Background: an optimization exercise with open tools, aiming at small area and a short achievable clock period. Do not read the settings as production practice. At most, simulation tests tie the RTL to the original design; equivalence was not proved. Some runs may be left out. An edit can pass the tests and still lose a function that they never use. For runs 2 to 12, only the layout was checked, not whether the RTL still works.

--- flow/config.mk ---
export PLATFORM = sky130hd
export DESIGN_NAME = fifo_sync
export DESIGN_NICKNAME = fifo_sync
export VERILOG_FILES = /design/flow/design.v
export SDC_FILE = /design/flow/constraint.sdc
export NUM_CORES = 4
export LEC_CHECK = 0
export CAP_MARGIN = 20
export CORE_MARGIN = 2
export CORE_UTILIZATION = 40
export SETUP_SLACK_MARGIN = 0.15
export SLEW_MARGIN = 20
--- flow/constraint.sdc ---
create_clock -name core_clock -period 3.8 [get_ports {clk}]
set_input_delay 0.7600 -clock core_clock [delete_from_list [all_inputs] [get_ports {clk}]]
set_output_delay 0.7600 -clock core_clock [all_outputs]
set_load 0.01 [all_outputs]
--- flow/design.v ---
module fifo_sync #(
  parameter int WIDTH = 32,
  parameter int DEPTH = 16
)(
  input  logic              clk,
  input  logic              rst_n,
  input  logic              in_valid,
  output logic              in_ready,
  input  logic [WIDTH-1:0]  in_data,
  output logic              out_valid,
  input  logic              out_ready,
  output logic [WIDTH-1:0]  out_data,
  output logic              full,
  output logic              empty,
  output logic [$clog2(DEPTH+1)-1:0] count
);
  localparam int ADDR_W = $clog2(DEPTH);
  logic [WIDTH-1:0] mem [0:DEPTH-1];
  logic [ADDR_W-1:0] wptr, rptr;
  logic push, pop;
  assign empty    = (count == 0);
  assign full     = (count == DEPTH[$bits(count)-1:0]);
  assign in_ready  = ~full;
  assign out_valid = ~empty;
  assign push = in_valid && in_ready;
  assign pop  = out_valid && out_ready;
  assign out_data = mem[rptr];
  always_ff @(posedge clk or negedge rst_n) begin
    if (!rst_n) begin
      wptr <= '0;
    end else if (push) begin
      mem[wptr] <= in_data;
      wptr <= wptr + 1'b1;
    end
  end
  always_ff @(posedge clk or negedge rst_n) begin
    if (!rst_n) begin
      rptr <= '0;
    end else if (pop) begin
      rptr <= rptr + 1'b1;
    end
  end
  always_ff @(posedge clk or negedge rst_n) begin
    if (!rst_n) begin
      count <= '0;
    end else begin
      unique case ({push, pop})
        2'b10: count <= count + 1'b1;  
        2'b01: count <= count - 1'b1;  
        default: count <= count;       
      endcase
    end
  end
endmodule
--- flow/run.sh ---
#!/bin/bash
# synth_recipe.tcl (not shown) runs the flow's synth.tcl, then flattens the netlist and writes it again
# the make line also repeats each setting of config.mk as NAME=value (left out here)
make -C /OpenROAD-flow-scripts/flow DESIGN_CONFIG=/design/flow/config.mk WORK_HOME=/design/flow/orfs CLKGATE_MAP_FILE= SYNTH_SCRIPT=/design/flow/synth_recipe.tcl finish
==> run notes, run 1 <==
outcome timing/DRC/antenna clean; DRC 0; nets 1416; CTS sink cnt 525; total CTS buffers 50; Main synth FF type edfxtp_1; Die H 229 um; Final Instance Area 24500 um2; Max Freq 0.280 GHz; Slew headroom 55.2%; register area share after synthesis 77.8%; #FFs+latches synth 525; largest net degree at the start of global routing 55; # diodes 0; vias in the first global route 11600; DP HPWL 27700 um; first-pass iteration count of the detailed router 6; Async SR Flop Fraction 2.48%; TritonCTS clock tree done; Die X 229 um; Core Region 50000 um2; fillers 4132; Final TNS setup 0 ns; count of max-cap constraint violations 0; Initial Utilization 40.4%; crit path kind reg -> out; largest fanout on the critical path 45; Final Hold Viols 0; CP Capture Type output port; Syn Area/Cell 16.4 um2; clk_skew 0.0170 ns; Cells after Synth 1231; Yosys cell types 44; drt via density 5.65; Die ar. 52300 um2; crit start category flip-flop
[run 1: metrics by stage]
step | worst slack (ns) | util, % | std cells | hold slack [ns]
global route | 0.0806 | 49.0 | 2079 | 0.543
floorplan | 0.655 | - | 1231 | 0.464
detailed placement | 0.192 | 44.5 | 1958 | 0.508
CTS | 0.0406 | 48.5 | 2068 | 0.519
global placement | 0.189 | 44.5 | 1958 | 0.515
finish | 0.232 | 49.0 | 2079 | 0.519
[run 1: cells in the mapped netlist, types with 2 or more instances]
master,n,area (um2)
and2_1,4,25.0
o32a_1,9,90.1
ha_1,12,150
xor2_1,2,17.5
inv_1,13,48.8
xnor2_1,8,70.1
nor2b_1,5,31.3
buf_2,27,135
nand2b_1,5,31.3
nor3_1,4,20.0
a21oi_1,83,415
mux2i_1,44,440
a22o_1,19,166
nand2_1,59,221
o21ai_0,16,80.1
a311oi_1,13,114
a22oi_1,75,563
clkbuf_1,34,128
o211ai_1,3,22.5
a21o_1,9,67.6
dfrtp_1,13,325
edfxtp_1,512,15400
nor2_1,84,315
a211o_1,8,70.1
nand4_1,2,12.5
a222oi_1,12,120
buf_6,6,67.6
nand3b_1,7,52.6
a2111oi_0,21,184
o22ai_1,19,119
a221oi_1,36,315
nand3_1,22,110
a31oi_1,14,87.6
buf_1,21,78.8
[run 1: state kept, by name, indices dropped and copies added, names as in the netlist]
register,cells
mem,512
count,5
wptr,4
rptr,4
[run 1: kinds of logic after synthesis]
kind of cell	count (synthesis)	synth area share, %
mux	44	2.18
buf+inv	101	2.27
compound gates	342	12.3
fa+ha+maj	13	0.843
simple gates	196	4.20
xor+xnor	10	0.434
flops	525	77.8
[run 1: path summary, 6_finish.rpt]
kind | start | end | slack, ns | cells after the start
max reg2reg | count[1]$_DFFE_PN0P_ | count[4]$_DFFE_PN0P_ | 0.69 | 12
max in group asynchronous | rst_n | count[0]$_DFFE_PN0P_ | 2.75 | 2
max | rptr[0]$_DFFE_PN0P_ | out_data[19] | 0.23 | 8
min in group asynchronous | rst_n | wptr[2]$_DFFE_PN0P_ | 0.53 | 1
min reg2reg | count[4]$_DFFE_PN0P_ | count[4]$_DFFE_PN0P_ | 0.52 | 1
min | count[4]$_DFFE_PN0P_ | count[4]$_DFFE_PN0P_ | 0.52 | 1
[run 1: what timing repair did]
| action | in CTS | in global routing |
|---|---|---|
| gates resized for setup | 106 | 34 |
| endpoints found under the setup margin | 32 | 22 |
| setup buffers | 18 | 9 |
| gates cloned | 0 | 2 |
| pin swaps | 13 | 14 |
[run 1: worst max-delay path, stage by stage (launching register included)]
cell and delay, ns:
dfrtp_1 0.40, inv_2 0.10, ha_4 0.20, buf_16 0.21, a22o_1 0.25, a221oi_2 0.20, o22ai_1 0.11, o32a_1 0.42
dlygate4sd2_1 0.31
[run 1: layout make-up]
class / count / area [um2] / share of cell area [%]
Timing Repair Buffer: 172 / 1800 / 7.34
Clock inverter: 29 / 267 / 1.09
Sequential cell: 525 / 15700 / 64.2
Inverter: 13 / 48.8 / 0.199
Tap cell: 672 / 841 / 3.44
Clock buffer: 63 / 1320 / 5.40
Multi-Input combinational cell: 605 / 4480 / 18.3
[run 1: layer usage]
layer / share of wire (%) / wire (um) / track usage [%] / vias up
li1: - / - / - / 5234
met1: 43 / 22200 / 26.8 / 6019
met2: 48 / 24500 / 31.1 / 422
met3: 6.6 / 3400 / 3.44 / 71
met4: 2.1 / 1080 / 5.60 / 0
met5: 0 / 0 / 0 / -
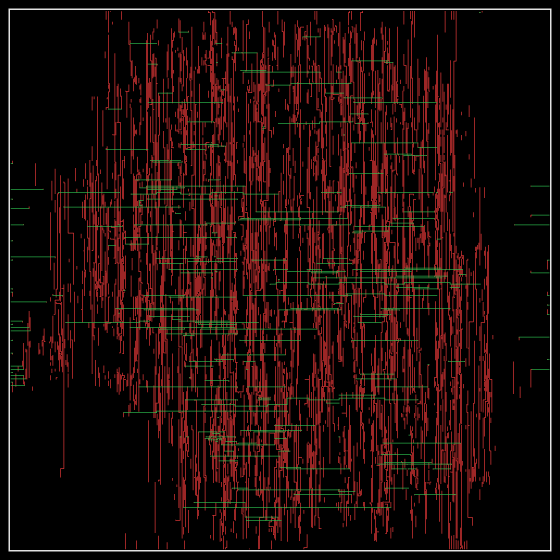
Fig. 1. Wiring by layer (run 1).
Two of the layers only.
[green] M3 | wire length: 3400 um
[red] M2 | wire length: 24.5 mm
Wirelength per Cell: 24.6 um
WL final: 51100 um
GRT Overall Usage: 19.2%

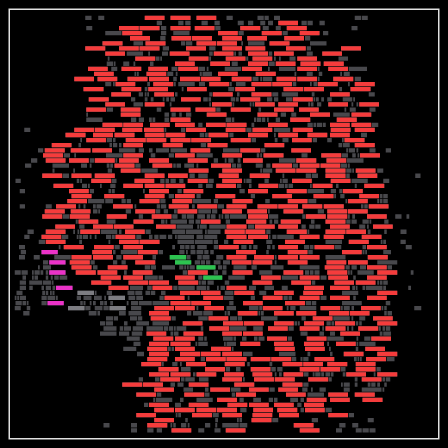
Fig. 2. Register map, names as in the netlist (run 1).
Other sequential cells in the stronger grey, the rest of the logic in the fainter grey.
[green] `rptr` | sequential cells: 4 | where: centre
[magenta] `count` | sequential cells: 5 | where: middle left
[red] `mem` | sequential cells: 512
not coloured: 4
Seq area share: 64.2%
Util after Layout: 49.0%
Register Area: 15700 um2

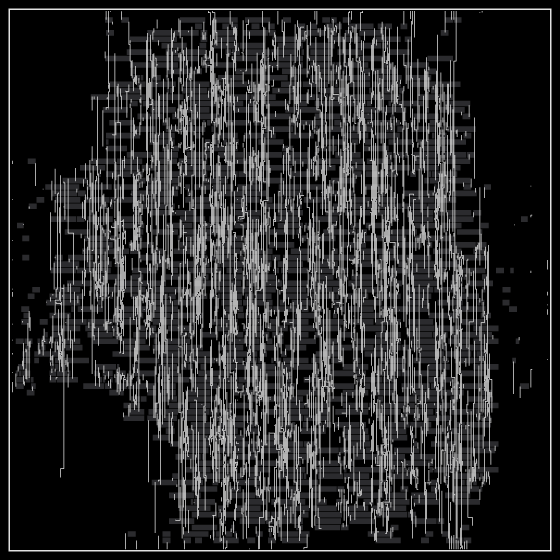
Fig. 3. The metal 2 layer (run 1).
Cells faint in the background.
wire length on this layer: 24.5 mm
longest straight run: 77.9 um
main direction: vertical
total number of vias: 11700
met2 Track Usage GR: 31.1%

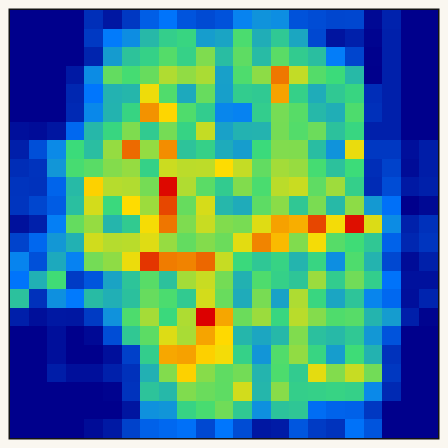
Fig. 4. Wiring heat map (run 1).
23 x 23 tiles, from dark blue (low) to red (high), scaled to the fullest tile. Values are wire area over tile area, all layers added.
densest ninth of the die: centre
nearly empty tiles: 16%
fullest tile: 0.45

==> run 2, diff against run 1 <==
==> flow/design.v (replaced) <==
module fifo_sync #(
  parameter int WIDTH = 32,
  parameter int DEPTH = 16
)(
  input  logic              clk,
  input  logic              rst_n,
  input  logic              in_valid,
  output logic              in_ready,
  input  logic [WIDTH-1:0]  in_data,
  output logic              out_valid,
  input  logic              out_ready,
  output logic [WIDTH-1:0]  out_data,
  output logic              full,
  output logic              empty,
  output logic [$clog2(DEPTH+1)-1:0] count
);
  localparam int CW = $clog2(DEPTH+1);
  localparam int NS = DEPTH - 1;           
  logic [WIDTH-1:0] mem [NS];
  logic [WIDTH-1:0] head;
  logic [3:0]       wptr;                  
  logic [NS-1:0]    roh;                   
  logic [CW-1:0]    cnt;
  logic             full_r, empty_r, rdy_r, vld_r, le1_r;
  function automatic logic [NS-1:0] dec(input logic [3:0] s);
    logic [3:0] x;
    dec = '0;
    x = 4'b0001;
    for (int i = 0; i < NS; i++) begin
      dec[i] = (s == x);
      x = {x[2:0], x[3] ^ x[2]};
    end
  endfunction
  function automatic logic [3:0] nxt(input logic [3:0] s);
    nxt = {s[2:0], s[3] ^ s[2]};
  endfunction
  logic push, pop, ram_push, ram_pop, head_en;
  assign push     = in_valid & rdy_r;
  assign pop      = out_ready & vld_r;
  assign ram_push = push & ~(empty_r | (le1_r & out_ready));
  assign ram_pop  = out_ready & ~le1_r;
  assign head_en  = empty_r | out_ready;
  logic [NS-1:0] wsel, rsel;
  assign wsel = dec(wptr) & {NS{~full_r}};
  assign rsel = roh & {NS{~le1_r}};
  for (genvar g = 0; g < NS; g++) begin : slot
    logic [WIDTH-1:0] q;
    always_ff @(posedge clk) begin
      if (wsel[g]) q <= in_data;
    end
    assign mem[g] = q;
  end
  logic [WIDTH-1:0] head_d;
  always_comb begin
    head_d = {WIDTH{le1_r}} & in_data;
    for (int i = 0; i < NS; i++)
      head_d = head_d | ({WIDTH{rsel[i]}} & mem[i]);
  end
  always_ff @(posedge clk) begin
    if (head_en) head <= head_d;
  end
  always_ff @(posedge clk or negedge rst_n) begin
    if (!rst_n) begin
      wptr <= 4'b0001;
      roh  <= {{(NS-1){1'b0}}, 1'b1};
    end else begin
      if (ram_push) wptr <= nxt(wptr);
      if (ram_pop)  roh  <= {roh[NS-2:0], roh[NS-1]};
    end
  end
  logic [CW-1:0] cnt_d;
  always_comb begin
    case ({push, pop})
      2'b10:   cnt_d = cnt + 1'b1;
      2'b01:   cnt_d = cnt - 1'b1;
      default: cnt_d = cnt;
    endcase
  end
  always_ff @(posedge clk or negedge rst_n) begin
    if (!rst_n) begin
      cnt     <= '0;
      full_r  <= 1'b0;
      empty_r <= 1'b1;
      rdy_r   <= 1'b1;
      vld_r   <= 1'b0;
      le1_r   <= 1'b1;
    end else begin
      cnt     <= cnt_d;
      full_r  <= (cnt_d == DEPTH[CW-1:0]);
      empty_r <= (cnt_d == '0);
      rdy_r   <= (cnt_d != DEPTH[CW-1:0]);
      vld_r   <= (cnt_d != '0);
      le1_r   <= (cnt_d <= 1);
    end
  end
  assign out_data  = head;
  assign count     = cnt;
  assign full      = full_r;
  assign empty     = empty_r;
  assign in_ready  = rdy_r;
  assign out_valid = vld_r;
endmodule
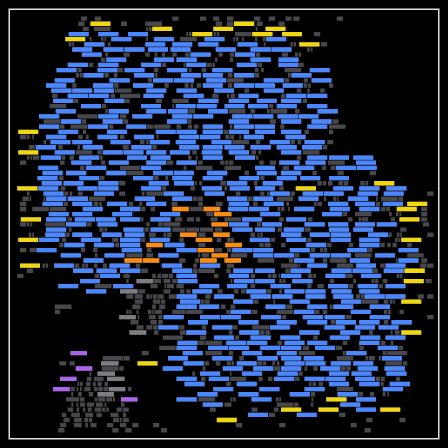
Fig. 5. Register map, names as in the netlist (run 2).
Other sequential cells in the stronger grey, the rest of the logic in the fainter grey.
[orange] `roh` | sequential cells: 15 | where: centre
[purple] `cnt` | sequential cells: 5 | where: lower left
[yellow] `head` | sequential cells: 32 | where: spread over the die
[blue] `slot.q` | sequential cells: 480 | where: spread over the die
not coloured: 9
Register Area: 16100 um2
Seq area share: 69.0%
Util after Layout: 47.8%

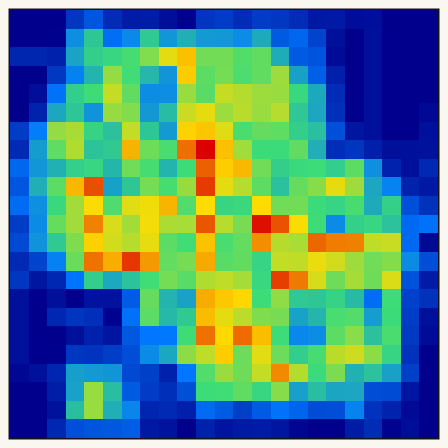
Fig. 6. Wiring heat map (run 2).
23 x 23 tiles, from dark blue (low) to red (high), scaled to the fullest tile. Values are wire area over tile area, all layers added.
fullest tile: 0.44
emptiest ninth of the die: upper right
nearly empty tiles: 12%
mean over tiles: 0.16
densest ninth of the die: centre
tiles over half the peak: 37%
GRT Overall Usage: 20.2%
total number of vias: 10900
WL final: 50800 um

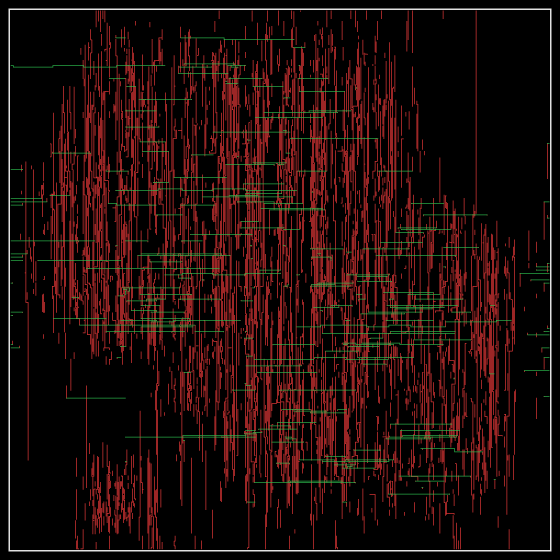
Fig. 7. Wiring by layer (run 2).
Two of the layers only.
[green] M3 | wire length: 3360 um
[red] M2 | wire length: 24.8 mm
Wirelength per Cell: 26.6 um

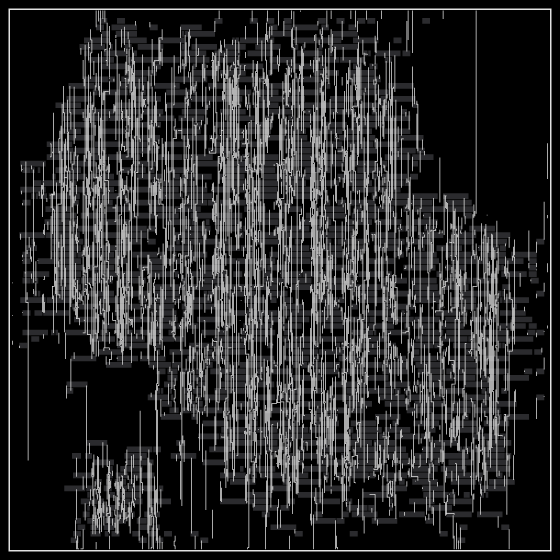
Fig. 8. The metal 2 layer (run 2).
Cells faint in the background.
nets with wire on the layer: 1025
longest straight run: 85.9 um
main direction: vertical
share of all routed wire: 49%
met2 Track Usage GR: 33.4%

==> run 2 against run 1 <==
Critical path type is now in -> reg. Still clean. Routed wire length is 0.70% lower. Largest cell class unchanged. Global-route usage is 1.0 points higher. Core utilization is 1.2 points lower. First-iteration DRC count is 16% higher. Critical endpoint is now le1_r$_DFF_PN1_.
==> run notes, run 2 <==
Async SR Flop Fraction 5.36% (+2.9 points); Most common cell on crit path ha_1; TritonCTS clock tree done; Slew headroom 23.3% (-32 points); DRC 0 (unchanged); largest fanout on the critical path 9 (-80%); largest net degree at the start of global routing 64 (+16%); final cell count without fillers 1906 (-8.3%); Final TNS setup 0 ns (unchanged); Cells after Synth 1099 (-11%); drt via density 5.72 (+1.3%); PostCTS Resize Cnt 0 (-100%); vias in the first global route 11200 (-3.8%); critical path's top delay family simple AND/OR/NAND/NOR gates; placed cell count 1807 (-7.7%); Die H 226 um (-1.0%); Final Hold Viols 0 (unchanged); #FFs+latches synth 541 (+3.0%); Yosys cell types 47 (+6.8%); Max Freq 0.377 GHz (+35%); count of max-cap constraint violations 0 (unchanged); max reg flops 480 (-6.3%); top-area cell type share of the netlist area 77.8% (+1.6 points); first-pass iteration count of the detailed router 5 (-1); crit start category input port; ranking of synthesized cells by area edfxtp_1 78%, a22oi_1 7.2%, dfrtp_1 3.0%; outcome timing/DRC/antenna clean; Syn Area/Cell 18.0 um2 (+9.6%)
run 2: cells by family after synthesis:
kind of cell               Yosys count  share of synthesized area, %
AOI/OAI and AO/OA                  270                          10.3
adders and majority gates            9                         0.608
and+or+nand+nor                    146                          4.09
muxes                               23                          1.30
xor gates and xnor gates             2                        0.0887
buffers and inverters              108                          2.10
DFF                                541                          81.5
run 2: final timing paths:
kind	start	endpoint	slack, ns	cells past startpoint
max reg2reg	roh[14]$_DFFE_PN0P_	head[30]$_DFFE_PP_	1.30	5
min in group asynchronous	rst_n	cnt[1]$_DFF_PN0_	0.56	2
min	wptr[3]$_DFFE_PN0P_	wptr[3]$_DFFE_PN0P_	0.54	2
max in group asynchronous	rst_n	roh[4]$_DFFE_PN0P_	2.90	2
max	out_ready	le1_r$_DFF_PN1_	1.15	8
min reg2reg	wptr[3]$_DFFE_PN0P_	wptr[3]$_DFFE_PN0P_	0.54	2
run 2: routing by layer:
metal  GRT usage (%)  routed length (um)  vias to the layer above
li1                -                   -                     4739
met1            27.9               21400                     5648
met2            33.4               24800                      428
met3            3.36                3360                       88
met4            5.41                1220                        2
met5               0                  12                        -
run 2: worst min-delay path, cell delays in order (launching register included):
cell and delay, ns:
dfrtp_1 0.38, nand2_1 0.05, o21ai_0 0.07
run 2: layout make-up:
class | count | area, um2
well taps | 664 | 831
multi-input cells | 450 | 3330
inverters | 35 | 131
clock buffers | 67 | 1460
flip-flops and latches | 541 | 16100
fillers | 4183 | 25500
repair buffers | 117 | 1130
clock inverters | 32 | 344
run 2: stage by stage:
| step | hold slack [ns] | setup slack (ns) |
|---|---|---|
| 2_1_floorplan | 0.464 | 0.312 |
| 3_3_place_gp | 0.518 | 0.583 |
| 3_5_place_dp | 0.534 | 0.544 |
| 4_1_cts | 0.546 | 1.17 |
| 5_1_grt | 0.590 | 1.02 |
| 6_report | 0.537 | 1.15 |
==> run 3, diff against run 2 <==
--- a/flow/config.mk
+++ b/flow/config.mk
@@ -8,5 +8,5 @@
 export CAP_MARGIN = 20
 export CORE_MARGIN = 2
 export CORE_UTILIZATION = 40
-export SETUP_SLACK_MARGIN = 0.15
+export SETUP_SLACK_MARGIN = 2.0
 export SLEW_MARGIN = 20
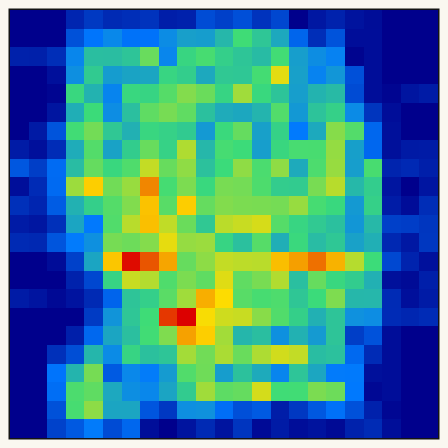
Fig. 9. Wiring heat map (run 3).
23 x 23 tiles, from dark blue (low) to red (high), scaled to the fullest tile. Values are wire area over tile area, all layers added.
mean over tiles: 0.17
nearly empty tiles: 14%
densest ninth of the die: centre
tiles over half the peak: 27%
fullest tile: 0.52
GRT Overall Usage: 20.8%
WL final: 52900 um

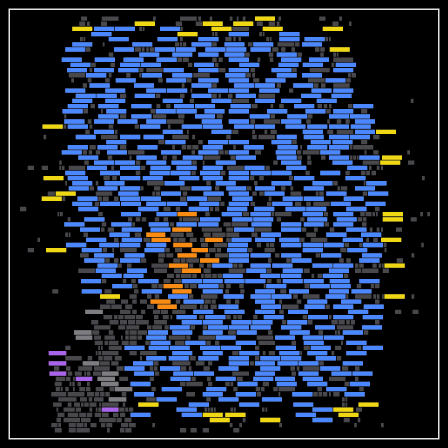
Fig. 10. Register map, names as in the netlist (run 3).
Other sequential cells in the stronger grey, the rest of the logic in the fainter grey.
[blue] `slot.q` | sequential cells: 480
[yellow] `head` | sequential cells: 32 | where: spread over the die
[orange] `roh` | sequential cells: 15 | where: centre
[purple] `cnt` | sequential cells: 5 | where: lower left
Util after Layout: 49.7%
Seq area share: 66.5%
Register Area: 16200 um2

==> run 3 against run 2 <==
Via count rose by 3.9%. Critical path depth stayed put. Final cell count up 3.6%. Worst hold slack improved by 0.050 ns. Global-route usage is 0.59 points higher. Sequential cell count unchanged. Fmax rose by 22%. Core utilization rose by 1.9 points. Largest cell class unchanged.
==> run notes, run 3 <==
first-pass iteration count of the detailed router 8 (+3); Crit path depth 8 (unchanged); # diodes 0; Final TNS setup 0 ns (unchanged); dpl ws 0.807 ns (+0.263 ns); RD Place Congestion 0.750; outcome timing/DRC/antenna clean; Bufs on Longest Clock Path 3; count of max-cap constraint violations 0 (unchanged); area of the multi-input gates 3720 um2 (+12%); Core Region 48800 um2; DRC 0 (unchanged); #FFs+latches synth 541 (unchanged); TritonCTS clock tree done; total CTS buffers 53; drt via density 5.74 (+0.36%); Main synth FF type edfxtp_1; Cells after Synth 1099 (unchanged); most frequent cells after synthesis 512 x edfxtp_1, 189 x a22oi_1, 69 x clkbuf_1; CP peak stage delay 0.55 ns; post-route ant nets 0; Ys Warns 2; Yosys cell types 47 (unchanged); largest fanout on the critical path 4 (-5); CP Capture Type flip-flop; Final Hold Viols 0 (unchanged); Most common cell on crit path ha_4; crit path kind reg -> reg; Slew headroom 53.1% (+30 points); ranking of synthesized cells by area edfxtp_1 78%, a22oi_1 7.2%, dfrtp_1 3.0%; Root Driver clkbuf_16; most numerous cell in the Yosys netlist edfxtp_1; vias in the first global route 11500 (+3.4%); CTS Hold Bufs 0; fillers 4057 (-3.0%); crit start category flip-flop; Die H 226 um (unchanged); final worst setup slack 1.63 ns (+0.480 ns); max reg flops 480 (unchanged); Syn Area/Cell 18.0 um2 (unchanged); top-area cell type share of the netlist area 77.8% (unchanged); largest net degree at the start of global routing 63 (-1.6%); commonest non-fill, non-tap cell in the layout edfxtp_1; reg2reg path depth 8 (+3); Max Freq 0.460 GHz (+22%); Async SR Flop Fraction 5.36% (unchanged); Worst Hold Class in -> async; critical path's top delay family simple AND/OR/NAND/NOR gates
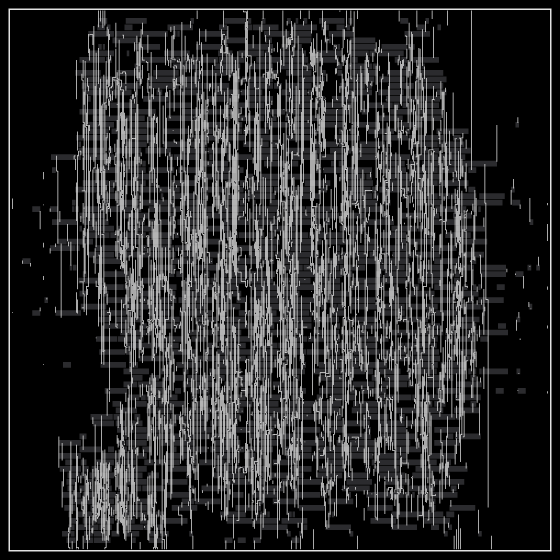
Fig. 11. The metal 2 layer (run 3).
Cells faint in the background.
nets with wire on the layer: 1114
longest straight run: 87.0 um
main direction: vertical
share of all routed wire: 50%
met2 Track Usage GR: 35.6%
total number of vias: 11300

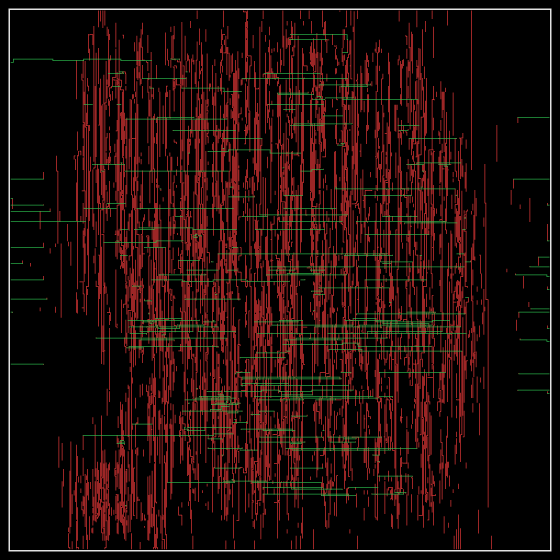
Fig. 12. Wiring by layer (run 3).
Two of the layers only.
[green] M3 | wire length: 3900 um
[red] M2 | wire length: 26.4 mm
Wirelength per Cell: 26.8 um

## run 3: cell counts after synthesis
No cell type changed its count.
## run 3: cells by family (layout without fill, tap and decap cells)
family | Yosys count | in the layout | share of synthesized area, %
mux | 23 | 23 | 1.30
flops | 541 | 541 | 81.5
compound gates | 270 | 270 | 10.3
xor+xnor | 2 | 2 | 0.0887
buf+inv | 108 | 319 | 2.10
fa+ha+maj | 9 | 9 | 0.608
simple gates | 146 | 146 | 4.09
## run 3: per-stage QoR
step / hold slack [ns] / cells
final: 0.587 / 1974
after global routing: 0.612 / 1974
after CTS: 0.578 / 1963
after detailed placement: 0.613 / 1808
after global placement: 0.585 / 1808
after floorplan: 0.464 / 1099
## run 3: per-layer routing
metal | GRT usage [%] | vias to the layer above | share of wire (%)
li1 | - | 4882 | -
met1 | 27.4 | 5892 | 40
met2 | 35.6 | 476 | 50
met3 | 3.46 | 83 | 7.4
met4 | 6.26 | 2 | 2.5
met5 | 0 | - | 0.026
## run 3: area by class of cell
cell class                      instances  share of cell area [%]
Clock buffer                           68                    5.90
Clock inverter                         26                   0.994
Timing Repair Buffer                  190                    7.27
Inverter                               35                   0.551
Sequential cell                       541                    66.5
Multi-Input combinational cell        450                    15.3
Tap cell                              664                    3.42
## run 3: path summary, 6_finish.rpt
check                                    startpoint  slack [ns]                   to
worst min-delay path                          rst_n        0.59  roh[13]$_DFFE_PN0P_
worst min register to register  roh[13]$_DFFE_PN0P_        0.62  roh[13]$_DFFE_PN0P_
worst max-delay path                rdy_r$_DFF_PN1_        1.63      le1_r$_DFF_PN1_
max in group asynchronous                     rst_n        2.88  wptr[0]$_DFFE_PN1P_
min in group core_clock         roh[13]$_DFFE_PN0P_        0.62  roh[13]$_DFFE_PN0P_
worst max register to register      rdy_r$_DFF_PN1_        1.63      le1_r$_DFF_PN1_
## run 3: repair_timing
action                                  4_1_cts  5_1_grt
setup buffers                                61       11
endpoints found under the setup margin      521      322
gates resized for setup                     240       52
pin swaps                                    21       33
## run 3: worst reg2reg max path, delay by kind of cell (launching register included)
kind | cells | cell delay (ns)
fa+ha+maj | 2 | 0.39
buf+inv | 1 | 0.12
flops | 1 | 0.55
simple gates | 5 | 1.03
==> run 4, diff against run 3 <==
--- a/flow/design.v
+++ b/flow/design.v
@@ -68,13 +68,30 @@
       if (ram_pop)  roh  <= {roh[NS-2:0], roh[NS-1]};
     end
   end
-  logic [CW-1:0] cnt_d;
+  logic [CW-1:0] cnt_inc, cnt_dec, cnt_d;
+  logic          is1, is15, le2;
+  assign cnt_inc = cnt + 1'b1;
+  assign cnt_dec = cnt - 1'b1;
+  assign is1     = (cnt == 1);
+  assign is15    = (cnt == DEPTH - 1);
+  assign le2     = (cnt <= 2);
+  logic full_d, empty_d, le1_d;
   always_comb begin
-    case ({push, pop})
-      2'b10:   cnt_d = cnt + 1'b1;
-      2'b01:   cnt_d = cnt - 1'b1;
-      default: cnt_d = cnt;
-    endcase
+    cnt_d   = cnt;
+    full_d  = full_r;
+    empty_d = empty_r;
+    le1_d   = le1_r;
+    if (push & ~pop) begin
+      cnt_d   = cnt_inc;
+      full_d  = is15;
+      empty_d = 1'b0;
+      le1_d   = empty_r;
+    end else if (pop & ~push) begin
+      cnt_d   = cnt_dec;
+      full_d  = 1'b0;
+      empty_d = is1;
+      le1_d   = le2;
+    end
   end
   always_ff @(posedge clk or negedge rst_n) begin
     if (!rst_n) begin
@@ -86,11 +103,11 @@
       le1_r   <= 1'b1;
     end else begin
       cnt     <= cnt_d;
-      full_r  <= (cnt_d == DEPTH[CW-1:0]);
-      empty_r <= (cnt_d == '0);
-      rdy_r   <= (cnt_d != DEPTH[CW-1:0]);
-      vld_r   <= (cnt_d != '0);
-      le1_r   <= (cnt_d <= 1);
+      full_r  <= full_d;
+      empty_r <= empty_d;
+      rdy_r   <= ~full_d;
+      vld_r   <= ~empty_d;
+      le1_r   <= le1_d;
     end
   end
   assign out_data  = head;
--- a/flow/config.mk
+++ b/flow/config.mk
@@ -7,6 +7,7 @@
 export LEC_CHECK = 0
 export CAP_MARGIN = 20
 export CORE_MARGIN = 2
-export CORE_UTILIZATION = 40
-export SETUP_SLACK_MARGIN = 2.0
+export CORE_UTILIZATION = 65
+export CTS_BUF_LIST = sky130_fd_sc_hd__clkbuf_8
+export SETUP_SLACK_MARGIN = 2.2
 export SLEW_MARGIN = 20
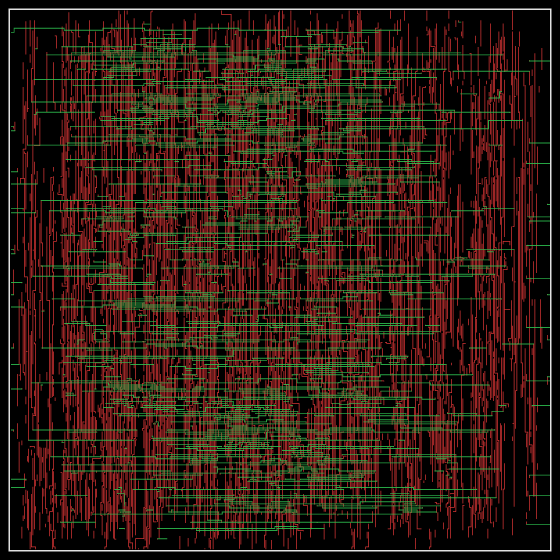
Fig. 13. Wiring by layer (run 4).
Two of the layers only.
[green] M3 | wire length: 11100 um
[red] M2 | wire length: 31.7 mm
GRT Overall Usage: 41.6%
Wirelength per Cell: 37.4 um

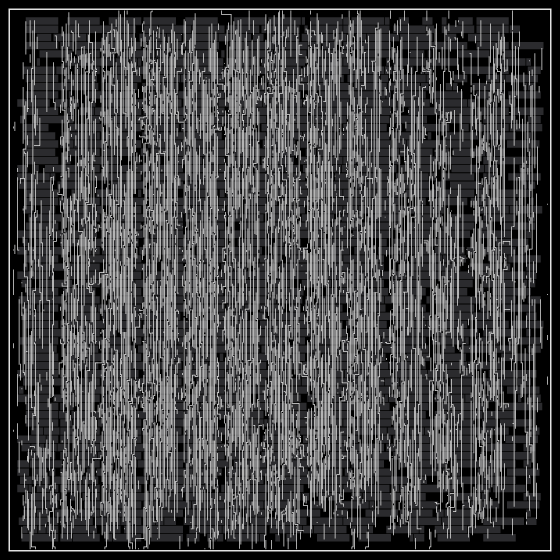
Fig. 14. The metal 2 layer (run 4).
Cells faint in the background.
nets with wire on the layer: 1303
main direction: vertical
wire length on this layer: 31.7 mm
longest straight run: 94.2 um
total number of vias: 13500
WL final: 69500 um

==> run 4 against run 3 <==
Register-to-register slack improved by 0.25 ns. Sequential share of layout area decreased by 5.0 points. Global-route usage up 21 points. Fmax grew 6.0%. Core utilization rose by 37 points. Clock skew increased by 0.012 ns. Critical path depth fell by 7.
==> run notes, run 4 <==
outcome timing/DRC/antenna clean; largest fanout on the critical path 2 (-2); Final Hold Viols 0 (unchanged); top-area cell type share of the netlist area 77.1% (-0.69 points); CP peak stage delay 0.55 ns (about the same); reg2reg path depth 9 (+1); first-pass iteration count of the detailed router 6 (-2); RR Startpoint wptr[2]$_DFFE_PN0P_; Main synth FF type edfxtp_1; CP Capture Type output port; vias in the first global route 12900 (+11%); #FFs+latches synth 541 (unchanged); CTS Hold Bufs 0 (unchanged); area of the multi-input gates 4290 um2 (+15%); ranking of synthesized cells by area edfxtp_1 77%, a22oi_1 8.4%, dfrtp_1 3.0%; Syn Area/Cell 18.2 um2 (+1.4%); Worst Hold Class in -> async; total CTS buffers 80 (+51%); most numerous cell in the Yosys netlist edfxtp_1; Core Region 30400 um2 (-38%); Worst R2R End slot[7].q[28]$_DFFE_PP_; Ys Warns 2 (unchanged); RD Place Congestion 0.778 (+3.7%); Bufs on Longest Clock Path 3 (unchanged); final worst setup slack 1.75 ns (+0.123 ns); Async SR Flop Fraction 5.36% (unchanged); crit start category flip-flop; most frequent cells after synthesis 512 x edfxtp_1, 224 x a22oi_1, 71 x nand2_1; TritonCTS clock tree done; Root Driver clkbuf_8; commonest non-fill, non-tap cell in the layout edfxtp_1; largest net degree at the start of global routing 35 (-44%); fillers 1221 (-70%); dpl ws 1.37 ns (+0.562 ns); R2R setup slack 1.88 ns (+0.25 ns); Die H 179 um (-21%); count of max-cap constraint violations 0 (unchanged); Max Freq 0.488 GHz (+6.0%); Slew headroom 51.9% (-1.2 points); max reg flops 480 (unchanged)
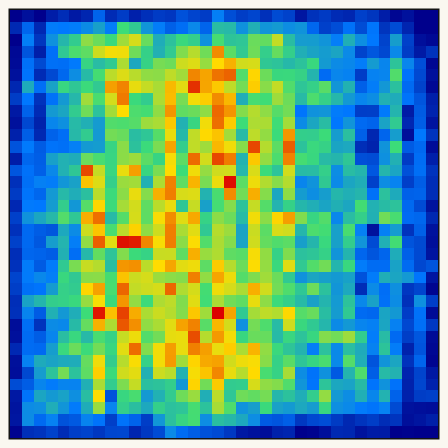
Fig. 15. Wiring heat map (run 4).
36 x 36 tiles, from dark blue (low) to red (high), scaled to the fullest tile. Values are wire area over tile area, all layers added.
densest ninth of the die: centre
fullest tile: 0.95
mean over tiles: 0.40
tiles over half the peak: 36%
nearly empty tiles: 1.7%

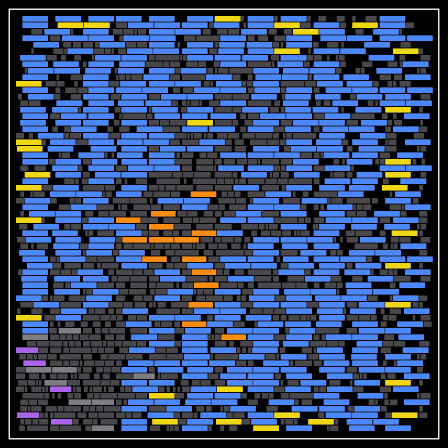
Fig. 16. Register map, names as in the netlist (run 4).
Other sequential cells in the stronger grey, the rest of the logic in the fainter grey.
[yellow] `head` | sequential cells: 32 | where: spread over the die
[purple] `cnt` | sequential cells: 5 | where: lower left
[orange] `roh` | sequential cells: 15 | where: centre
[blue] `slot.q` | sequential cells: 480 | where: spread over the die
not coloured: 9
Seq area share: 61.6%
Util after Layout: 86.4%
Register Area: 16200 um2

-- run 4: cell count changes in the layout (fill, tap and decap cells not counted), sizes merged, moves of 10 or more --
cell    before  now
a222oi      32    0
nand2b      11    1
clkbuf      70   82
a22oi      189  224
o32a         0   32
nand3       32    0
nand2        8   73
buf        154  243
nor3        37    2
and2         1   18
-- run 4: worst max-delay path by stage --
stage,endpoint,cells after the start,slack [ns]
global route,empty,1,1.74
CTS,empty,1,1.75
detailed placement,cnt[3]$_DFFE_PN0P_,6,1.37
finish,empty,1,1.75
floorplan,slot[14].q[0]$_DFFE_PP_,4,1.76
global placement,cnt[3]$_DFFE_PN0P_,6,1.40
-- run 4: layout make-up --
class,instances,share of cell area [%]
clock inverter,61,1.11
timing repair buffer,280,14.7
multi-input combinational,488,16.3
clock buffer,80,4.19
antenna,1,0.00952
sequential,541,61.6
tap,396,1.89
inverter,9,0.210
-- run 4: logic make-up after synthesis --
kind of cell / share of synthesized area [%]
DFF: 80.8
AOI/OAI and AO/OA: 11.2
and+or+nand+nor: 3.45
buffers and inverters: 2.55
muxes: 1.17
adders and majority gates: 0.691
xor gates and xnor gates: 0.176
-- run 4: what timing repair did --
item	CTS	global route
cloned	41	2
endpoints found under the setup margin	605	510
setup buffers	137	20
gates resized for setup	421	96
pin swaps	78	54
-- run 4: metrics by stage --
stage	util (%)	instances	hold WS, ns
6_report	86.4	1856	0.555
5_1_grt	86.3	1855	0.592
3_3_place_gp	68.9	1514	0.544
4_1_cts	84.3	1833	0.537
3_5_place_dp	68.9	1514	0.544
2_1_floorplan	-	1094	0.464
-- run 4: per-layer routing --
metal / share of wire (%) / global-route usage, %
met1: 31 / 53.8
met2: 46 / 62.8
met3: 16 / 13.6
met4: 7.3 / 23.2
met5: 0 / 0
==> run 5, diff against run 4 <==
--- a/flow/config.mk
+++ b/flow/config.mk
@@ -7,7 +7,6 @@
 export LEC_CHECK = 0
 export CAP_MARGIN = 20
 export CORE_MARGIN = 2
-export CORE_UTILIZATION = 65
-export CTS_BUF_LIST = sky130_fd_sc_hd__clkbuf_8
-export SETUP_SLACK_MARGIN = 2.2
+export CORE_UTILIZATION = 40
+export SETUP_SLACK_MARGIN = 2.0
 export SLEW_MARGIN = 20
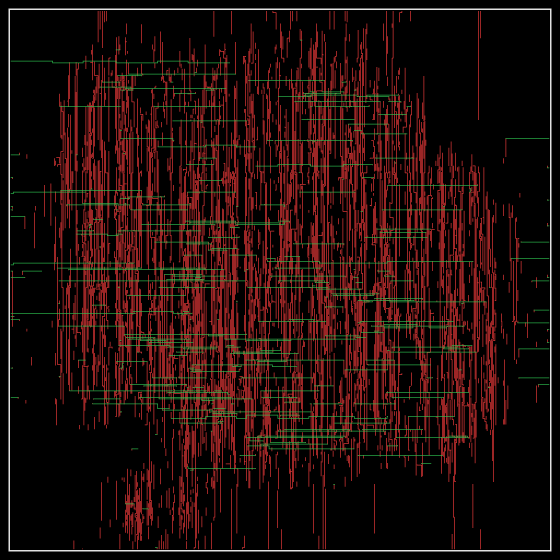
Fig. 17. Wiring by layer (run 5).
Two of the layers only.
[green] M3 | wire length: 4330 um
[red] M2 | wire length: 27.0 mm
Wirelength per Cell: 27.9 um
GRT Overall Usage: 20.8%
total number of vias: 11600
WL final: 55400 um

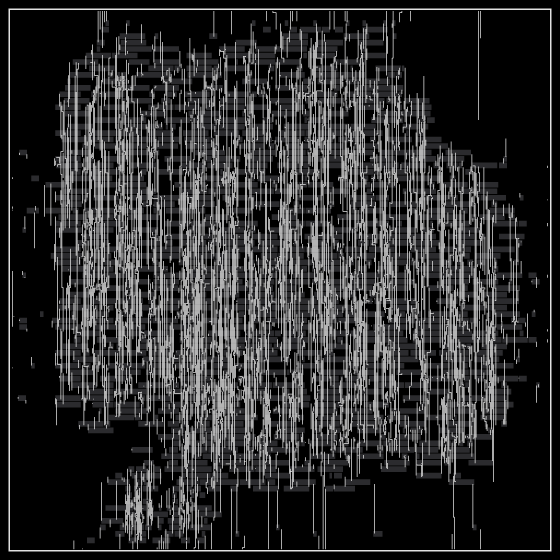
Fig. 18. The metal 2 layer (run 5).
Cells faint in the background.
share of all routed wire: 49%
wire length on this layer: 27.0 mm
main direction: vertical
met2 Track Usage GR: 34.8%

==> run 5 against run 4 <==
Critical endpoint is now out_data[14]. Clock-buffer cell count shrank 9. Routed wire length shrank 20%. Still clean on timing, DRC and antenna. First-iteration DRC count shrank 44%.
==> run notes, run 5 <==
Root Driver clkbuf_16; top-area cell type share of the netlist area 77.1% (unchanged); Worst Hold Class reg -> reg; Setup crit end out_data[14]; most frequent cells after synthesis 512 x edfxtp_1, 224 x a22oi_1, 71 x nand2_1; Core Region 49100 um2 (+61%); Worst R2R End slot[2].q[6]$_DFFE_PP_; count of max-cap constraint violations 0 (unchanged); reg2reg path depth 3 (-6); most numerous cell in the Yosys netlist edfxtp_1; first-pass iteration count of the detailed router 5 (-1); TritonCTS clock tree done; CP Capture Type output port; Async SR Flop Fraction 5.36% (unchanged); commonest non-fill, non-tap cell in the layout edfxtp_1; R2R setup slack 1.94 ns (+0.06 ns); Die H 227 um (+27%); max reg flops 480 (unchanged); outcome timing/DRC/antenna clean; largest net degree at the start of global routing 35 (unchanged); Ys Warns 2 (unchanged); # diodes 0 (-1); crit start category flip-flop; Slew headroom 59.8% (+7.9 points); CP peak stage delay 0.48 ns (-0.07 ns); total CTS buffers 53 (-34%); vias in the first global route 11300 (-12%); #FFs+latches synth 541 (unchanged); Max Freq 0.495 GHz (+1.5%); Bufs on Longest Clock Path 3 (unchanged)
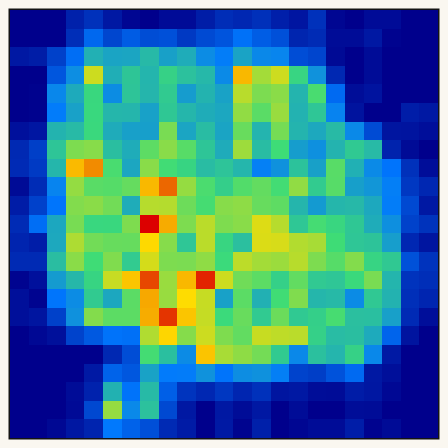
Fig. 19. Wiring heat map (run 5).
23 x 23 tiles, from dark blue (low) to red (high), scaled to the fullest tile. Values are wire area over tile area, all layers added.
fullest tile: 0.58
emptiest ninth of the die: upper right
mean over tiles: 0.18
tiles over half the peak: 25%
densest ninth of the die: centre

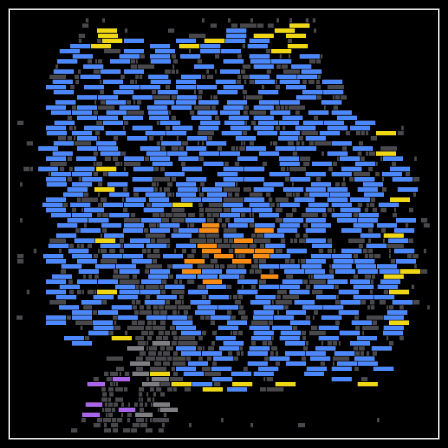
Fig. 20. Register map, names as in the netlist (run 5).
Other sequential cells in the stronger grey, the rest of the logic in the fainter grey.
[orange] `roh` | sequential cells: 15 | where: centre
[blue] `slot.q` | sequential cells: 480
[purple] `cnt` | sequential cells: 5 | where: lower left
[yellow] `head` | sequential cells: 32 | where: spread over the die
not coloured: 9
Util after Layout: 49.0%

==> run 5: per-layer routing <==
| metal | vias up | track usage (%) | routed length [um] |
|---|---|---|---|
| met1 | 6042 | 27.0 | 22000 |
| li1 | 4869 | - | - |
| met3 | 123 | 3.96 | 4330 |
| met2 | 519 | 34.8 | 27000 |
| met4 | 4 | 7.74 | 2000 |
| met5 | - | 0 | 22 |
==> run 5: how the worst min path moves through the flow <==
stage	startpoint	endpoint	slack [ns]
after CTS	rst_n	cnt[2]$_DFFE_PN0P_	0.55
after global routing	rst_n	cnt[2]$_DFFE_PN0P_	0.58
after detailed placement	cnt[3]$_DFFE_PN0P_	cnt[3]$_DFFE_PN0P_	0.54
after global placement	cnt[3]$_DFFE_PN0P_	cnt[3]$_DFFE_PN0P_	0.54
final	cnt[3]$_DFFE_PN0P_	cnt[3]$_DFFE_PN0P_	0.56
after floorplan	rst_n	cnt[0]$_DFFE_PN0P_	0.46
==> run 5: layout make-up <==
type / count / area (um2)
fillers: 4046 / 25000
flip-flops and latches: 541 / 16200
multi-input cells: 481 / 3540
repair buffers: 191 / 1790
clock buffers: 71 / 1410
well taps: 664 / 831
clock inverters: 27 / 259
inverters: 9 / 38.8
==> run 5: cells by family after synthesis <==
family                     after synthesis  synth area share [%]
buffers and inverters                   81                  2.55
muxes                                   21                  1.17
and+or+nand+nor                        138                  3.45
DFF                                    541                  80.8
xor gates and xnor gates                 4                 0.176
adders and majority gates               11                 0.691
AOI/OAI and AO/OA                      298                  11.2
==> run 5: per-stage QoR <==
stage	hold WS [ns]	setup slack, ns	cells	instance area (um2)
3_5_place_dp	0.542	1.10	1793	21400
4_1_cts	0.549	1.52	1933	23400
5_1_grt	0.580	1.73	1984	24000
2_1_floorplan	0.464	1.74	1094	20000
6_report	0.565	1.78	1984	24000
3_3_place_gp	0.541	1.14	1792	21300
==> run 5: timing repair <==
action | CTS | global route
gates cloned | 3 | 8
resized for setup | 215 | 47
buffers inserted | 39 | 43
setup endpoints to repair | 536 | 412
pin swaps | 7 | 6
hold buffers | 0 | 0
==> run 6, diff against run 5 <==
--- a/flow/config.mk
+++ b/flow/config.mk
@@ -7,6 +7,6 @@
 export LEC_CHECK = 0
 export CAP_MARGIN = 20
 export CORE_MARGIN = 2
-export CORE_UTILIZATION = 40
-export SETUP_SLACK_MARGIN = 2.0
+export CORE_UTILIZATION = 55
+export SETUP_SLACK_MARGIN = 1.9
 export SLEW_MARGIN = 20
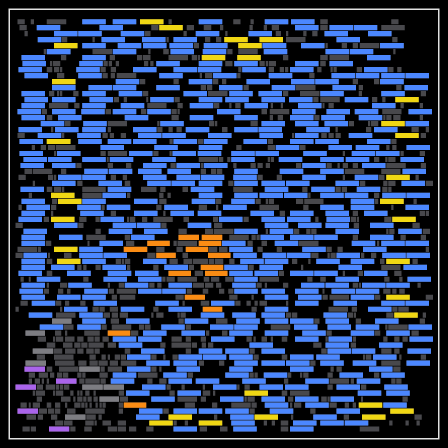
Fig. 21. Register map, names as in the netlist (run 6).
Other sequential cells in the stronger grey, the rest of the logic in the fainter grey.
[purple] `cnt` | sequential cells: 5 | where: lower left
[yellow] `head` | sequential cells: 32 | where: spread over the die
[orange] `roh` | sequential cells: 15 | where: centre
[blue] `slot.q` | sequential cells: 480 | where: spread over the die
not coloured: 9
Seq area share: 69.8%
Util after Layout: 64.9%
Register Area: 16200 um2

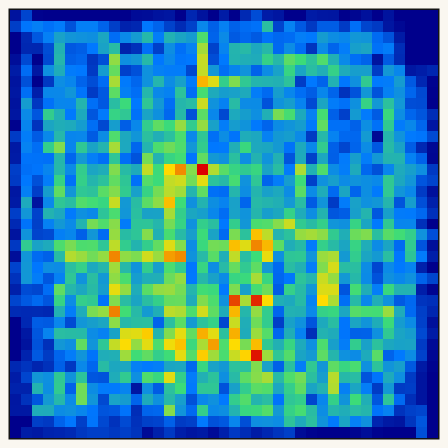
Fig. 22. Wiring heat map (run 6).
39 x 39 tiles, from dark blue (low) to red (high), scaled to the fullest tile. Values are wire area over tile area, all layers added.
mean over tiles: 0.22
tiles over half the peak: 16%
emptiest ninth of the die: upper right
nearly empty tiles: 4.7%
fullest tile: 0.68
Wirelength per Cell: 29.9 um
total number of vias: 11000
WL final: 51600 um

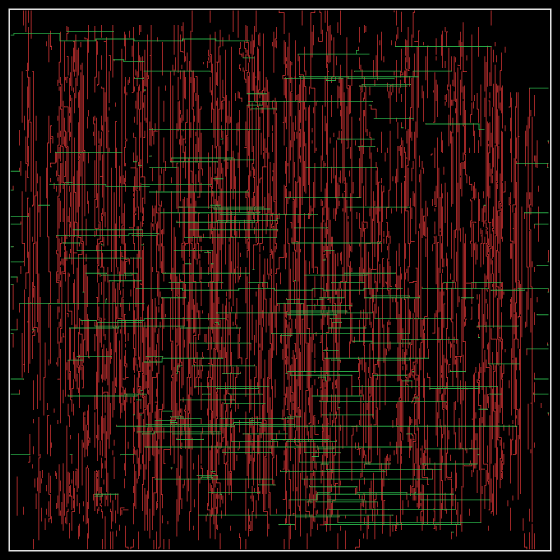
Fig. 23. Wiring by layer (run 6).
Two of the layers only.
[green] M3 | wire length: 3930 um
[red] M2 | wire length: 25.6 mm
GRT Overall Usage: 27.2%

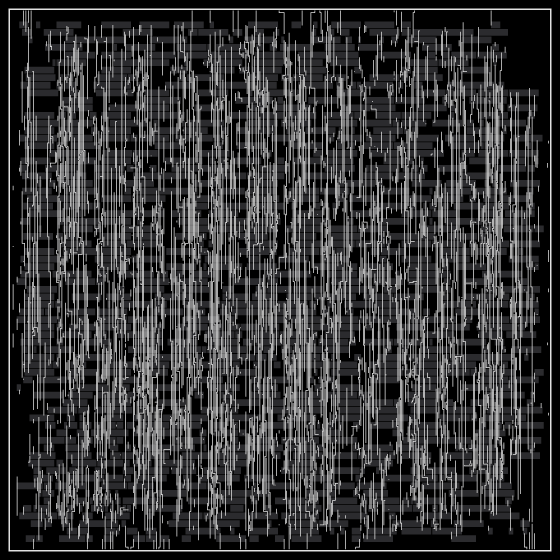
Fig. 24. The metal 2 layer (run 6).
Cells faint in the background.
nets with wire on the layer: 1045
longest straight run: 122 um
share of all routed wire: 50%
main direction: vertical
wire length on this layer: 25.6 mm
met2 Track Usage GR: 45.0%

==> run 6 against run 5 <==
Register-to-register slack got worse by 0.19 ns. Area after synthesis unchanged. Global-route usage increased by 6.5 points. Clock-buffer cell count increased by 6. Final cell count decreased by 13%. Clock skew decreased by 0.0036 ns. Via count fell by 4.4%. Worst hold slack better by 0.0044 ns. Non-clock buffer count fell by 49. Critical path type is now reg -> reg.
==> run notes, run 6 <==
outcome timing/DRC/antenna clean; Root Driver clkbuf_16; cell taking the most area after synthesis edfxtp_1; DRC 0; global-route wire length before repair 73700 um; vias in the first global route 11000 (-2.6%); Ys Warns 2 (unchanged); first-pass iteration count of the detailed router 18 (+13); CTS Hold Bufs 0 (unchanged); Final Instance Area 23100 um2 (-3.8%); Slew headroom 51.0% (-8.8 points); # diodes 0 (unchanged); IO buf count 76; most numerous cell in the Yosys netlist edfxtp_1; final cell count without fillers 1730 (-13%); Bufs on Longest Clock Path 3 (unchanged); Slew @ Worst Pin 0.735 ns; Max Freq 0.489 GHz (-1.3%); largest fanout on the critical path 32; #FFs+latches synth 541 (unchanged); final max-slew violation count 0; largest net degree at the start of global routing 35 (unchanged); crit start category flip-flop; count of max-cap constraint violations 0 (unchanged); top-area cell type share of the netlist area 77.1% (unchanged); register area share after synthesis 80.8%; Die H 194 um (-14%); placed cell count 1586 (-12%); Final Hold Viols 0; crit path kind reg -> reg; biggest regs slot.q x480, head x32, roh x15; area delta synth->final 16.1%; post-route clock period utilization 53.8%; commonest non-fill, non-tap cell in the layout edfxtp_1; TritonCTS clock tree done; RD Place Congestion 0.755; Cells after Synth 1094; Core Region 35700 um2 (-27%); CP peak stage delay 0.77 ns (+0.29 ns); DP HPWL 25300 um; CP Capture Type flip-flop; total CTS buffers 54 (+1.9%); Rows 69; DP Area 21100 um2 (-1.3%); max reg flops 480 (unchanged); Async SR Flop Fraction 5.36% (unchanged); most frequent cells after synthesis 512 x edfxtp_1, 224 x a22oi_1, 71 x nand2_1; Worst Hold Class in -> async; Die ar. 37800 um2
-- run 6: cell counts after synthesis --
Identical to the previous run, type by type.
-- run 6: cell type report --
cell class / instances / area, um2
repair buffers: 142 / 1230
flip-flops and latches: 541 / 16200
fillers: 2515 / 12500
clock inverters: 23 / 163
multi-input cells: 477 / 3470
inverters: 9 / 36.3
well taps: 461 / 577
clock buffers: 77 / 1500
-- run 6: cell families after synthesis --
| family | after synthesis | share of synthesized area, % |
|---|---|---|
| AOI/OAI and AO/OA | 298 | 11.2 |
| xor gates and xnor gates | 4 | 0.176 |
| adders and majority gates | 11 | 0.691 |
| buffers and inverters | 81 | 2.55 |
| DFF | 541 | 80.8 |
| muxes | 21 | 1.17 |
| and+or+nand+nor | 138 | 3.45 |
-- run 6: final timing paths --
check                                     from                  endpoint  slack, ns  depth (start not counted)
setup / recovery           wptr[0]$_DFFE_PN1P_  slot[10].q[25]$_DFFE_PP_       1.75                          2
hold / removal                           rst_n        cnt[3]$_DFFE_PN0P_       0.57                          2
setup reg to reg           wptr[0]$_DFFE_PN1P_  slot[10].q[25]$_DFFE_PP_       1.75                          2
hold reg to reg            roh[13]$_DFFE_PN0P_       roh[14]$_DFFE_PN0P_       0.60                          1
max in group asynchronous                rst_n       roh[12]$_DFFE_PN0P_       2.88                          2
min in group core_clock    roh[13]$_DFFE_PN0P_       roh[14]$_DFFE_PN0P_       0.60                          1
-- run 6: metal layers --
metal	GRT usage [%]	wire, um	up-vias
li1	-	-	4757
met1	37.5	20800	5728
met2	45.0	25600	470
met3	3.89	3930	90
met4	9.74	1340	0
met5	0	0	-
-- run 6: timing repair --
action / in CTS / in global routing
pin swaps: 5 / 4
setup buffers: 17 / 22
gates resized for setup: 215 / 21
hold endpoints to repair: 0 / 0
endpoints found under the setup margin: 484 / 307
cloned: 1 / 4
-- run 6: worst max-delay path, delay by kind of cell (launching register included) --
family	cells	cell delay (ns)
AND/OR/NAND/NOR	2	0.86
flip-flops	1	0.77
-- run 6: per-stage QoR --
stage | setup slack (ns) | hold WS [ns]
floorplan | 1.74 | 0.464
global placement | 1.25 | 0.557
detailed placement | 1.21 | 0.568
CTS | 1.69 | 0.564
global route | 1.74 | 0.589
finish | 1.75 | 0.569
==> run 7, diff against run 6 <==
--- a/flow/design.v
+++ b/flow/design.v
@@ -16,12 +16,12 @@
 );
   localparam int CW = $clog2(DEPTH+1);
   localparam int NS = DEPTH - 1;           
-  logic [WIDTH-1:0] mem [NS];
-  logic [WIDTH-1:0] head;
-  logic [3:0]       wptr;                  
-  logic [NS-1:0]    roh;                   
-  logic [CW-1:0]    cnt;
-  logic             full_r, empty_r, rdy_r, vld_r, le1_r;
+  logic [NS*WIDTH-1:0] mem;
+  logic [WIDTH-1:0]    head;
+  logic [3:0]          wptr;               
+  logic [NS-1:0]       roh;                
+  logic [CW-1:0]       cnt;
+  logic                full_r, empty_r, rdy_r, vld_r, le1_r;
   function automatic logic [NS-1:0] dec(input logic [3:0] s);
     logic [3:0] x;
     dec = '0;
@@ -44,21 +44,19 @@
   assign wsel = dec(wptr) & {NS{~full_r}};
   assign rsel = roh & {NS{~le1_r}};
   for (genvar g = 0; g < NS; g++) begin : slot
-    logic [WIDTH-1:0] q;
-    always_ff @(posedge clk) begin
-      if (wsel[g]) q <= in_data;
-    end
-    assign mem[g] = q;
+    logic [WIDTH-1:0] q, d;
+    fifo_sync_wmux #(.WIDTH(WIDTH)) u_wmux (
+      .we(wsel[g]), .hold(~wsel[g]), .din(in_data), .q(q), .d(d)
+    );
+    always_ff @(posedge clk) q <= d;
+    assign mem[g*WIDTH +: WIDTH] = q;
   end
   logic [WIDTH-1:0] head_d;
-  always_comb begin
-    head_d = {WIDTH{le1_r}} & in_data;
-    for (int i = 0; i < NS; i++)
-      head_d = head_d | ({WIDTH{rsel[i]}} & mem[i]);
-  end
-  always_ff @(posedge clk) begin
-    if (head_en) head <= head_d;
-  end
+  fifo_sync_hmux #(.WIDTH(WIDTH), .N(NS)) u_hmux (
+    .sel(rsel), .d(mem), .sel_in(le1_r), .din(in_data),
+    .en(head_en), .q(head), .y(head_d)
+  );
+  always_ff @(posedge clk) head <= head_d;
   always_ff @(posedge clk or negedge rst_n) begin
     if (!rst_n) begin
       wptr <= 4'b0001;
@@ -117,3 +115,34 @@
   assign in_ready  = rdy_r;
   assign out_valid = vld_r;
 endmodule
+module fifo_sync_wmux #(
+  parameter int WIDTH = 32
+)(
+  input  logic             we,
+  input  logic             hold,
+  input  logic [WIDTH-1:0] din,
+  input  logic [WIDTH-1:0] q,
+  output logic [WIDTH-1:0] d
+);
+  assign d = ({WIDTH{we}} & din) | ({WIDTH{hold}} & q);
+endmodule
+module fifo_sync_hmux #(
+  parameter int WIDTH = 32,
+  parameter int N     = 15
+)(
+  input  logic [N-1:0]       sel,
+  input  logic [N*WIDTH-1:0] d,
+  input  logic               sel_in,
+  input  logic [WIDTH-1:0]   din,
+  input  logic               en,
+  input  logic [WIDTH-1:0]   q,
+  output logic [WIDTH-1:0]   y
+);
+  logic [WIDTH-1:0] r;
+  always_comb begin
+    r = {WIDTH{sel_in}} & din;
+    for (int i = 0; i < N; i++)
+      r = r | ({WIDTH{sel[i]}} & d[i*WIDTH +: WIDTH]);
+  end
+  assign y = ({WIDTH{en}} & r) | ({WIDTH{~en}} & q);
+endmodule
--- a/flow/config.mk
+++ b/flow/config.mk
@@ -10,3 +10,5 @@
 export CORE_UTILIZATION = 55
 export SETUP_SLACK_MARGIN = 1.9
 export SLEW_MARGIN = 20
+export SYNTH_HIERARCHICAL = 1
+export SYNTH_MINIMUM_KEEP_SIZE = 0
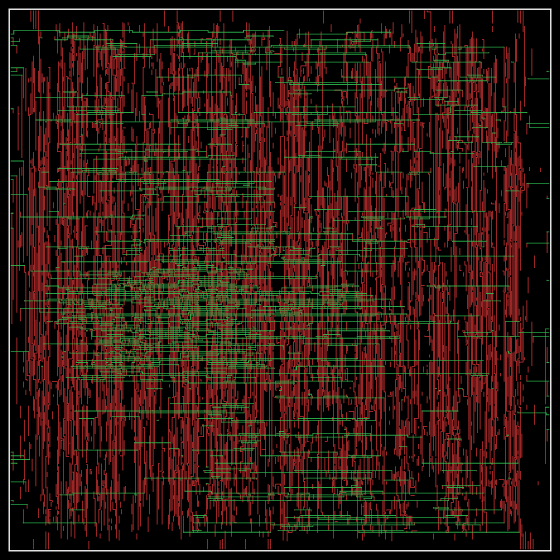
Fig. 25. Wiring by layer (run 7).
Two of the layers only.
[red] M2 | wire length: 34.5 mm
[green] M3 | wire length: 9540 um
WL final: 79400 um
GRT Overall Usage: 38.6%
Wirelength per Cell: 33.7 um
total number of vias: 17100

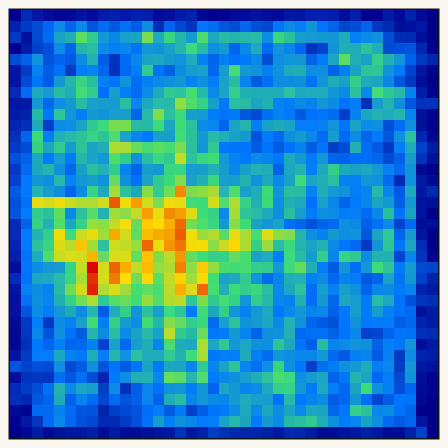
Fig. 26. Wiring heat map (run 7).
39 x 39 tiles, from dark blue (low) to red (high), scaled to the fullest tile. Values are wire area over tile area, all layers added.
tiles over half the peak: 14%
fullest tile: 1.1
nearly empty tiles: 2.5%

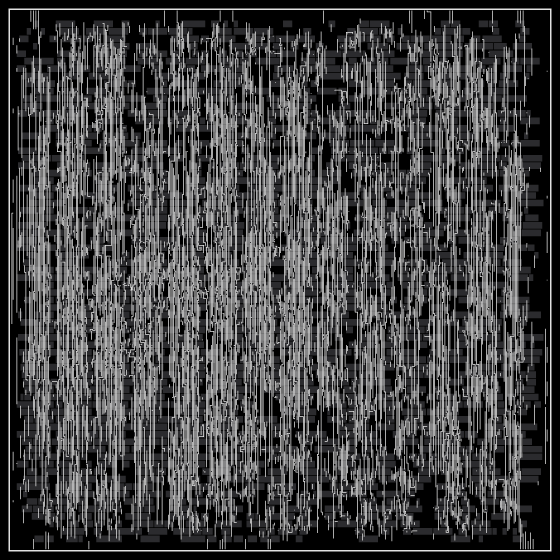
Fig. 27. The metal 2 layer (run 7).
Cells faint in the background.
nets with wire on the layer: 1686
share of all routed wire: 43%
main direction: vertical
met2 Track Usage GR: 57.4%

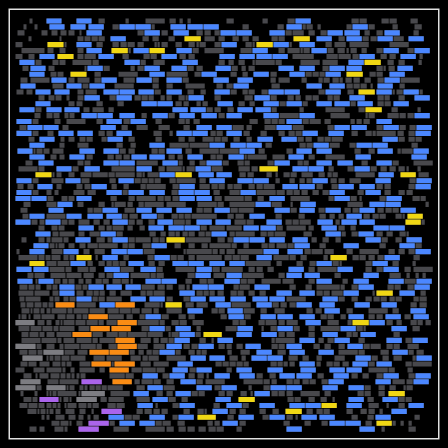
Fig. 28. Register map, names as in the netlist (run 7).
Other sequential cells in the stronger grey, the rest of the logic in the fainter grey.
[yellow] `head` | sequential cells: 32 | where: spread over the die
[purple] `cnt` | sequential cells: 5 | where: lower left
[blue] `slot.q` | sequential cells: 480 | where: spread over the die
[orange] `roh` | sequential cells: 15 | where: lower left
Register Area: 11000 um2
Seq area share: 43.4%
Util after Layout: 69.4%

==> run 7 against run 6 <==
Still clean. Final cell count rose by 36%. Setup slack got worse by 0.030 ns. Core utilization rose by 4.5 points. First-iteration DRC count rose to 2.6 times the previous value.
==> run notes, run 7 <==
outcome timing/DRC/antenna clean; Async SR Flop Fraction 5.36% (unchanged); Core Region 36600 um2 (+2.7%); global-route wire length before repair 111000 um (+50%); Min-Delay Path Depth 1; DRC 0 (unchanged); area of the multi-input gates 8630 um2 (+150%); most frequent cells after synthesis 546 x a22o_1, 512 x dfxtp_1, 95 x buf_6; CP peak stage delay 0.70 ns (-0.07 ns); crit path buf inv count 2 (+2); total CTS buffers 54 (unchanged); crit start category flip-flop; IO buf count 76 (unchanged); Root Driver clkbuf_16; post-route clock period utilization 54.6% (+0.79 points); max reg flops 480 (unchanged); largest fanout on the critical path 16 (-50%); fillers 2656 (+5.6%); RD Place Congestion 0.794 (+5.2%); CTS Hold Bufs 0 (unchanged); Crit path depth 6 (+4); CP Capture Type flip-flop; vias in the first global route 16300 (+48%); TritonCTS clock tree done
## run 7: cell types whose count changed after synthesis, moves of 58 or more
cell / previous run / this run
nand2_1: 71 / 13
a22o_1: 0 / 546
a221oi_1: 0 / 65
a22oi_1: 224 / 64
dfxtp_1: 0 / 512
buf_6: 20 / 95
edfxtp_1: 512 / 0
## run 7: area by class of cell
cell class,instances,area share [%]
timing repair buffer,273,12.6
clock inverter,13,0.567
clock buffer,87,6.53
multi-input combinational,944,34.0
antenna,3,0.0296
timing repair inverter,1,0.0296
tap,468,2.31
inverter,23,0.517
sequential,541,43.4
## run 7: repair_timing
item                                    CTS  global route
resized for setup                       344            64
pin swaps                                17            24
gates cloned                             18            10
hold endpoints to repair                  0             0
endpoints found under the setup margin  531           343
buffers inserted                         84            21
## run 7: worst reg2reg max path, delay by kind of cell (launching register included)
| kind | cells | cell delay [ns] |
|---|---|---|
| compound gates | 3 | 0.77 |
| flops | 1 | 0.70 |
| buf+inv | 2 | 0.36 |
| simple gates | 1 | 0.09 |
## run 7: routing by layer
layer | track usage (%) | wire, um
met1 | 52.7 | 31800
met2 | 57.4 | 34500
met3 | 10.4 | 9540
met4 | 17.4 | 3510
met5 | 0 | 58
## run 7: path summary, 6_finish.rpt
kind                                        from                     to  slack [ns]
max in group asynchronous                  rst_n     roh[0]$_DFFE_PN1P_        2.94
max reg2reg                    le1_r$_DFFE_PN1P_        head[1]$_DFF_P_        1.73
min in group asynchronous                  rst_n     cnt[4]$_DFFE_PN0P_        0.54
max                            le1_r$_DFFE_PN1P_        head[1]$_DFF_P_        1.73
min                        slot[12].q[4]$_DFF_P_  slot[12].q[4]$_DFF_P_        0.47
min reg2reg                slot[12].q[4]$_DFF_P_  slot[12].q[4]$_DFF_P_        0.47
## run 7: kinds of logic after synthesis
kind of cell    after synthesis  share of synthesized area, %
compound gates              780                          34.0
xor+xnor                      3                         0.129
fa+ha+maj                    13                         0.795
buf+inv                     175                          6.90
flops                       541                          53.7
mux                          20                          1.27
simple gates                124                          3.19
## run 7: through the flow
stage,instances,hold slack (ns)
3_3_place_gp,2115,0.452
4_1_cts,2319,0.473
3_5_place_dp,2117,0.453
2_1_floorplan,1656,0.439
5_1_grt,2350,0.479
6_report,2353,0.472
==> run 8, diff against run 7 <==
==> flow/design.v (replaced) <==
module fifo_sync #(
  parameter int WIDTH = 32,
  parameter int DEPTH = 16
)(
  input  logic              clk,
  input  logic              rst_n,
  input  logic              in_valid,
  output logic              in_ready,
  input  logic [WIDTH-1:0]  in_data,
  output logic              out_valid,
  input  logic              out_ready,
  output logic [WIDTH-1:0]  out_data,
  output logic              full,
  output logic              empty,
  output logic [$clog2(DEPTH+1)-1:0] count
);
  localparam int CW = $clog2(DEPTH+1);
  localparam int NS = DEPTH - 1;           
  logic [WIDTH-1:0] mem [NS];
  logic [WIDTH-1:0] head;
  logic [3:0]       wptr;                  
  logic [NS-1:0]    roh;                   
  logic             roh_n0;                
  logic [NS-1:1]    roh_hi;
  assign roh = {roh_hi, ~roh_n0};
  logic [CW-1:0]    cnt;
  logic             full_r, vld_r, ge2_r;   
  function automatic logic [NS-1:0] dec(input logic [3:0] s);
    logic [3:0] x;
    dec = '0;
    x = 4'b0000;
    for (int i = 0; i < NS; i++) begin
      dec[i] = (s == x);
      x = {x[2:0], ~(x[3] ^ x[2])};
    end
  endfunction
  function automatic logic [3:0] nxt(input logic [3:0] s);
    nxt = {s[2:0], ~(s[3] ^ s[2])};
  endfunction
  logic push, pop, ram_push, ram_pop, head_en;
  assign push     = in_valid & ~full_r;
  assign pop      = out_ready & vld_r;
  assign ram_push = push & vld_r & ~(~ge2_r & out_ready);
  assign ram_pop  = out_ready & ge2_r;
  assign head_en  = ~vld_r | out_ready;
  logic [NS-1:0] wsel, rsel;
  assign wsel = dec(wptr) & {NS{~full_r}};
  assign rsel = roh & {NS{ge2_r}};
  for (genvar g = 0; g < NS; g++) begin : slot
    logic [WIDTH-1:0] q;
    always_ff @(posedge clk) begin
      if (wsel[g]) q <= in_data;
    end
    assign mem[g] = q;
  end
  logic [WIDTH-1:0] head_d;
  always_comb begin
    head_d = {WIDTH{~ge2_r}} & in_data;
    for (int i = 0; i < NS; i++)
      head_d = head_d | ({WIDTH{rsel[i]}} & mem[i]);
  end
  always_ff @(posedge clk) begin
    if (head_en) head <= head_d;
  end
  always_ff @(posedge clk or negedge rst_n) begin
    if (!rst_n) begin
      wptr <= 4'b0000;
      roh_n0 <= 1'b0;
      roh_hi <= '0;
    end else begin
      if (ram_push) wptr <= nxt(wptr);
      if (ram_pop) begin
        roh_n0 <= ~roh[NS-1];
        roh_hi <= roh[NS-2:0];
      end
    end
  end
  logic [CW-1:0] cnt_inc, cnt_dec, cnt_d;
  logic          is1, is15, ge3;
  assign cnt_inc = cnt + 1'b1;
  assign cnt_dec = cnt - 1'b1;
  assign is1     = (cnt == 1);
  assign is15    = (cnt == DEPTH - 1);
  assign ge3     = (cnt >= 3);
  logic full_d, vld_d, ge2_d;
  always_comb begin
    cnt_d  = cnt;
    full_d = full_r;
    vld_d  = vld_r;
    ge2_d  = ge2_r;
    if (push & ~pop) begin
      cnt_d  = cnt_inc;
      full_d = is15;
      vld_d  = 1'b1;
      ge2_d  = vld_r;
    end else if (pop & ~push) begin
      cnt_d  = cnt_dec;
      full_d = 1'b0;
      vld_d  = ~is1;
      ge2_d  = ge3;
    end
  end
  always_ff @(posedge clk or negedge rst_n) begin
    if (!rst_n) begin
      cnt    <= '0;
      full_r <= 1'b0;
      vld_r  <= 1'b0;
      ge2_r  <= 1'b0;
    end else begin
      cnt    <= cnt_d;
      full_r <= full_d;
      vld_r  <= vld_d;
      ge2_r  <= ge2_d;
    end
  end
  assign out_data  = head;
  assign count     = cnt;
  assign full      = full_r;
  assign empty     = ~vld_r;
  assign in_ready  = ~full_r;
  assign out_valid = vld_r;
endmodule
--- a/flow/config.mk
+++ b/flow/config.mk
@@ -10,5 +10,3 @@
 export CORE_UTILIZATION = 55
 export SETUP_SLACK_MARGIN = 1.9
 export SLEW_MARGIN = 20
-export SYNTH_HIERARCHICAL = 1
-export SYNTH_MINIMUM_KEEP_SIZE = 0
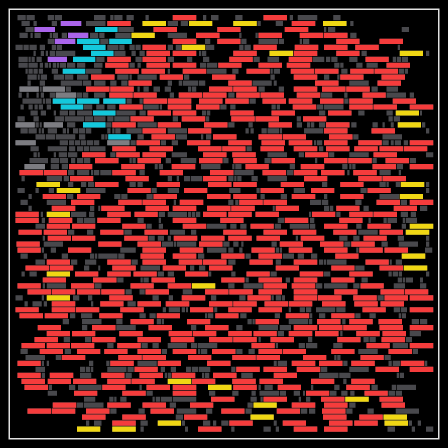
Fig. 29. Register map, names as in the netlist (run 8).
Other sequential cells in the stronger grey, the rest of the logic in the fainter grey.
[cyan] `roh_hi` | sequential cells: 14 | where: upper left
[yellow] `head` | sequential cells: 32 | where: spread over the die
[red] `slot.q` | sequential cells: 480 | where: spread over the die
[purple] `cnt` | sequential cells: 5 | where: upper left
not coloured: 8
Seq area share: 67.6%
Util after Layout: 65.6%
Register Area: 16100 um2

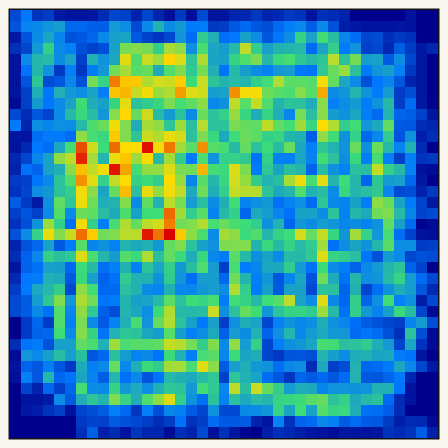
Fig. 30. Wiring heat map (run 8).
39 x 39 tiles, from dark blue (low) to red (high), scaled to the fullest tile. Values are wire area over tile area, all layers added.
mean over tiles: 0.24
fullest tile: 0.69
nearly empty tiles: 3.3%
GRT Overall Usage: 29.1%
WL final: 54800 um
total number of vias: 11300
Wirelength per Cell: 31.1 um

==> run 8 against run 7 <==
Synthesized cell count down 34%. Setup slack improved by 0.039 ns. Clock skew up 0.0016 ns. Core utilization is 3.8 points lower. Critical path depth decreased by 3. Non-clock buffer count down 102. Routed wire length down 31%. Largest cell class unchanged.
==> run notes, run 8 <==
R2R setup slack 1.76 ns (+0.04 ns); Top Usage Layer GRT met2; vias in the first global route 11100 (-32%); Async SR Flop Fraction 5.01% (-0.35 points); largest family of logic cells by synthesized area compound AO/OA/AOI/OAI gates; Worst R2R End slot[9].q[27]$_DFFE_PP_; fillers 2448 (-7.8%); CP Capture Type flip-flop; outcome timing/DRC/antenna clean; final cell count without fillers 1763 (-25%); RR Startpoint wptr[2]$_DFFE_PN0P_; Core Region 36300 um2 (-0.72%); simple-gate share of the synthesized area 4.41% (+1.2 points); CP peak stage delay 0.72 ns (+0.02 ns); CTS Hold Bufs 0 (unchanged); grt met3 use 7.63% (-2.7 points); global-route wire length before repair 77500 um (-30%); RD Place Congestion 0.743 (-6.5%); CP startpoint wptr[2]$_DFFE_PN0P_; crit start category flip-flop; met1 usage 41.7% (-11 points); area share of fa/ha/maj cells after synthesis 0.560% (-0.24 points); IO buf count 76 (unchanged); compound-gate portion of the synthesized area 11.7% (-22 points); DRC 0 (unchanged); max reg flops 480 (unchanged); most frequent cells after synthesis 512 x edfxtp_1, 83 x a22o_1, 57 x a221oi_1; Root Driver clkbuf_16; largest fanout on the critical path 32 (+16)
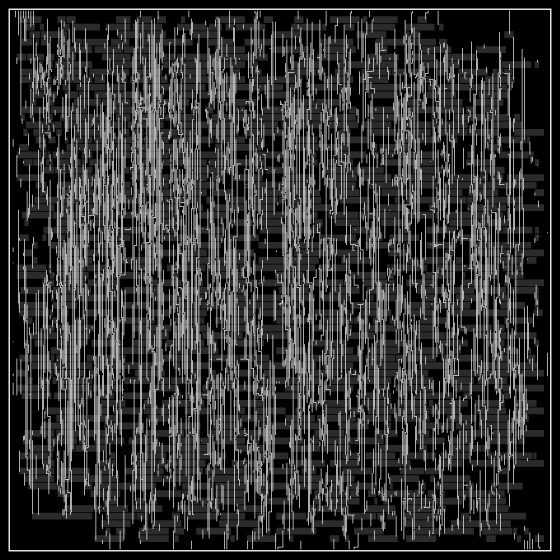
Fig. 31. The metal 2 layer (run 8).
Cells faint in the background.
share of all routed wire: 47%
main direction: vertical
met2 Track Usage GR: 43.9%

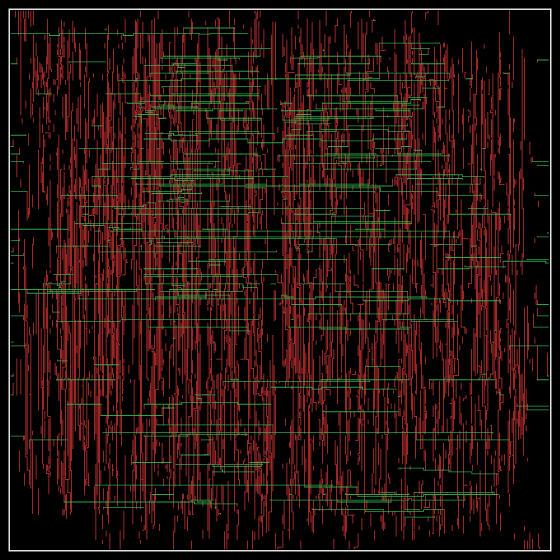
Fig. 32. Wiring by layer (run 8).
Two of the layers only.
[red] M2 | wire length: 25.6 mm
[green] M3 | wire length: 5640 um

run 8: changes by cell type after synthesis, moves of 28 or more:
cell and delta:
a22o_1 -463, a22o_2 -30, a22oi_1 -30, a41oi_1 -32, and3_1 -28, buf_6 -78, dfxtp_1 -512, edfxtp_1 +512
nand2_1 +29
run 8: worst max-delay path: cells and delay by family (launching register included):
family / cells / cell delay, ns
flip-flops: 1 / 0.41
AND/OR/NAND/NOR: 1 / 0.72
adder cells (fa/ha/maj): 1 / 0.37
buffers and inverters: 1 / 0.12
run 8: worst max-delay path by stage:
stage,cells past startpoint,to,slack (ns)
6_report,3,slot[9].q[27]$_DFFE_PP_,1.76
5_1_grt,3,slot[9].q[30]$_DFFE_PP_,1.74
4_1_cts,1,full,1.67
3_5_place_dp,6,cnt[3]$_DFFE_PN0P_,1.29
3_3_place_gp,6,cnt[3]$_DFFE_PN0P_,1.29
2_1_floorplan,2,slot[5].q[0]$_DFFE_PP_,1.63
run 8: metrics by stage:
step	area, um2	hold slack (ns)
after CTS	23600	0.536
after floorplan	20200	0.464
after global placement	21400	0.523
after global routing	23800	0.569
final	23900	0.540
after detailed placement	21400	0.536
run 8: layout make-up:
class                      count  area, um2  area share [%]
inverter                       7       26.3           0.110
clock buffer                  74       1470            6.15
sequential                   539      16100            67.6
timing repair buffer         171       1620            6.79
multi-input combinational    474       3790            15.9
antenna                        1       2.50          0.0105
tap                          468        586            2.46
clock inverter                29        243            1.02
run 8: kinds of logic after synthesis:
family	Yosys count
AOI/OAI and AO/OA	270
and+or+nand+nor	171
muxes	16
buffers and inverters	78
DFF	539
adders and majority gates	9
xor gates and xnor gates	4
run 8: routing by layer:
layer / wire length (um) / up-vias / part of all wire [%]
li1: - / 4812 / -
met1: 22100 / 5853 / 40
met2: 25600 / 569 / 47
met3: 5640 / 85 / 10
met4: 1530 / 0 / 2.8
met5: 0 / - / 0
run 8: timing repair:
item,in CTS,in global routing
gates cloned,1,3
pin swaps,5,7
setup endpoints to repair,445,261
resized for setup,213,25
hold endpoints to repair,0,0
buffers inserted,52,13
==> run 9, diff against run 8 <==
--- a/flow/design.v
+++ b/flow/design.v
@@ -18,25 +18,16 @@
   localparam int NS = DEPTH - 1;           
   logic [WIDTH-1:0] mem [NS];
   logic [WIDTH-1:0] head;
-  logic [3:0]       wptr;                  
+  logic [NS-1:0]    woh;                   
+  logic             woh_n0;                
+  logic [NS-1:1]    woh_hi;
+  assign woh = {woh_hi, ~woh_n0};
   logic [NS-1:0]    roh;                   
   logic             roh_n0;                
   logic [NS-1:1]    roh_hi;
   assign roh = {roh_hi, ~roh_n0};
   logic [CW-1:0]    cnt;
   logic             full_r, vld_r, ge2_r;   
-  function automatic logic [NS-1:0] dec(input logic [3:0] s);
-    logic [3:0] x;
-    dec = '0;
-    x = 4'b0000;
-    for (int i = 0; i < NS; i++) begin
-      dec[i] = (s == x);
-      x = {x[2:0], ~(x[3] ^ x[2])};
-    end
-  endfunction
-  function automatic logic [3:0] nxt(input logic [3:0] s);
-    nxt = {s[2:0], ~(s[3] ^ s[2])};
-  endfunction
   logic push, pop, ram_push, ram_pop, head_en;
   assign push     = in_valid & ~full_r;
   assign pop      = out_ready & vld_r;
@@ -44,7 +35,7 @@
   assign ram_pop  = out_ready & ge2_r;
   assign head_en  = ~vld_r | out_ready;
   logic [NS-1:0] wsel, rsel;
-  assign wsel = dec(wptr) & {NS{~full_r}};
+  assign wsel = woh & {NS{~full_r}};
   assign rsel = roh & {NS{ge2_r}};
   for (genvar g = 0; g < NS; g++) begin : slot
     logic [WIDTH-1:0] q;
@@ -64,11 +55,15 @@
   end
   always_ff @(posedge clk or negedge rst_n) begin
     if (!rst_n) begin
-      wptr <= 4'b0000;
+      woh_n0 <= 1'b0;
+      woh_hi <= '0;
       roh_n0 <= 1'b0;
       roh_hi <= '0;
     end else begin
-      if (ram_push) wptr <= nxt(wptr);
+      if (ram_push) begin
+        woh_n0 <= ~woh[NS-1];
+        woh_hi <= woh[NS-2:0];
+      end
       if (ram_pop) begin
         roh_n0 <= ~roh[NS-1];
         roh_hi <= roh[NS-2:0];
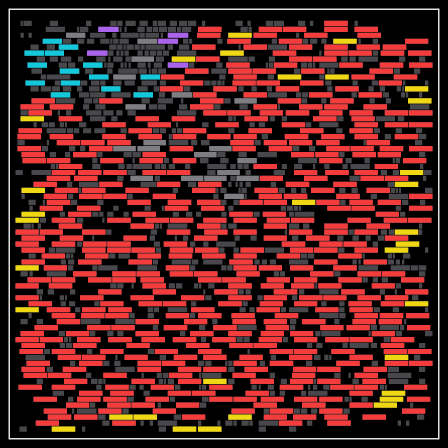
Fig. 33. Register map, names as in the netlist (run 9).
Other sequential cells in the stronger grey, the rest of the logic in the fainter grey.
[cyan] `woh_hi` | sequential cells: 14 | where: upper left
[yellow] `head` | sequential cells: 32 | where: spread over the die
[purple] `cnt` | sequential cells: 5
[red] `slot.q` | sequential cells: 480 | where: spread over the die
Seq area share: 70.0%
Register Area: 16400 um2

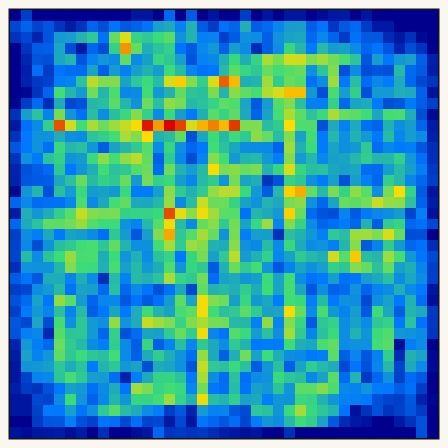
Fig. 34. Wiring heat map (run 9).
39 x 39 tiles, from dark blue (low) to red (high), scaled to the fullest tile. Values are wire area over tile area, all layers added.
tiles over half the peak: 19%
nearly empty tiles: 4.5%
fullest tile: 0.62
Wirelength per Cell: 29.8 um
GRT Overall Usage: 27.0%

==> run 9 against run 8 <==
Final cell count is 4.0% lower. Sequential share of layout area is 2.4 points higher. Highest routed layer unchanged. Critical path depth stayed put. Global-route usage is 2.2 points lower.
==> run notes, run 9 <==
outcome timing/DRC/antenna clean; ranking of synthesized cells by area edfxtp_1 77%, dfrtp_1 4.7%, a22oi_1 3.7%; Die X 195 um; global-route wire length before repair 73700 um (-4.9%); CTS sink cnt 550; DRC 0 (unchanged); Final Instance Area 23400 um2 (-1.9%); CTS Hold Bufs 0 (unchanged); IO buf count 76 (unchanged); #FFs+latches synth 550; final cell count without fillers 1693 (-4.0%); syn_nets 1107; vias in the first global route 11000 (-0.72%); Core Region 35700 um2 (-1.7%); DP Area 21500 um2 (+0.59%); drt via density 6.43; final hold slack 0.317 ns (-0.224 ns); max reg flops 480 (unchanged); Yosys cell types 34; final max-slew violation count 0; RD Place Congestion 0.757 (+1.9%); CP Capture Type output port; Root Driver clkbuf_16; most frequent cells after synthesis 512 x edfxtp_1, 99 x a22oi_1, 64 x a221oi_1, 64 x a22o_1, 48 x buf_2; largest fanout on the critical path 3 (-91%); nets 1231; crit start category flip-flop; Async SR Flop Fraction 6.91% (+1.9 points)
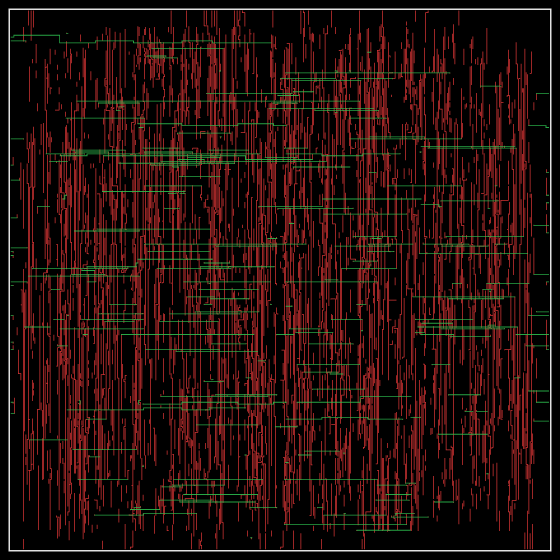
Fig. 35. Wiring by layer (run 9).
Two of the layers only.
[green] M3 | wire length: 3710 um
[red] M2 | wire length: 24.4 mm
total number of vias: 10900
WL final: 50500 um

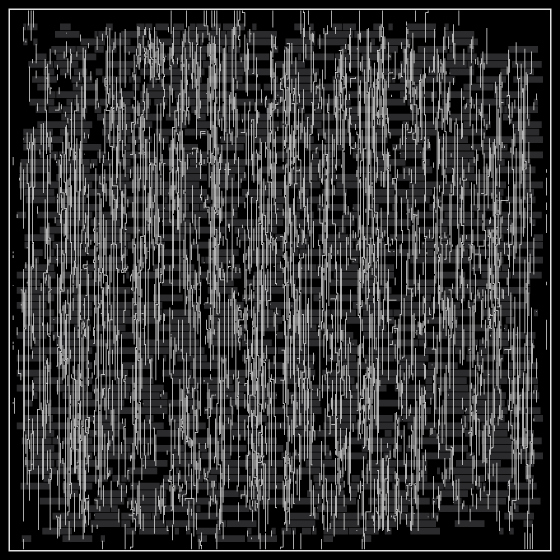
Fig. 36. The metal 2 layer (run 9).
Cells faint in the background.
wire length on this layer: 24.4 mm
nets with wire on the layer: 1035
met2 Track Usage GR: 44.2%

## run 9: cell count changes after synthesis, moves of 13 or more
cell,previous run,this run
a2111oi_2,14,0
a21boi_0,0,32
a21oi_1,17,1
a22o_1,83,64
a22oi_1,34,99
a31oi_1,19,32
and4_1,0,32
buf_6,17,1
nand2_1,42,7
nand3_1,33,0
nand4_1,14,1
nor2b_1,25,9
o22a_1,13,0
## run 9: layout make-up
type	count	area [um2]
Multi-Input combinational cell	438	3560
Clock inverter	18	128
Inverter	8	32.5
Fill cell	2491	12300
Clock buffer	80	1510
Sequential cell	550	16400
Tap cell	461	577
Timing Repair Buffer	138	1210
## run 9: kinds of logic after synthesis
group                      share of synthesized area [%]
adders and majority gates                          0.311
muxes                                               1.66
buffers and inverters                               1.81
and+or+nand+nor                                     3.07
AOI/OAI and AO/OA                                   11.7
DFF                                                 81.3
xor gates and xnor gates                           0.174
## run 9: timing repair
item / 4_1_cts / 5_1_grt
setup buffers: 19 / 9
resized for setup: 211 / 18
hold endpoints to repair: 0 / 0
pin swaps: 0 / 0
endpoints found under the setup margin: 371 / 102
gates cloned: 1 / 0
## run 9: routing by layer
layer	GRT usage, %	vias up	share of wire, %
met1	37.9	5684	42
met2	44.2	442	48
met3	4.77	73	7.3
met4	6.98	0	2.1
li1	-	4686	-
met5	0	-	0
## run 9: final timing paths
kind / startpoint / slack [ns] / end / depth (start not counted)
max in group asynchronous: rst_n / 2.79 / roh_hi[13]$_DFFE_PN0P_ / 1
worst min-delay path: rst_n / 0.32 / woh_hi[8]$_DFFE_PN0P_ / 1
worst min register to register: roh_n0$_DFFE_PN0P_ / 0.49 / roh_hi[1]$_DFFE_PN0P_ / 1
min in group core_clock: roh_n0$_DFFE_PN0P_ / 0.49 / roh_hi[1]$_DFFE_PN0P_ / 1
worst max-delay path: vld_r$_DFFE_PN0P_ / 1.79 / empty / 3
worst max register to register: roh_hi[13]$_DFFE_PN0P_ / 1.91 / head[11]$_DFFE_PP_ / 4
## run 9: stage by stage
step	util, %	setup WS [ns]
finish	65.5	1.79
global route	65.5	1.75
CTS	65.1	1.62
detailed placement	60.1	1.26
global placement	60.1	1.26
floorplan	-	1.43
## run 9: critical path, stage by stage, from the launching register on
cell and delay, ns:
dfrtp_1 0.40, buf_6 0.14, inv_4 0.05, buf_6 0.09
==> run 10, diff against run 9 <==
--- a/flow/config.mk
+++ b/flow/config.mk
@@ -8,5 +8,7 @@
 export CAP_MARGIN = 20
 export CORE_MARGIN = 2
 export CORE_UTILIZATION = 55
+export CTS_CLUSTER_DIAMETER = 100
+export CTS_CLUSTER_SIZE = 24
 export SETUP_SLACK_MARGIN = 1.9
 export SLEW_MARGIN = 20
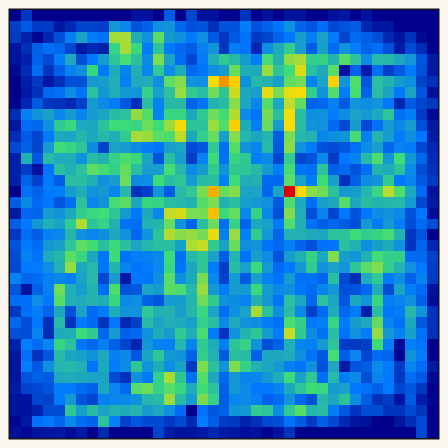
Fig. 37. Wiring heat map (run 10).
39 x 39 tiles, from dark blue (low) to red (high), scaled to the fullest tile. Values are wire area over tile area, all layers added.
nearly empty tiles: 4.7%
fullest tile: 0.70
mean over tiles: 0.21
tiles over half the peak: 9.8%
WL final: 49700 um
Wirelength per Cell: 30.1 um

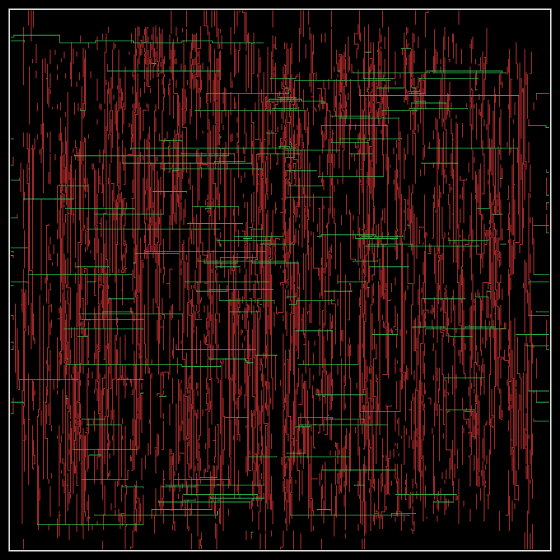
Fig. 38. Wiring by layer (run 10).
Two of the layers only.
[green] M3 | wire length: 2870 um
[red] M2 | wire length: 24.5 mm
total number of vias: 10800
GRT Overall Usage: 26.3%

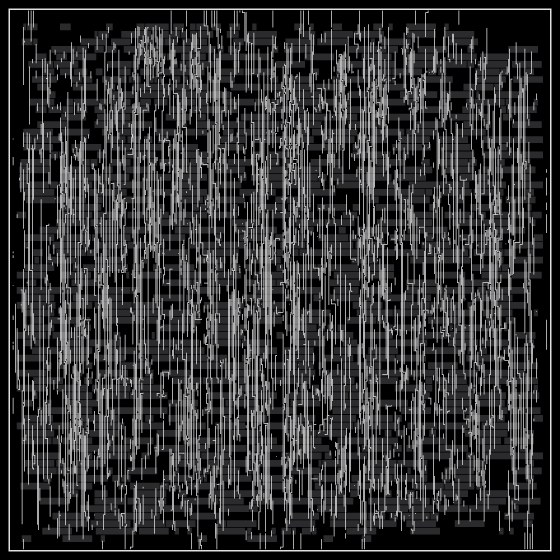
Fig. 39. The metal 2 layer (run 10).
Cells faint in the background.
main direction: vertical
share of all routed wire: 49%
longest straight run: 65.6 um
wire length on this layer: 24.5 mm
met2 Track Usage GR: 43.8%

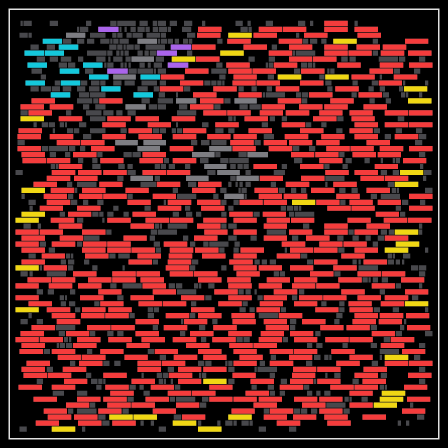
Fig. 40. Register map, names as in the netlist (run 10).
Other sequential cells in the stronger grey, the rest of the logic in the fainter grey.
[cyan] `woh_hi` | sequential cells: 14 | where: upper left
[yellow] `head` | sequential cells: 32 | where: spread over the die
[purple] `cnt` | sequential cells: 5
[red] `slot.q` | sequential cells: 480 | where: spread over the die
not coloured: 19
Register Area: 16400 um2
Util after Layout: 63.3%
Seq area share: 72.4%

==> run 10 against run 9 <==
Synthesized cell count stayed put. Highest routed layer unchanged. Cell area is 3.3% lower. Clock-buffer cell count is 32 lower. Routed wire length is 1.5% lower. Die area stayed put. Final cell count is 2.6% lower. Worst hold slack better by 0.0091 ns. Setup slack better by 0.0072 ns. Still clean.
==> run notes, run 10 <==
outcome timing/DRC/antenna clean; post-route ant nets 0; drt via density 6.53 (+1.6%); Die X 195 um (unchanged); fillers 2566 (+3.0%); CP Capture Type output port; Main synth FF type edfxtp_1; critical path cell sequence buf_6, inv_4, buf_6; final cell count without fillers 1649 (-2.6%); crit start category flip-flop; io pins 77; Final Hold Viols 0; CP peak stage delay 0.41 ns (about the same); dpl ws 1.26 ns (unchanged); slowest stage cell, crit path dfrtp_1; Core Region 35700 um2 (unchanged); RD Place Congestion 0.757 (unchanged); #FFs+latches synth 550 (unchanged); final max-slew violation count 0 (unchanged); initial antenna violation count 0; final worst setup slack 1.79 ns (+0.00720 ns); Async SR Flop Fraction 6.91% (unchanged); CTS Hold Bufs 0 (unchanged); nets 1209 (-1.8%); synthesized area 20100 um2; largest fanout on the critical path 2 (-1); Yosys cell types 34 (unchanged); crit path buf inv count 3 (unchanged); critical path's top delay family flip-flops; DRC 0 (unchanged)
-- run 10: per-stage QoR --
stage	cell area (um2)	hold slack, ns	util [%]
after floorplan	20200	0.433	-
after global placement	21500	0.469	60.1
after detailed placement	21500	0.482	60.1
after CTS	22400	0.335	62.8
after global routing	22600	0.370	63.3
final	22600	0.326	63.3
-- run 10: path summary, 6_finish.rpt --
kind                                    start                    end  slack [ns]  cells after the start
setup / recovery            vld_r$_DFFE_PN0P_                  empty        1.79                      3
setup reg to reg           full_r$_DFFE_PN0P_     cnt[3]$_DFFE_PN0P_        1.89                      7
hold reg to reg            roh_n0$_DFFE_PN0P_  roh_hi[1]$_DFFE_PN0P_        0.49                      1
max in group asynchronous               rst_n  roh_hi[3]$_DFFE_PN0P_        2.79                      1
hold / removal                          rst_n  woh_hi[6]$_DFFE_PN0P_        0.33                      1
min in group core_clock    roh_n0$_DFFE_PN0P_  roh_hi[1]$_DFFE_PN0P_        0.49                      1
-- run 10: area by class of cell --
cell class,count,area (um2),share of cell area (%)
clock buffers,48,764,3.38
inverters,8,32.5,0.144
multi-input cells,438,3560,15.7
flip-flops and latches,550,16400,72.4
well taps,461,577,2.55
repair buffers,144,1320,5.84
-- run 10: metal layers --
| metal | wire length, um | GRT usage (%) | share of wire [%] |
|---|---|---|---|
| met1 | 21300 | 38.0 | 43 |
| met5 | 0 | 0 | 0 |
| met3 | 2870 | 2.63 | 5.8 |
| met4 | 1100 | 6.11 | 2.2 |
| met2 | 24500 | 43.8 | 49 |
-- run 10: repair_timing --
| action | in CTS | in global routing |
|---|---|---|
| gates resized for setup | 214 | 27 |
| setup buffers | 23 | 11 |
| pin swaps | 0 | 0 |
| setup endpoints to repair | 372 | 105 |
| cloned | 1 | 0 |
-- run 10: cell families after synthesis --
kind of cell | Yosys count | synth area share, %
and+or+nand+nor | 99 | 3.07
adders and majority gates | 5 | 0.311
AOI/OAI and AO/OA | 299 | 11.7
muxes | 30 | 1.66
buffers and inverters | 79 | 1.81
DFF | 550 | 81.3
xor gates and xnor gates | 4 | 0.174
-- run 10: worst reg2reg max path, cell delays in order, from the launching register on --
cell	delay, ns
dfrtp_4	0.47
buf_4	0.13
buf_12	0.17
nor2b_4	0.08
ha_4	0.20
or4_4	0.42
a21oi_2	0.16
xor2_1	0.19
==> run 11, diff against run 10 <==
--- a/flow/config.mk
+++ b/flow/config.mk
@@ -8,7 +8,7 @@
 export CAP_MARGIN = 20
 export CORE_MARGIN = 2
 export CORE_UTILIZATION = 55
-export CTS_CLUSTER_DIAMETER = 100
-export CTS_CLUSTER_SIZE = 24
+export CTS_CLUSTER_DIAMETER = 80
+export CTS_CLUSTER_SIZE = 30
 export SETUP_SLACK_MARGIN = 1.9
 export SLEW_MARGIN = 20
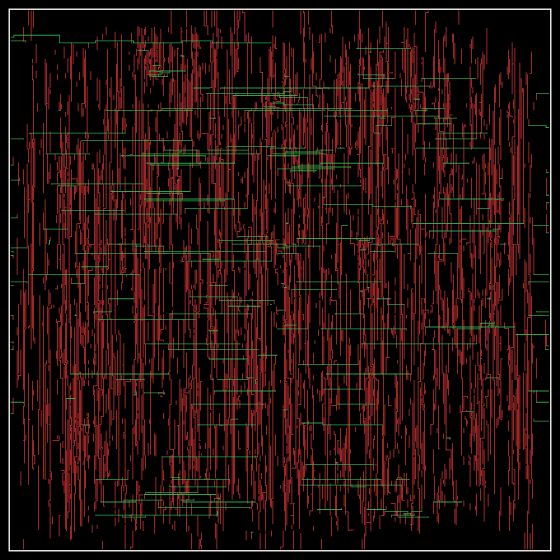
Fig. 41. Wiring by layer (run 11).
Two of the layers only.
[red] M2 | wire length: 24.3 mm
[green] M3 | wire length: 3040 um
Wirelength per Cell: 30.3 um
total number of vias: 10800
GRT Overall Usage: 26.2%
WL final: 49600 um

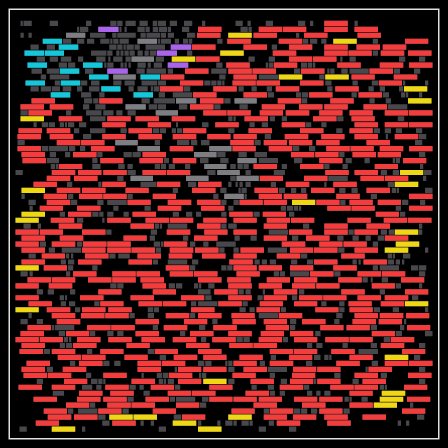
Fig. 42. Register map, names as in the netlist (run 11).
Other sequential cells in the stronger grey, the rest of the logic in the fainter grey.
[yellow] `head` | sequential cells: 32 | where: spread over the die
[cyan] `woh_hi` | sequential cells: 14 | where: upper left
[red] `slot.q` | sequential cells: 480 | where: spread over the die
[purple] `cnt` | sequential cells: 5
not coloured: 19
Seq area share: 72.7%
Util after Layout: 63.1%

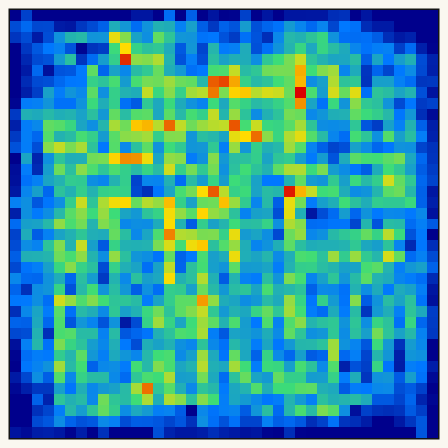
Fig. 43. Wiring heat map (run 11).
39 x 39 tiles, from dark blue (low) to red (high), scaled to the fullest tile. Values are wire area over tile area, all layers added.
tiles over half the peak: 20%
nearly empty tiles: 5.2%
mean over tiles: 0.21

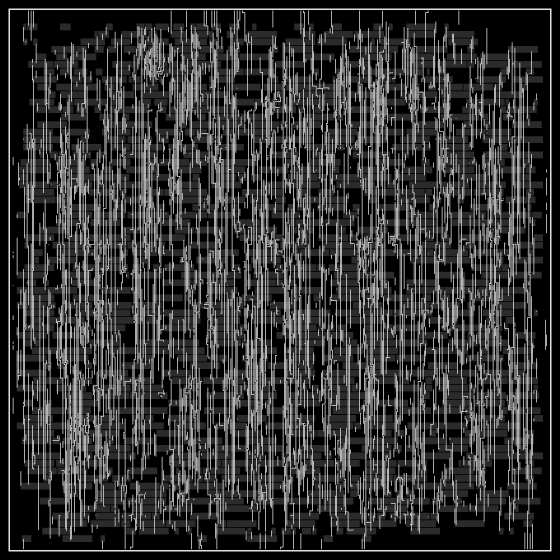
Fig. 44. The metal 2 layer (run 11).
Cells faint in the background.
share of all routed wire: 49%
longest straight run: 89.8 um
wire length on this layer: 24.3 mm
met2 Track Usage GR: 43.6%

==> run 11 against run 10 <==
Clock skew grew 0.014 ns. Via count up 0.10%. First-iteration DRC count increased by 7.1%. Area after synthesis stayed put. Die area did not move. Setup slack worse by 0.017 ns. Cell area is 0.43% lower. Non-clock buffer count decreased by 7. Synthesized cell count unchanged. Critical path type unchanged. Critical endpoint unchanged.
==> run notes, run 11 <==
initial antenna violation count 1 (+1); outcome timing/DRC/antenna clean; Setup crit end empty; post-route ant nets 0 (unchanged); final max-slew violation count 0 (unchanged); synthesized area 20100 um2 (unchanged); dpl ws 1.26 ns (unchanged); nets 1200 (-0.74%); DRC 0 (unchanged); final worst setup slack 1.78 ns (-0.0169 ns); largest fanout on the critical path 2 (unchanged); CP startpoint vld_r$_DFFE_PN0P_; Yosys cell types 34 (unchanged); CP Capture Type output port; critical path cell sequence buf_6, inv_4, buf_6; crit path buf inv count 3 (unchanged); Main synth FF type edfxtp_1; Worst R2R End head[11]$_DFFE_PP_; Async SR Flop Fraction 6.91% (unchanged); slowest stage cell, crit path dfrtp_1; Core Region 35700 um2 (unchanged); reg2reg path depth 4 (-3); Die X 195 um (unchanged); io pins 77 (unchanged); DP Area 21500 um2 (unchanged); RD Place Congestion 0.757 (unchanged); critical path's top delay family flip-flops; drt via density 6.59 (+0.77%); R2R setup slack 1.89 ns (about the same); Final Hold Viols 0 (unchanged); Final Instance Area 22500 um2 (-0.43%)
[run 11: per-stage QoR]
stage	cells	hold slack, ns
2_1_floorplan	1066	0.433
3_3_place_gp	1566	0.469
3_5_place_dp	1566	0.482
4_1_cts	1631	0.334
5_1_grt	1638	0.369
6_report	1638	0.311
[run 11: kinds of logic (layout without fill, tap and decap cells)]
family,Yosys count,in the layout,share of synthesized area [%]
AOI/OAI and AO/OA,299,299,11.7
xor gates and xnor gates,4,4,0.174
and+or+nand+nor,99,100,3.07
muxes,30,30,1.66
DFF,550,550,81.3
buffers and inverters,79,189,1.81
adders and majority gates,5,5,0.311
[run 11: layout make-up]
cell class / count / area, um2
Multi-Input combinational cell: 438 / 3560
Timing Repair Buffer: 137 / 1210
Sequential cell: 550 / 16400
Clock buffer: 35 / 673
Fill cell: 2587 / 13200
Inverter: 8 / 32.5
Clock inverter: 9 / 108
Tap cell: 461 / 577
[run 11: how the worst min path moves through the flow]
stage	endpoint	slack [ns]	cells past startpoint
floorplan	woh_n0$_DFFE_PN0P_	0.43	1
global placement	roh_hi[1]$_DFFE_PN0P_	0.47	1
detailed placement	roh_hi[1]$_DFFE_PN0P_	0.48	1
CTS	vld_r$_DFFE_PN0P_	0.33	1
global route	vld_r$_DFFE_PN0P_	0.37	1
finish	cnt[2]$_DFFE_PN0P_	0.31	1
[run 11: repair_timing]
item	CTS	global route
hold buffers	0	0
pin swaps	0	0
resized for setup	215	14
cloned	1	0
setup endpoints to repair	390	64
buffers inserted	20	7
[run 11: layer usage]
layer,up-vias,GRT usage [%],share of wire (%)
li1,4587,-,-
met1,5725,38.3,43
met2,411,43.6,49
met3,64,2.47,6.1
met4,0,5.74,2.2
met5,-,0,0
==> run 12, diff against run 11 <==
--- a/flow/design.v
+++ b/flow/design.v
@@ -95,6 +95,20 @@
       ge2_d  = ge3;
     end
   end
+  logic vld_o, nvld_o, full_o, nfull_o;
+  always_ff @(posedge clk or negedge rst_n) begin
+    if (!rst_n) begin
+      vld_o   <= 1'b0;
+      nvld_o  <= 1'b0;
+      full_o  <= 1'b0;
+      nfull_o <= 1'b0;
+    end else begin
+      vld_o   <= push | (vld_r & ~(pop & is1));
+      nvld_o  <= push ? 1'b1 : (pop ? ~is1 : vld_r);
+      full_o  <= ~pop & (full_r | (push & is15));
+      nfull_o <= pop ? 1'b0 : (push ? is15 : full_r);
+    end
+  end
   always_ff @(posedge clk or negedge rst_n) begin
     if (!rst_n) begin
       cnt    <= '0;
@@ -110,8 +124,8 @@
   end
   assign out_data  = head;
   assign count     = cnt;
-  assign full      = full_r;
-  assign empty     = ~vld_r;
-  assign in_ready  = ~full_r;
-  assign out_valid = vld_r;
+  assign full      = full_o;
+  assign empty     = ~nvld_o;
+  assign in_ready  = ~nfull_o;
+  assign out_valid = vld_o;
 endmodule
--- a/flow/config.mk
+++ b/flow/config.mk
@@ -7,8 +7,8 @@
 export LEC_CHECK = 0
 export CAP_MARGIN = 20
 export CORE_MARGIN = 2
-export CORE_UTILIZATION = 55
-export CTS_CLUSTER_DIAMETER = 80
-export CTS_CLUSTER_SIZE = 30
+export CORE_UTILIZATION = 68
+export CTS_CLUSTER_DIAMETER = 100
+export CTS_CLUSTER_SIZE = 24
 export SETUP_SLACK_MARGIN = 1.9
 export SLEW_MARGIN = 20
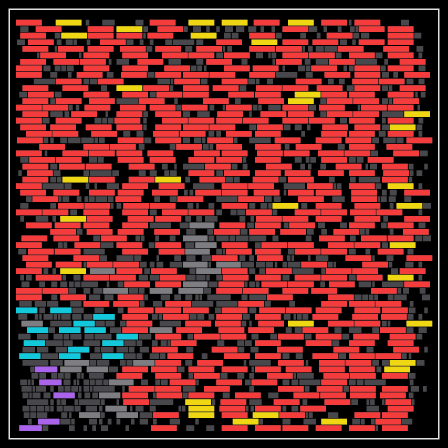
Fig. 45. Register map, names as in the netlist (run 12).
Other sequential cells in the stronger grey, the rest of the logic in the fainter grey.
[purple] `cnt` | sequential cells: 5 | where: lower left
[cyan] `woh_hi` | sequential cells: 14 | where: lower left
[yellow] `head` | sequential cells: 32 | where: spread over the die
[red] `slot.q` | sequential cells: 480 | where: spread over the die
Seq area share: 71.1%
Register Area: 16500 um2

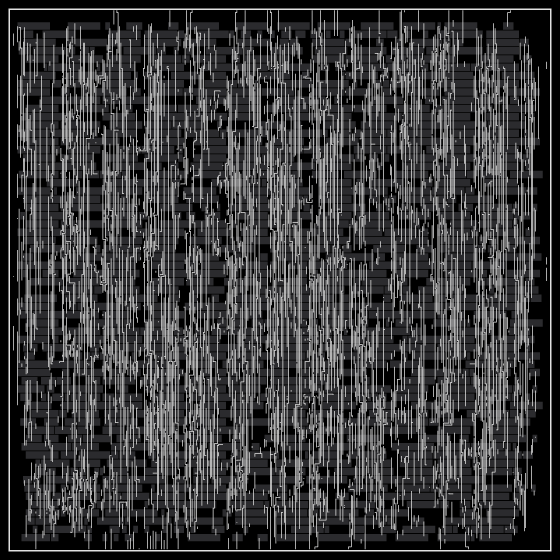
Fig. 46. The metal 2 layer (run 12).
Cells faint in the background.
nets with wire on the layer: 1090
share of all routed wire: 47%
main direction: vertical
wire length on this layer: 23.8 mm
longest straight run: 71.1 um
WL final: 50200 um
total number of vias: 11400
met2 Track Usage GR: 51.6%

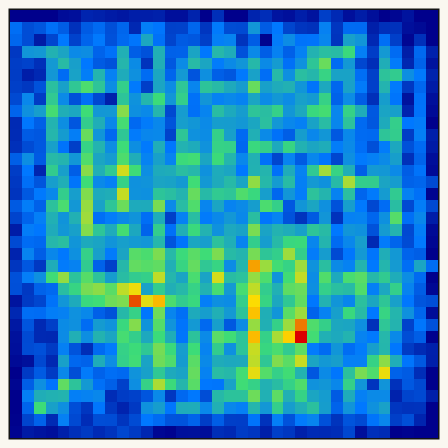
Fig. 47. Wiring heat map (run 12).
36 x 36 tiles, from dark blue (low) to red (high), scaled to the fullest tile. Values are wire area over tile area, all layers added.
mean over tiles: 0.27
fullest tile: 0.89
nearly empty tiles: 3.0%
GRT Overall Usage: 32.7%
Wirelength per Cell: 30.2 um

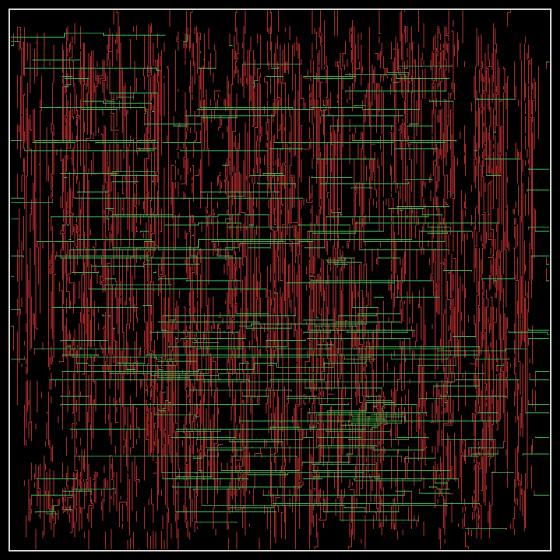
Fig. 48. Wiring by layer (run 12).
Two of the layers only.
[red] M2 | wire length: 23.8 mm
[green] M3 | wire length: 5640 um

==> run 12 against run 11 <==
Routed wire length increased by 1.2%. Register-to-register slack better by 0.06 ns. Die area down 17%. Clock-buffer cell count increased by 13. Area after synthesis is 2.4% higher. Non-clock buffer count up 43. Critical path depth fell by 2. Cell area rose by 2.8%. Highest routed layer is now met5.
==> run notes, run 12 <==
Die X 178 um (-8.8%); CP required 3.04 ns; Main synth FF type edfxtp_1; fillers 1662 (-36%); Setup crit end out_data[17]; Yosys cell types 42 (+24%); DRC 0 (unchanged); CP startpoint head[17]$_DFFE_PP_; CP Capture Type output port; initial antenna violation count 1 (unchanged); Async SR Flop Fraction 7.58% (+0.67 points); critical path cell sequence buf_2; clk_skew 0.0263 ns; Slew @ Worst Pin 0.967 ns; RD Place Congestion 0.779 (+2.9%); reg2reg path depth 5 (+1); outcome timing/DRC/antenna clean; register area share after synthesis 79.8%; Worst R2R End head[18]$_DFFE_PP_; io pins 77 (unchanged); synthesized area 20600 um2 (+2.4%); Final Hold Viols 0 (unchanged); slowest stage cell, crit path edfxtp_1; Core Region 29700 um2 (-17%); nets 1289 (+7.4%); Root Driver clkbuf_16; final max-slew violation count 0 (unchanged); CTS Hold Bufs 0 (unchanged); crit path buf inv count 1 (-2); IO buf count 76; ranking of synthesized cells by area edfxtp_1 75%, dfrtp_1 5.1%, a22o_1 3.0%; post-route ant nets 0 (unchanged); first-pass iteration count of the detailed router 5
run 12: cell types whose count changed after synthesis, sizes merged, moves of 29 or more:
cell,before,now
a21boi,32,0
a21oi,2,31
a22oi,99,57
and4,32,0
nand2,8,41
nand3,1,34
nor2b,10,47
run 12: through the flow:
stage          instance area, um2  hold WS [ns]  std cells  util, %  setup WS (ns)
3_5_place_dp                21800         0.490       1545     73.3           1.16
3_3_place_gp                21800         0.481       1545     73.3           1.19
6_report                    23200         0.339       1661     78.0           1.84
2_1_floorplan               20600         0.445       1109        -           1.44
5_1_grt                     23200         0.398       1660     78.0           1.83
4_1_cts                     23000         0.350       1647     77.3           1.56
run 12: how the worst min path moves through the flow:
| stage | startpoint | to | slack (ns) | depth (start not counted) |
|---|---|---|---|---|
| 2_1_floorplan | woh_hi[14]$_DFFE_PN0P_ | woh_n0$_DFFE_PN0P_ | 0.45 | 1 |
| 3_3_place_gp | woh_hi[14]$_DFFE_PN0P_ | woh_n0$_DFFE_PN0P_ | 0.48 | 1 |
| 3_5_place_dp | woh_hi[1]$_DFFE_PN0P_ | woh_hi[1]$_DFFE_PN0P_ | 0.49 | 2 |
| 4_1_cts | rst_n | roh_hi[3]$_DFFE_PN0P_ | 0.35 | 1 |
| 5_1_grt | rst_n | full_r$_DFFE_PN0P_ | 0.40 | 1 |
| 6_report | rst_n | cnt[3]$_DFFE_PN0P_ | 0.34 | 1 |
run 12: cells by family (layout without fill, tap and decap cells):
kind of cell / after synthesis / after routing / share of synthesized area (%)
other: 0 / 2 / 0
buffers and inverters: 78 / 236 / 2.50
AND/OR/NAND/NOR: 166 / 168 / 4.34
flip-flops: 554 / 554 / 79.8
multiplexers: 27 / 27 / 1.58
XOR/XNOR: 4 / 4 / 0.170
AO/OA/AOI/OAI: 275 / 275 / 11.3
adder cells (fa/ha/maj): 5 / 5 / 0.304
run 12: per-layer routing:
layer | routed length (um) | share of wire, % | track usage, % | vias to the layer above
met5 | 13 | 0.026 | 0 | -
met4 | 1590 | 3.2 | 9.60 | 2
met3 | 5640 | 11 | 6.56 | 116
met2 | 23800 | 47 | 51.6 | 664
met1 | 19200 | 38 | 47.4 | 5851
li1 | - | - | - | 4803
run 12: timing repair:
item                       CTS  global route
setup buffers               50            12
setup endpoints to repair  355           142
gates cloned                 2             0
gates resized for setup    186            21
pin swaps                    1             3
run 12: final cells by class:
class | count | area, um2 | share of cell area, %
Sequential cell | 554 | 16500 | 71.1
Clock inverter | 2 | 38.8 | 0.167
Tap cell | 390 | 488 | 2.11
Antenna cell | 2 | 5.00 | 0.0216
Multi-Input combinational cell | 479 | 3840 | 16.6
Clock buffer | 48 | 754 | 3.26
Inverter | 6 | 22.5 | 0.0972
Timing Repair Buffer | 180 | 1550 | 6.70

-- separate check: timing with driven ports --
The results above use ideal ports. As a check the final layouts listed here were re-extracted and re-timed, cells and wires unchanged.
Step 1, drivers: a clkbuf_16 drives clk and a buf_2 each remaining input, both assumed.
Step 2 adds t to the input delays and takes it off the output delays; t is the mean of the earliest and latest rising clock arrival at the registers after step 1. Input paths then give back, and output paths get back, about the clock's delay inside the block.
Three values: ideal, step 1, step 2; two values: the first two.
run	shift t [ns]	setup slack, ns	worst setup path after step 2	worst register clock-pin slew, ns	worst data-port slew with drivers (ns)
run 1	0.637	0.232 / 0.175 / 0.407	input to register	0.06 / 0.06	0.08
run 2	0.643	1.148 / 1.178 / 0.535	input to register	0.06 / 0.06	0.11
run 3	0.627	1.628 / 1.628 / 1.098	input to register	0.06 / 0.06	0.07
run 4	0.661	1.750 / 1.706 / 1.496	input to register	0.09 / 0.09	0.07
run 5	0.653	1.780 / 1.726 / 1.451	input to register	0.06 / 0.06	0.07
run 6	0.645	1.755 / 1.748 / 1.451	input to register	0.06 / 0.06	0.05
run 7	0.661	1.725 / 1.709 / 1.298	input to register	0.07 / 0.07	0.07
run 8	0.644	1.764 / 1.764 / 1.332	input to register	0.06 / 0.06	0.07
run 9	0.643	1.786 / 1.731 / 1.380	input to register	0.06 / 0.06	0.04
run 10	0.623	1.793 / 1.736 / 1.420	input to register	0.10 / 0.10	0.04
run 11	0.613	1.777 / 1.722 / 1.337	input to register	0.11 / 0.11	0.04
run 12	0.610	1.844 / 1.797 / 1.394	input to register	0.10 / 0.10	0.10
After both steps every run listed still meets setup and hold. For run 2, which loses most, drivers alone change the setup slack by +0.030 ns; drivers and shift together by -0.613 ns.
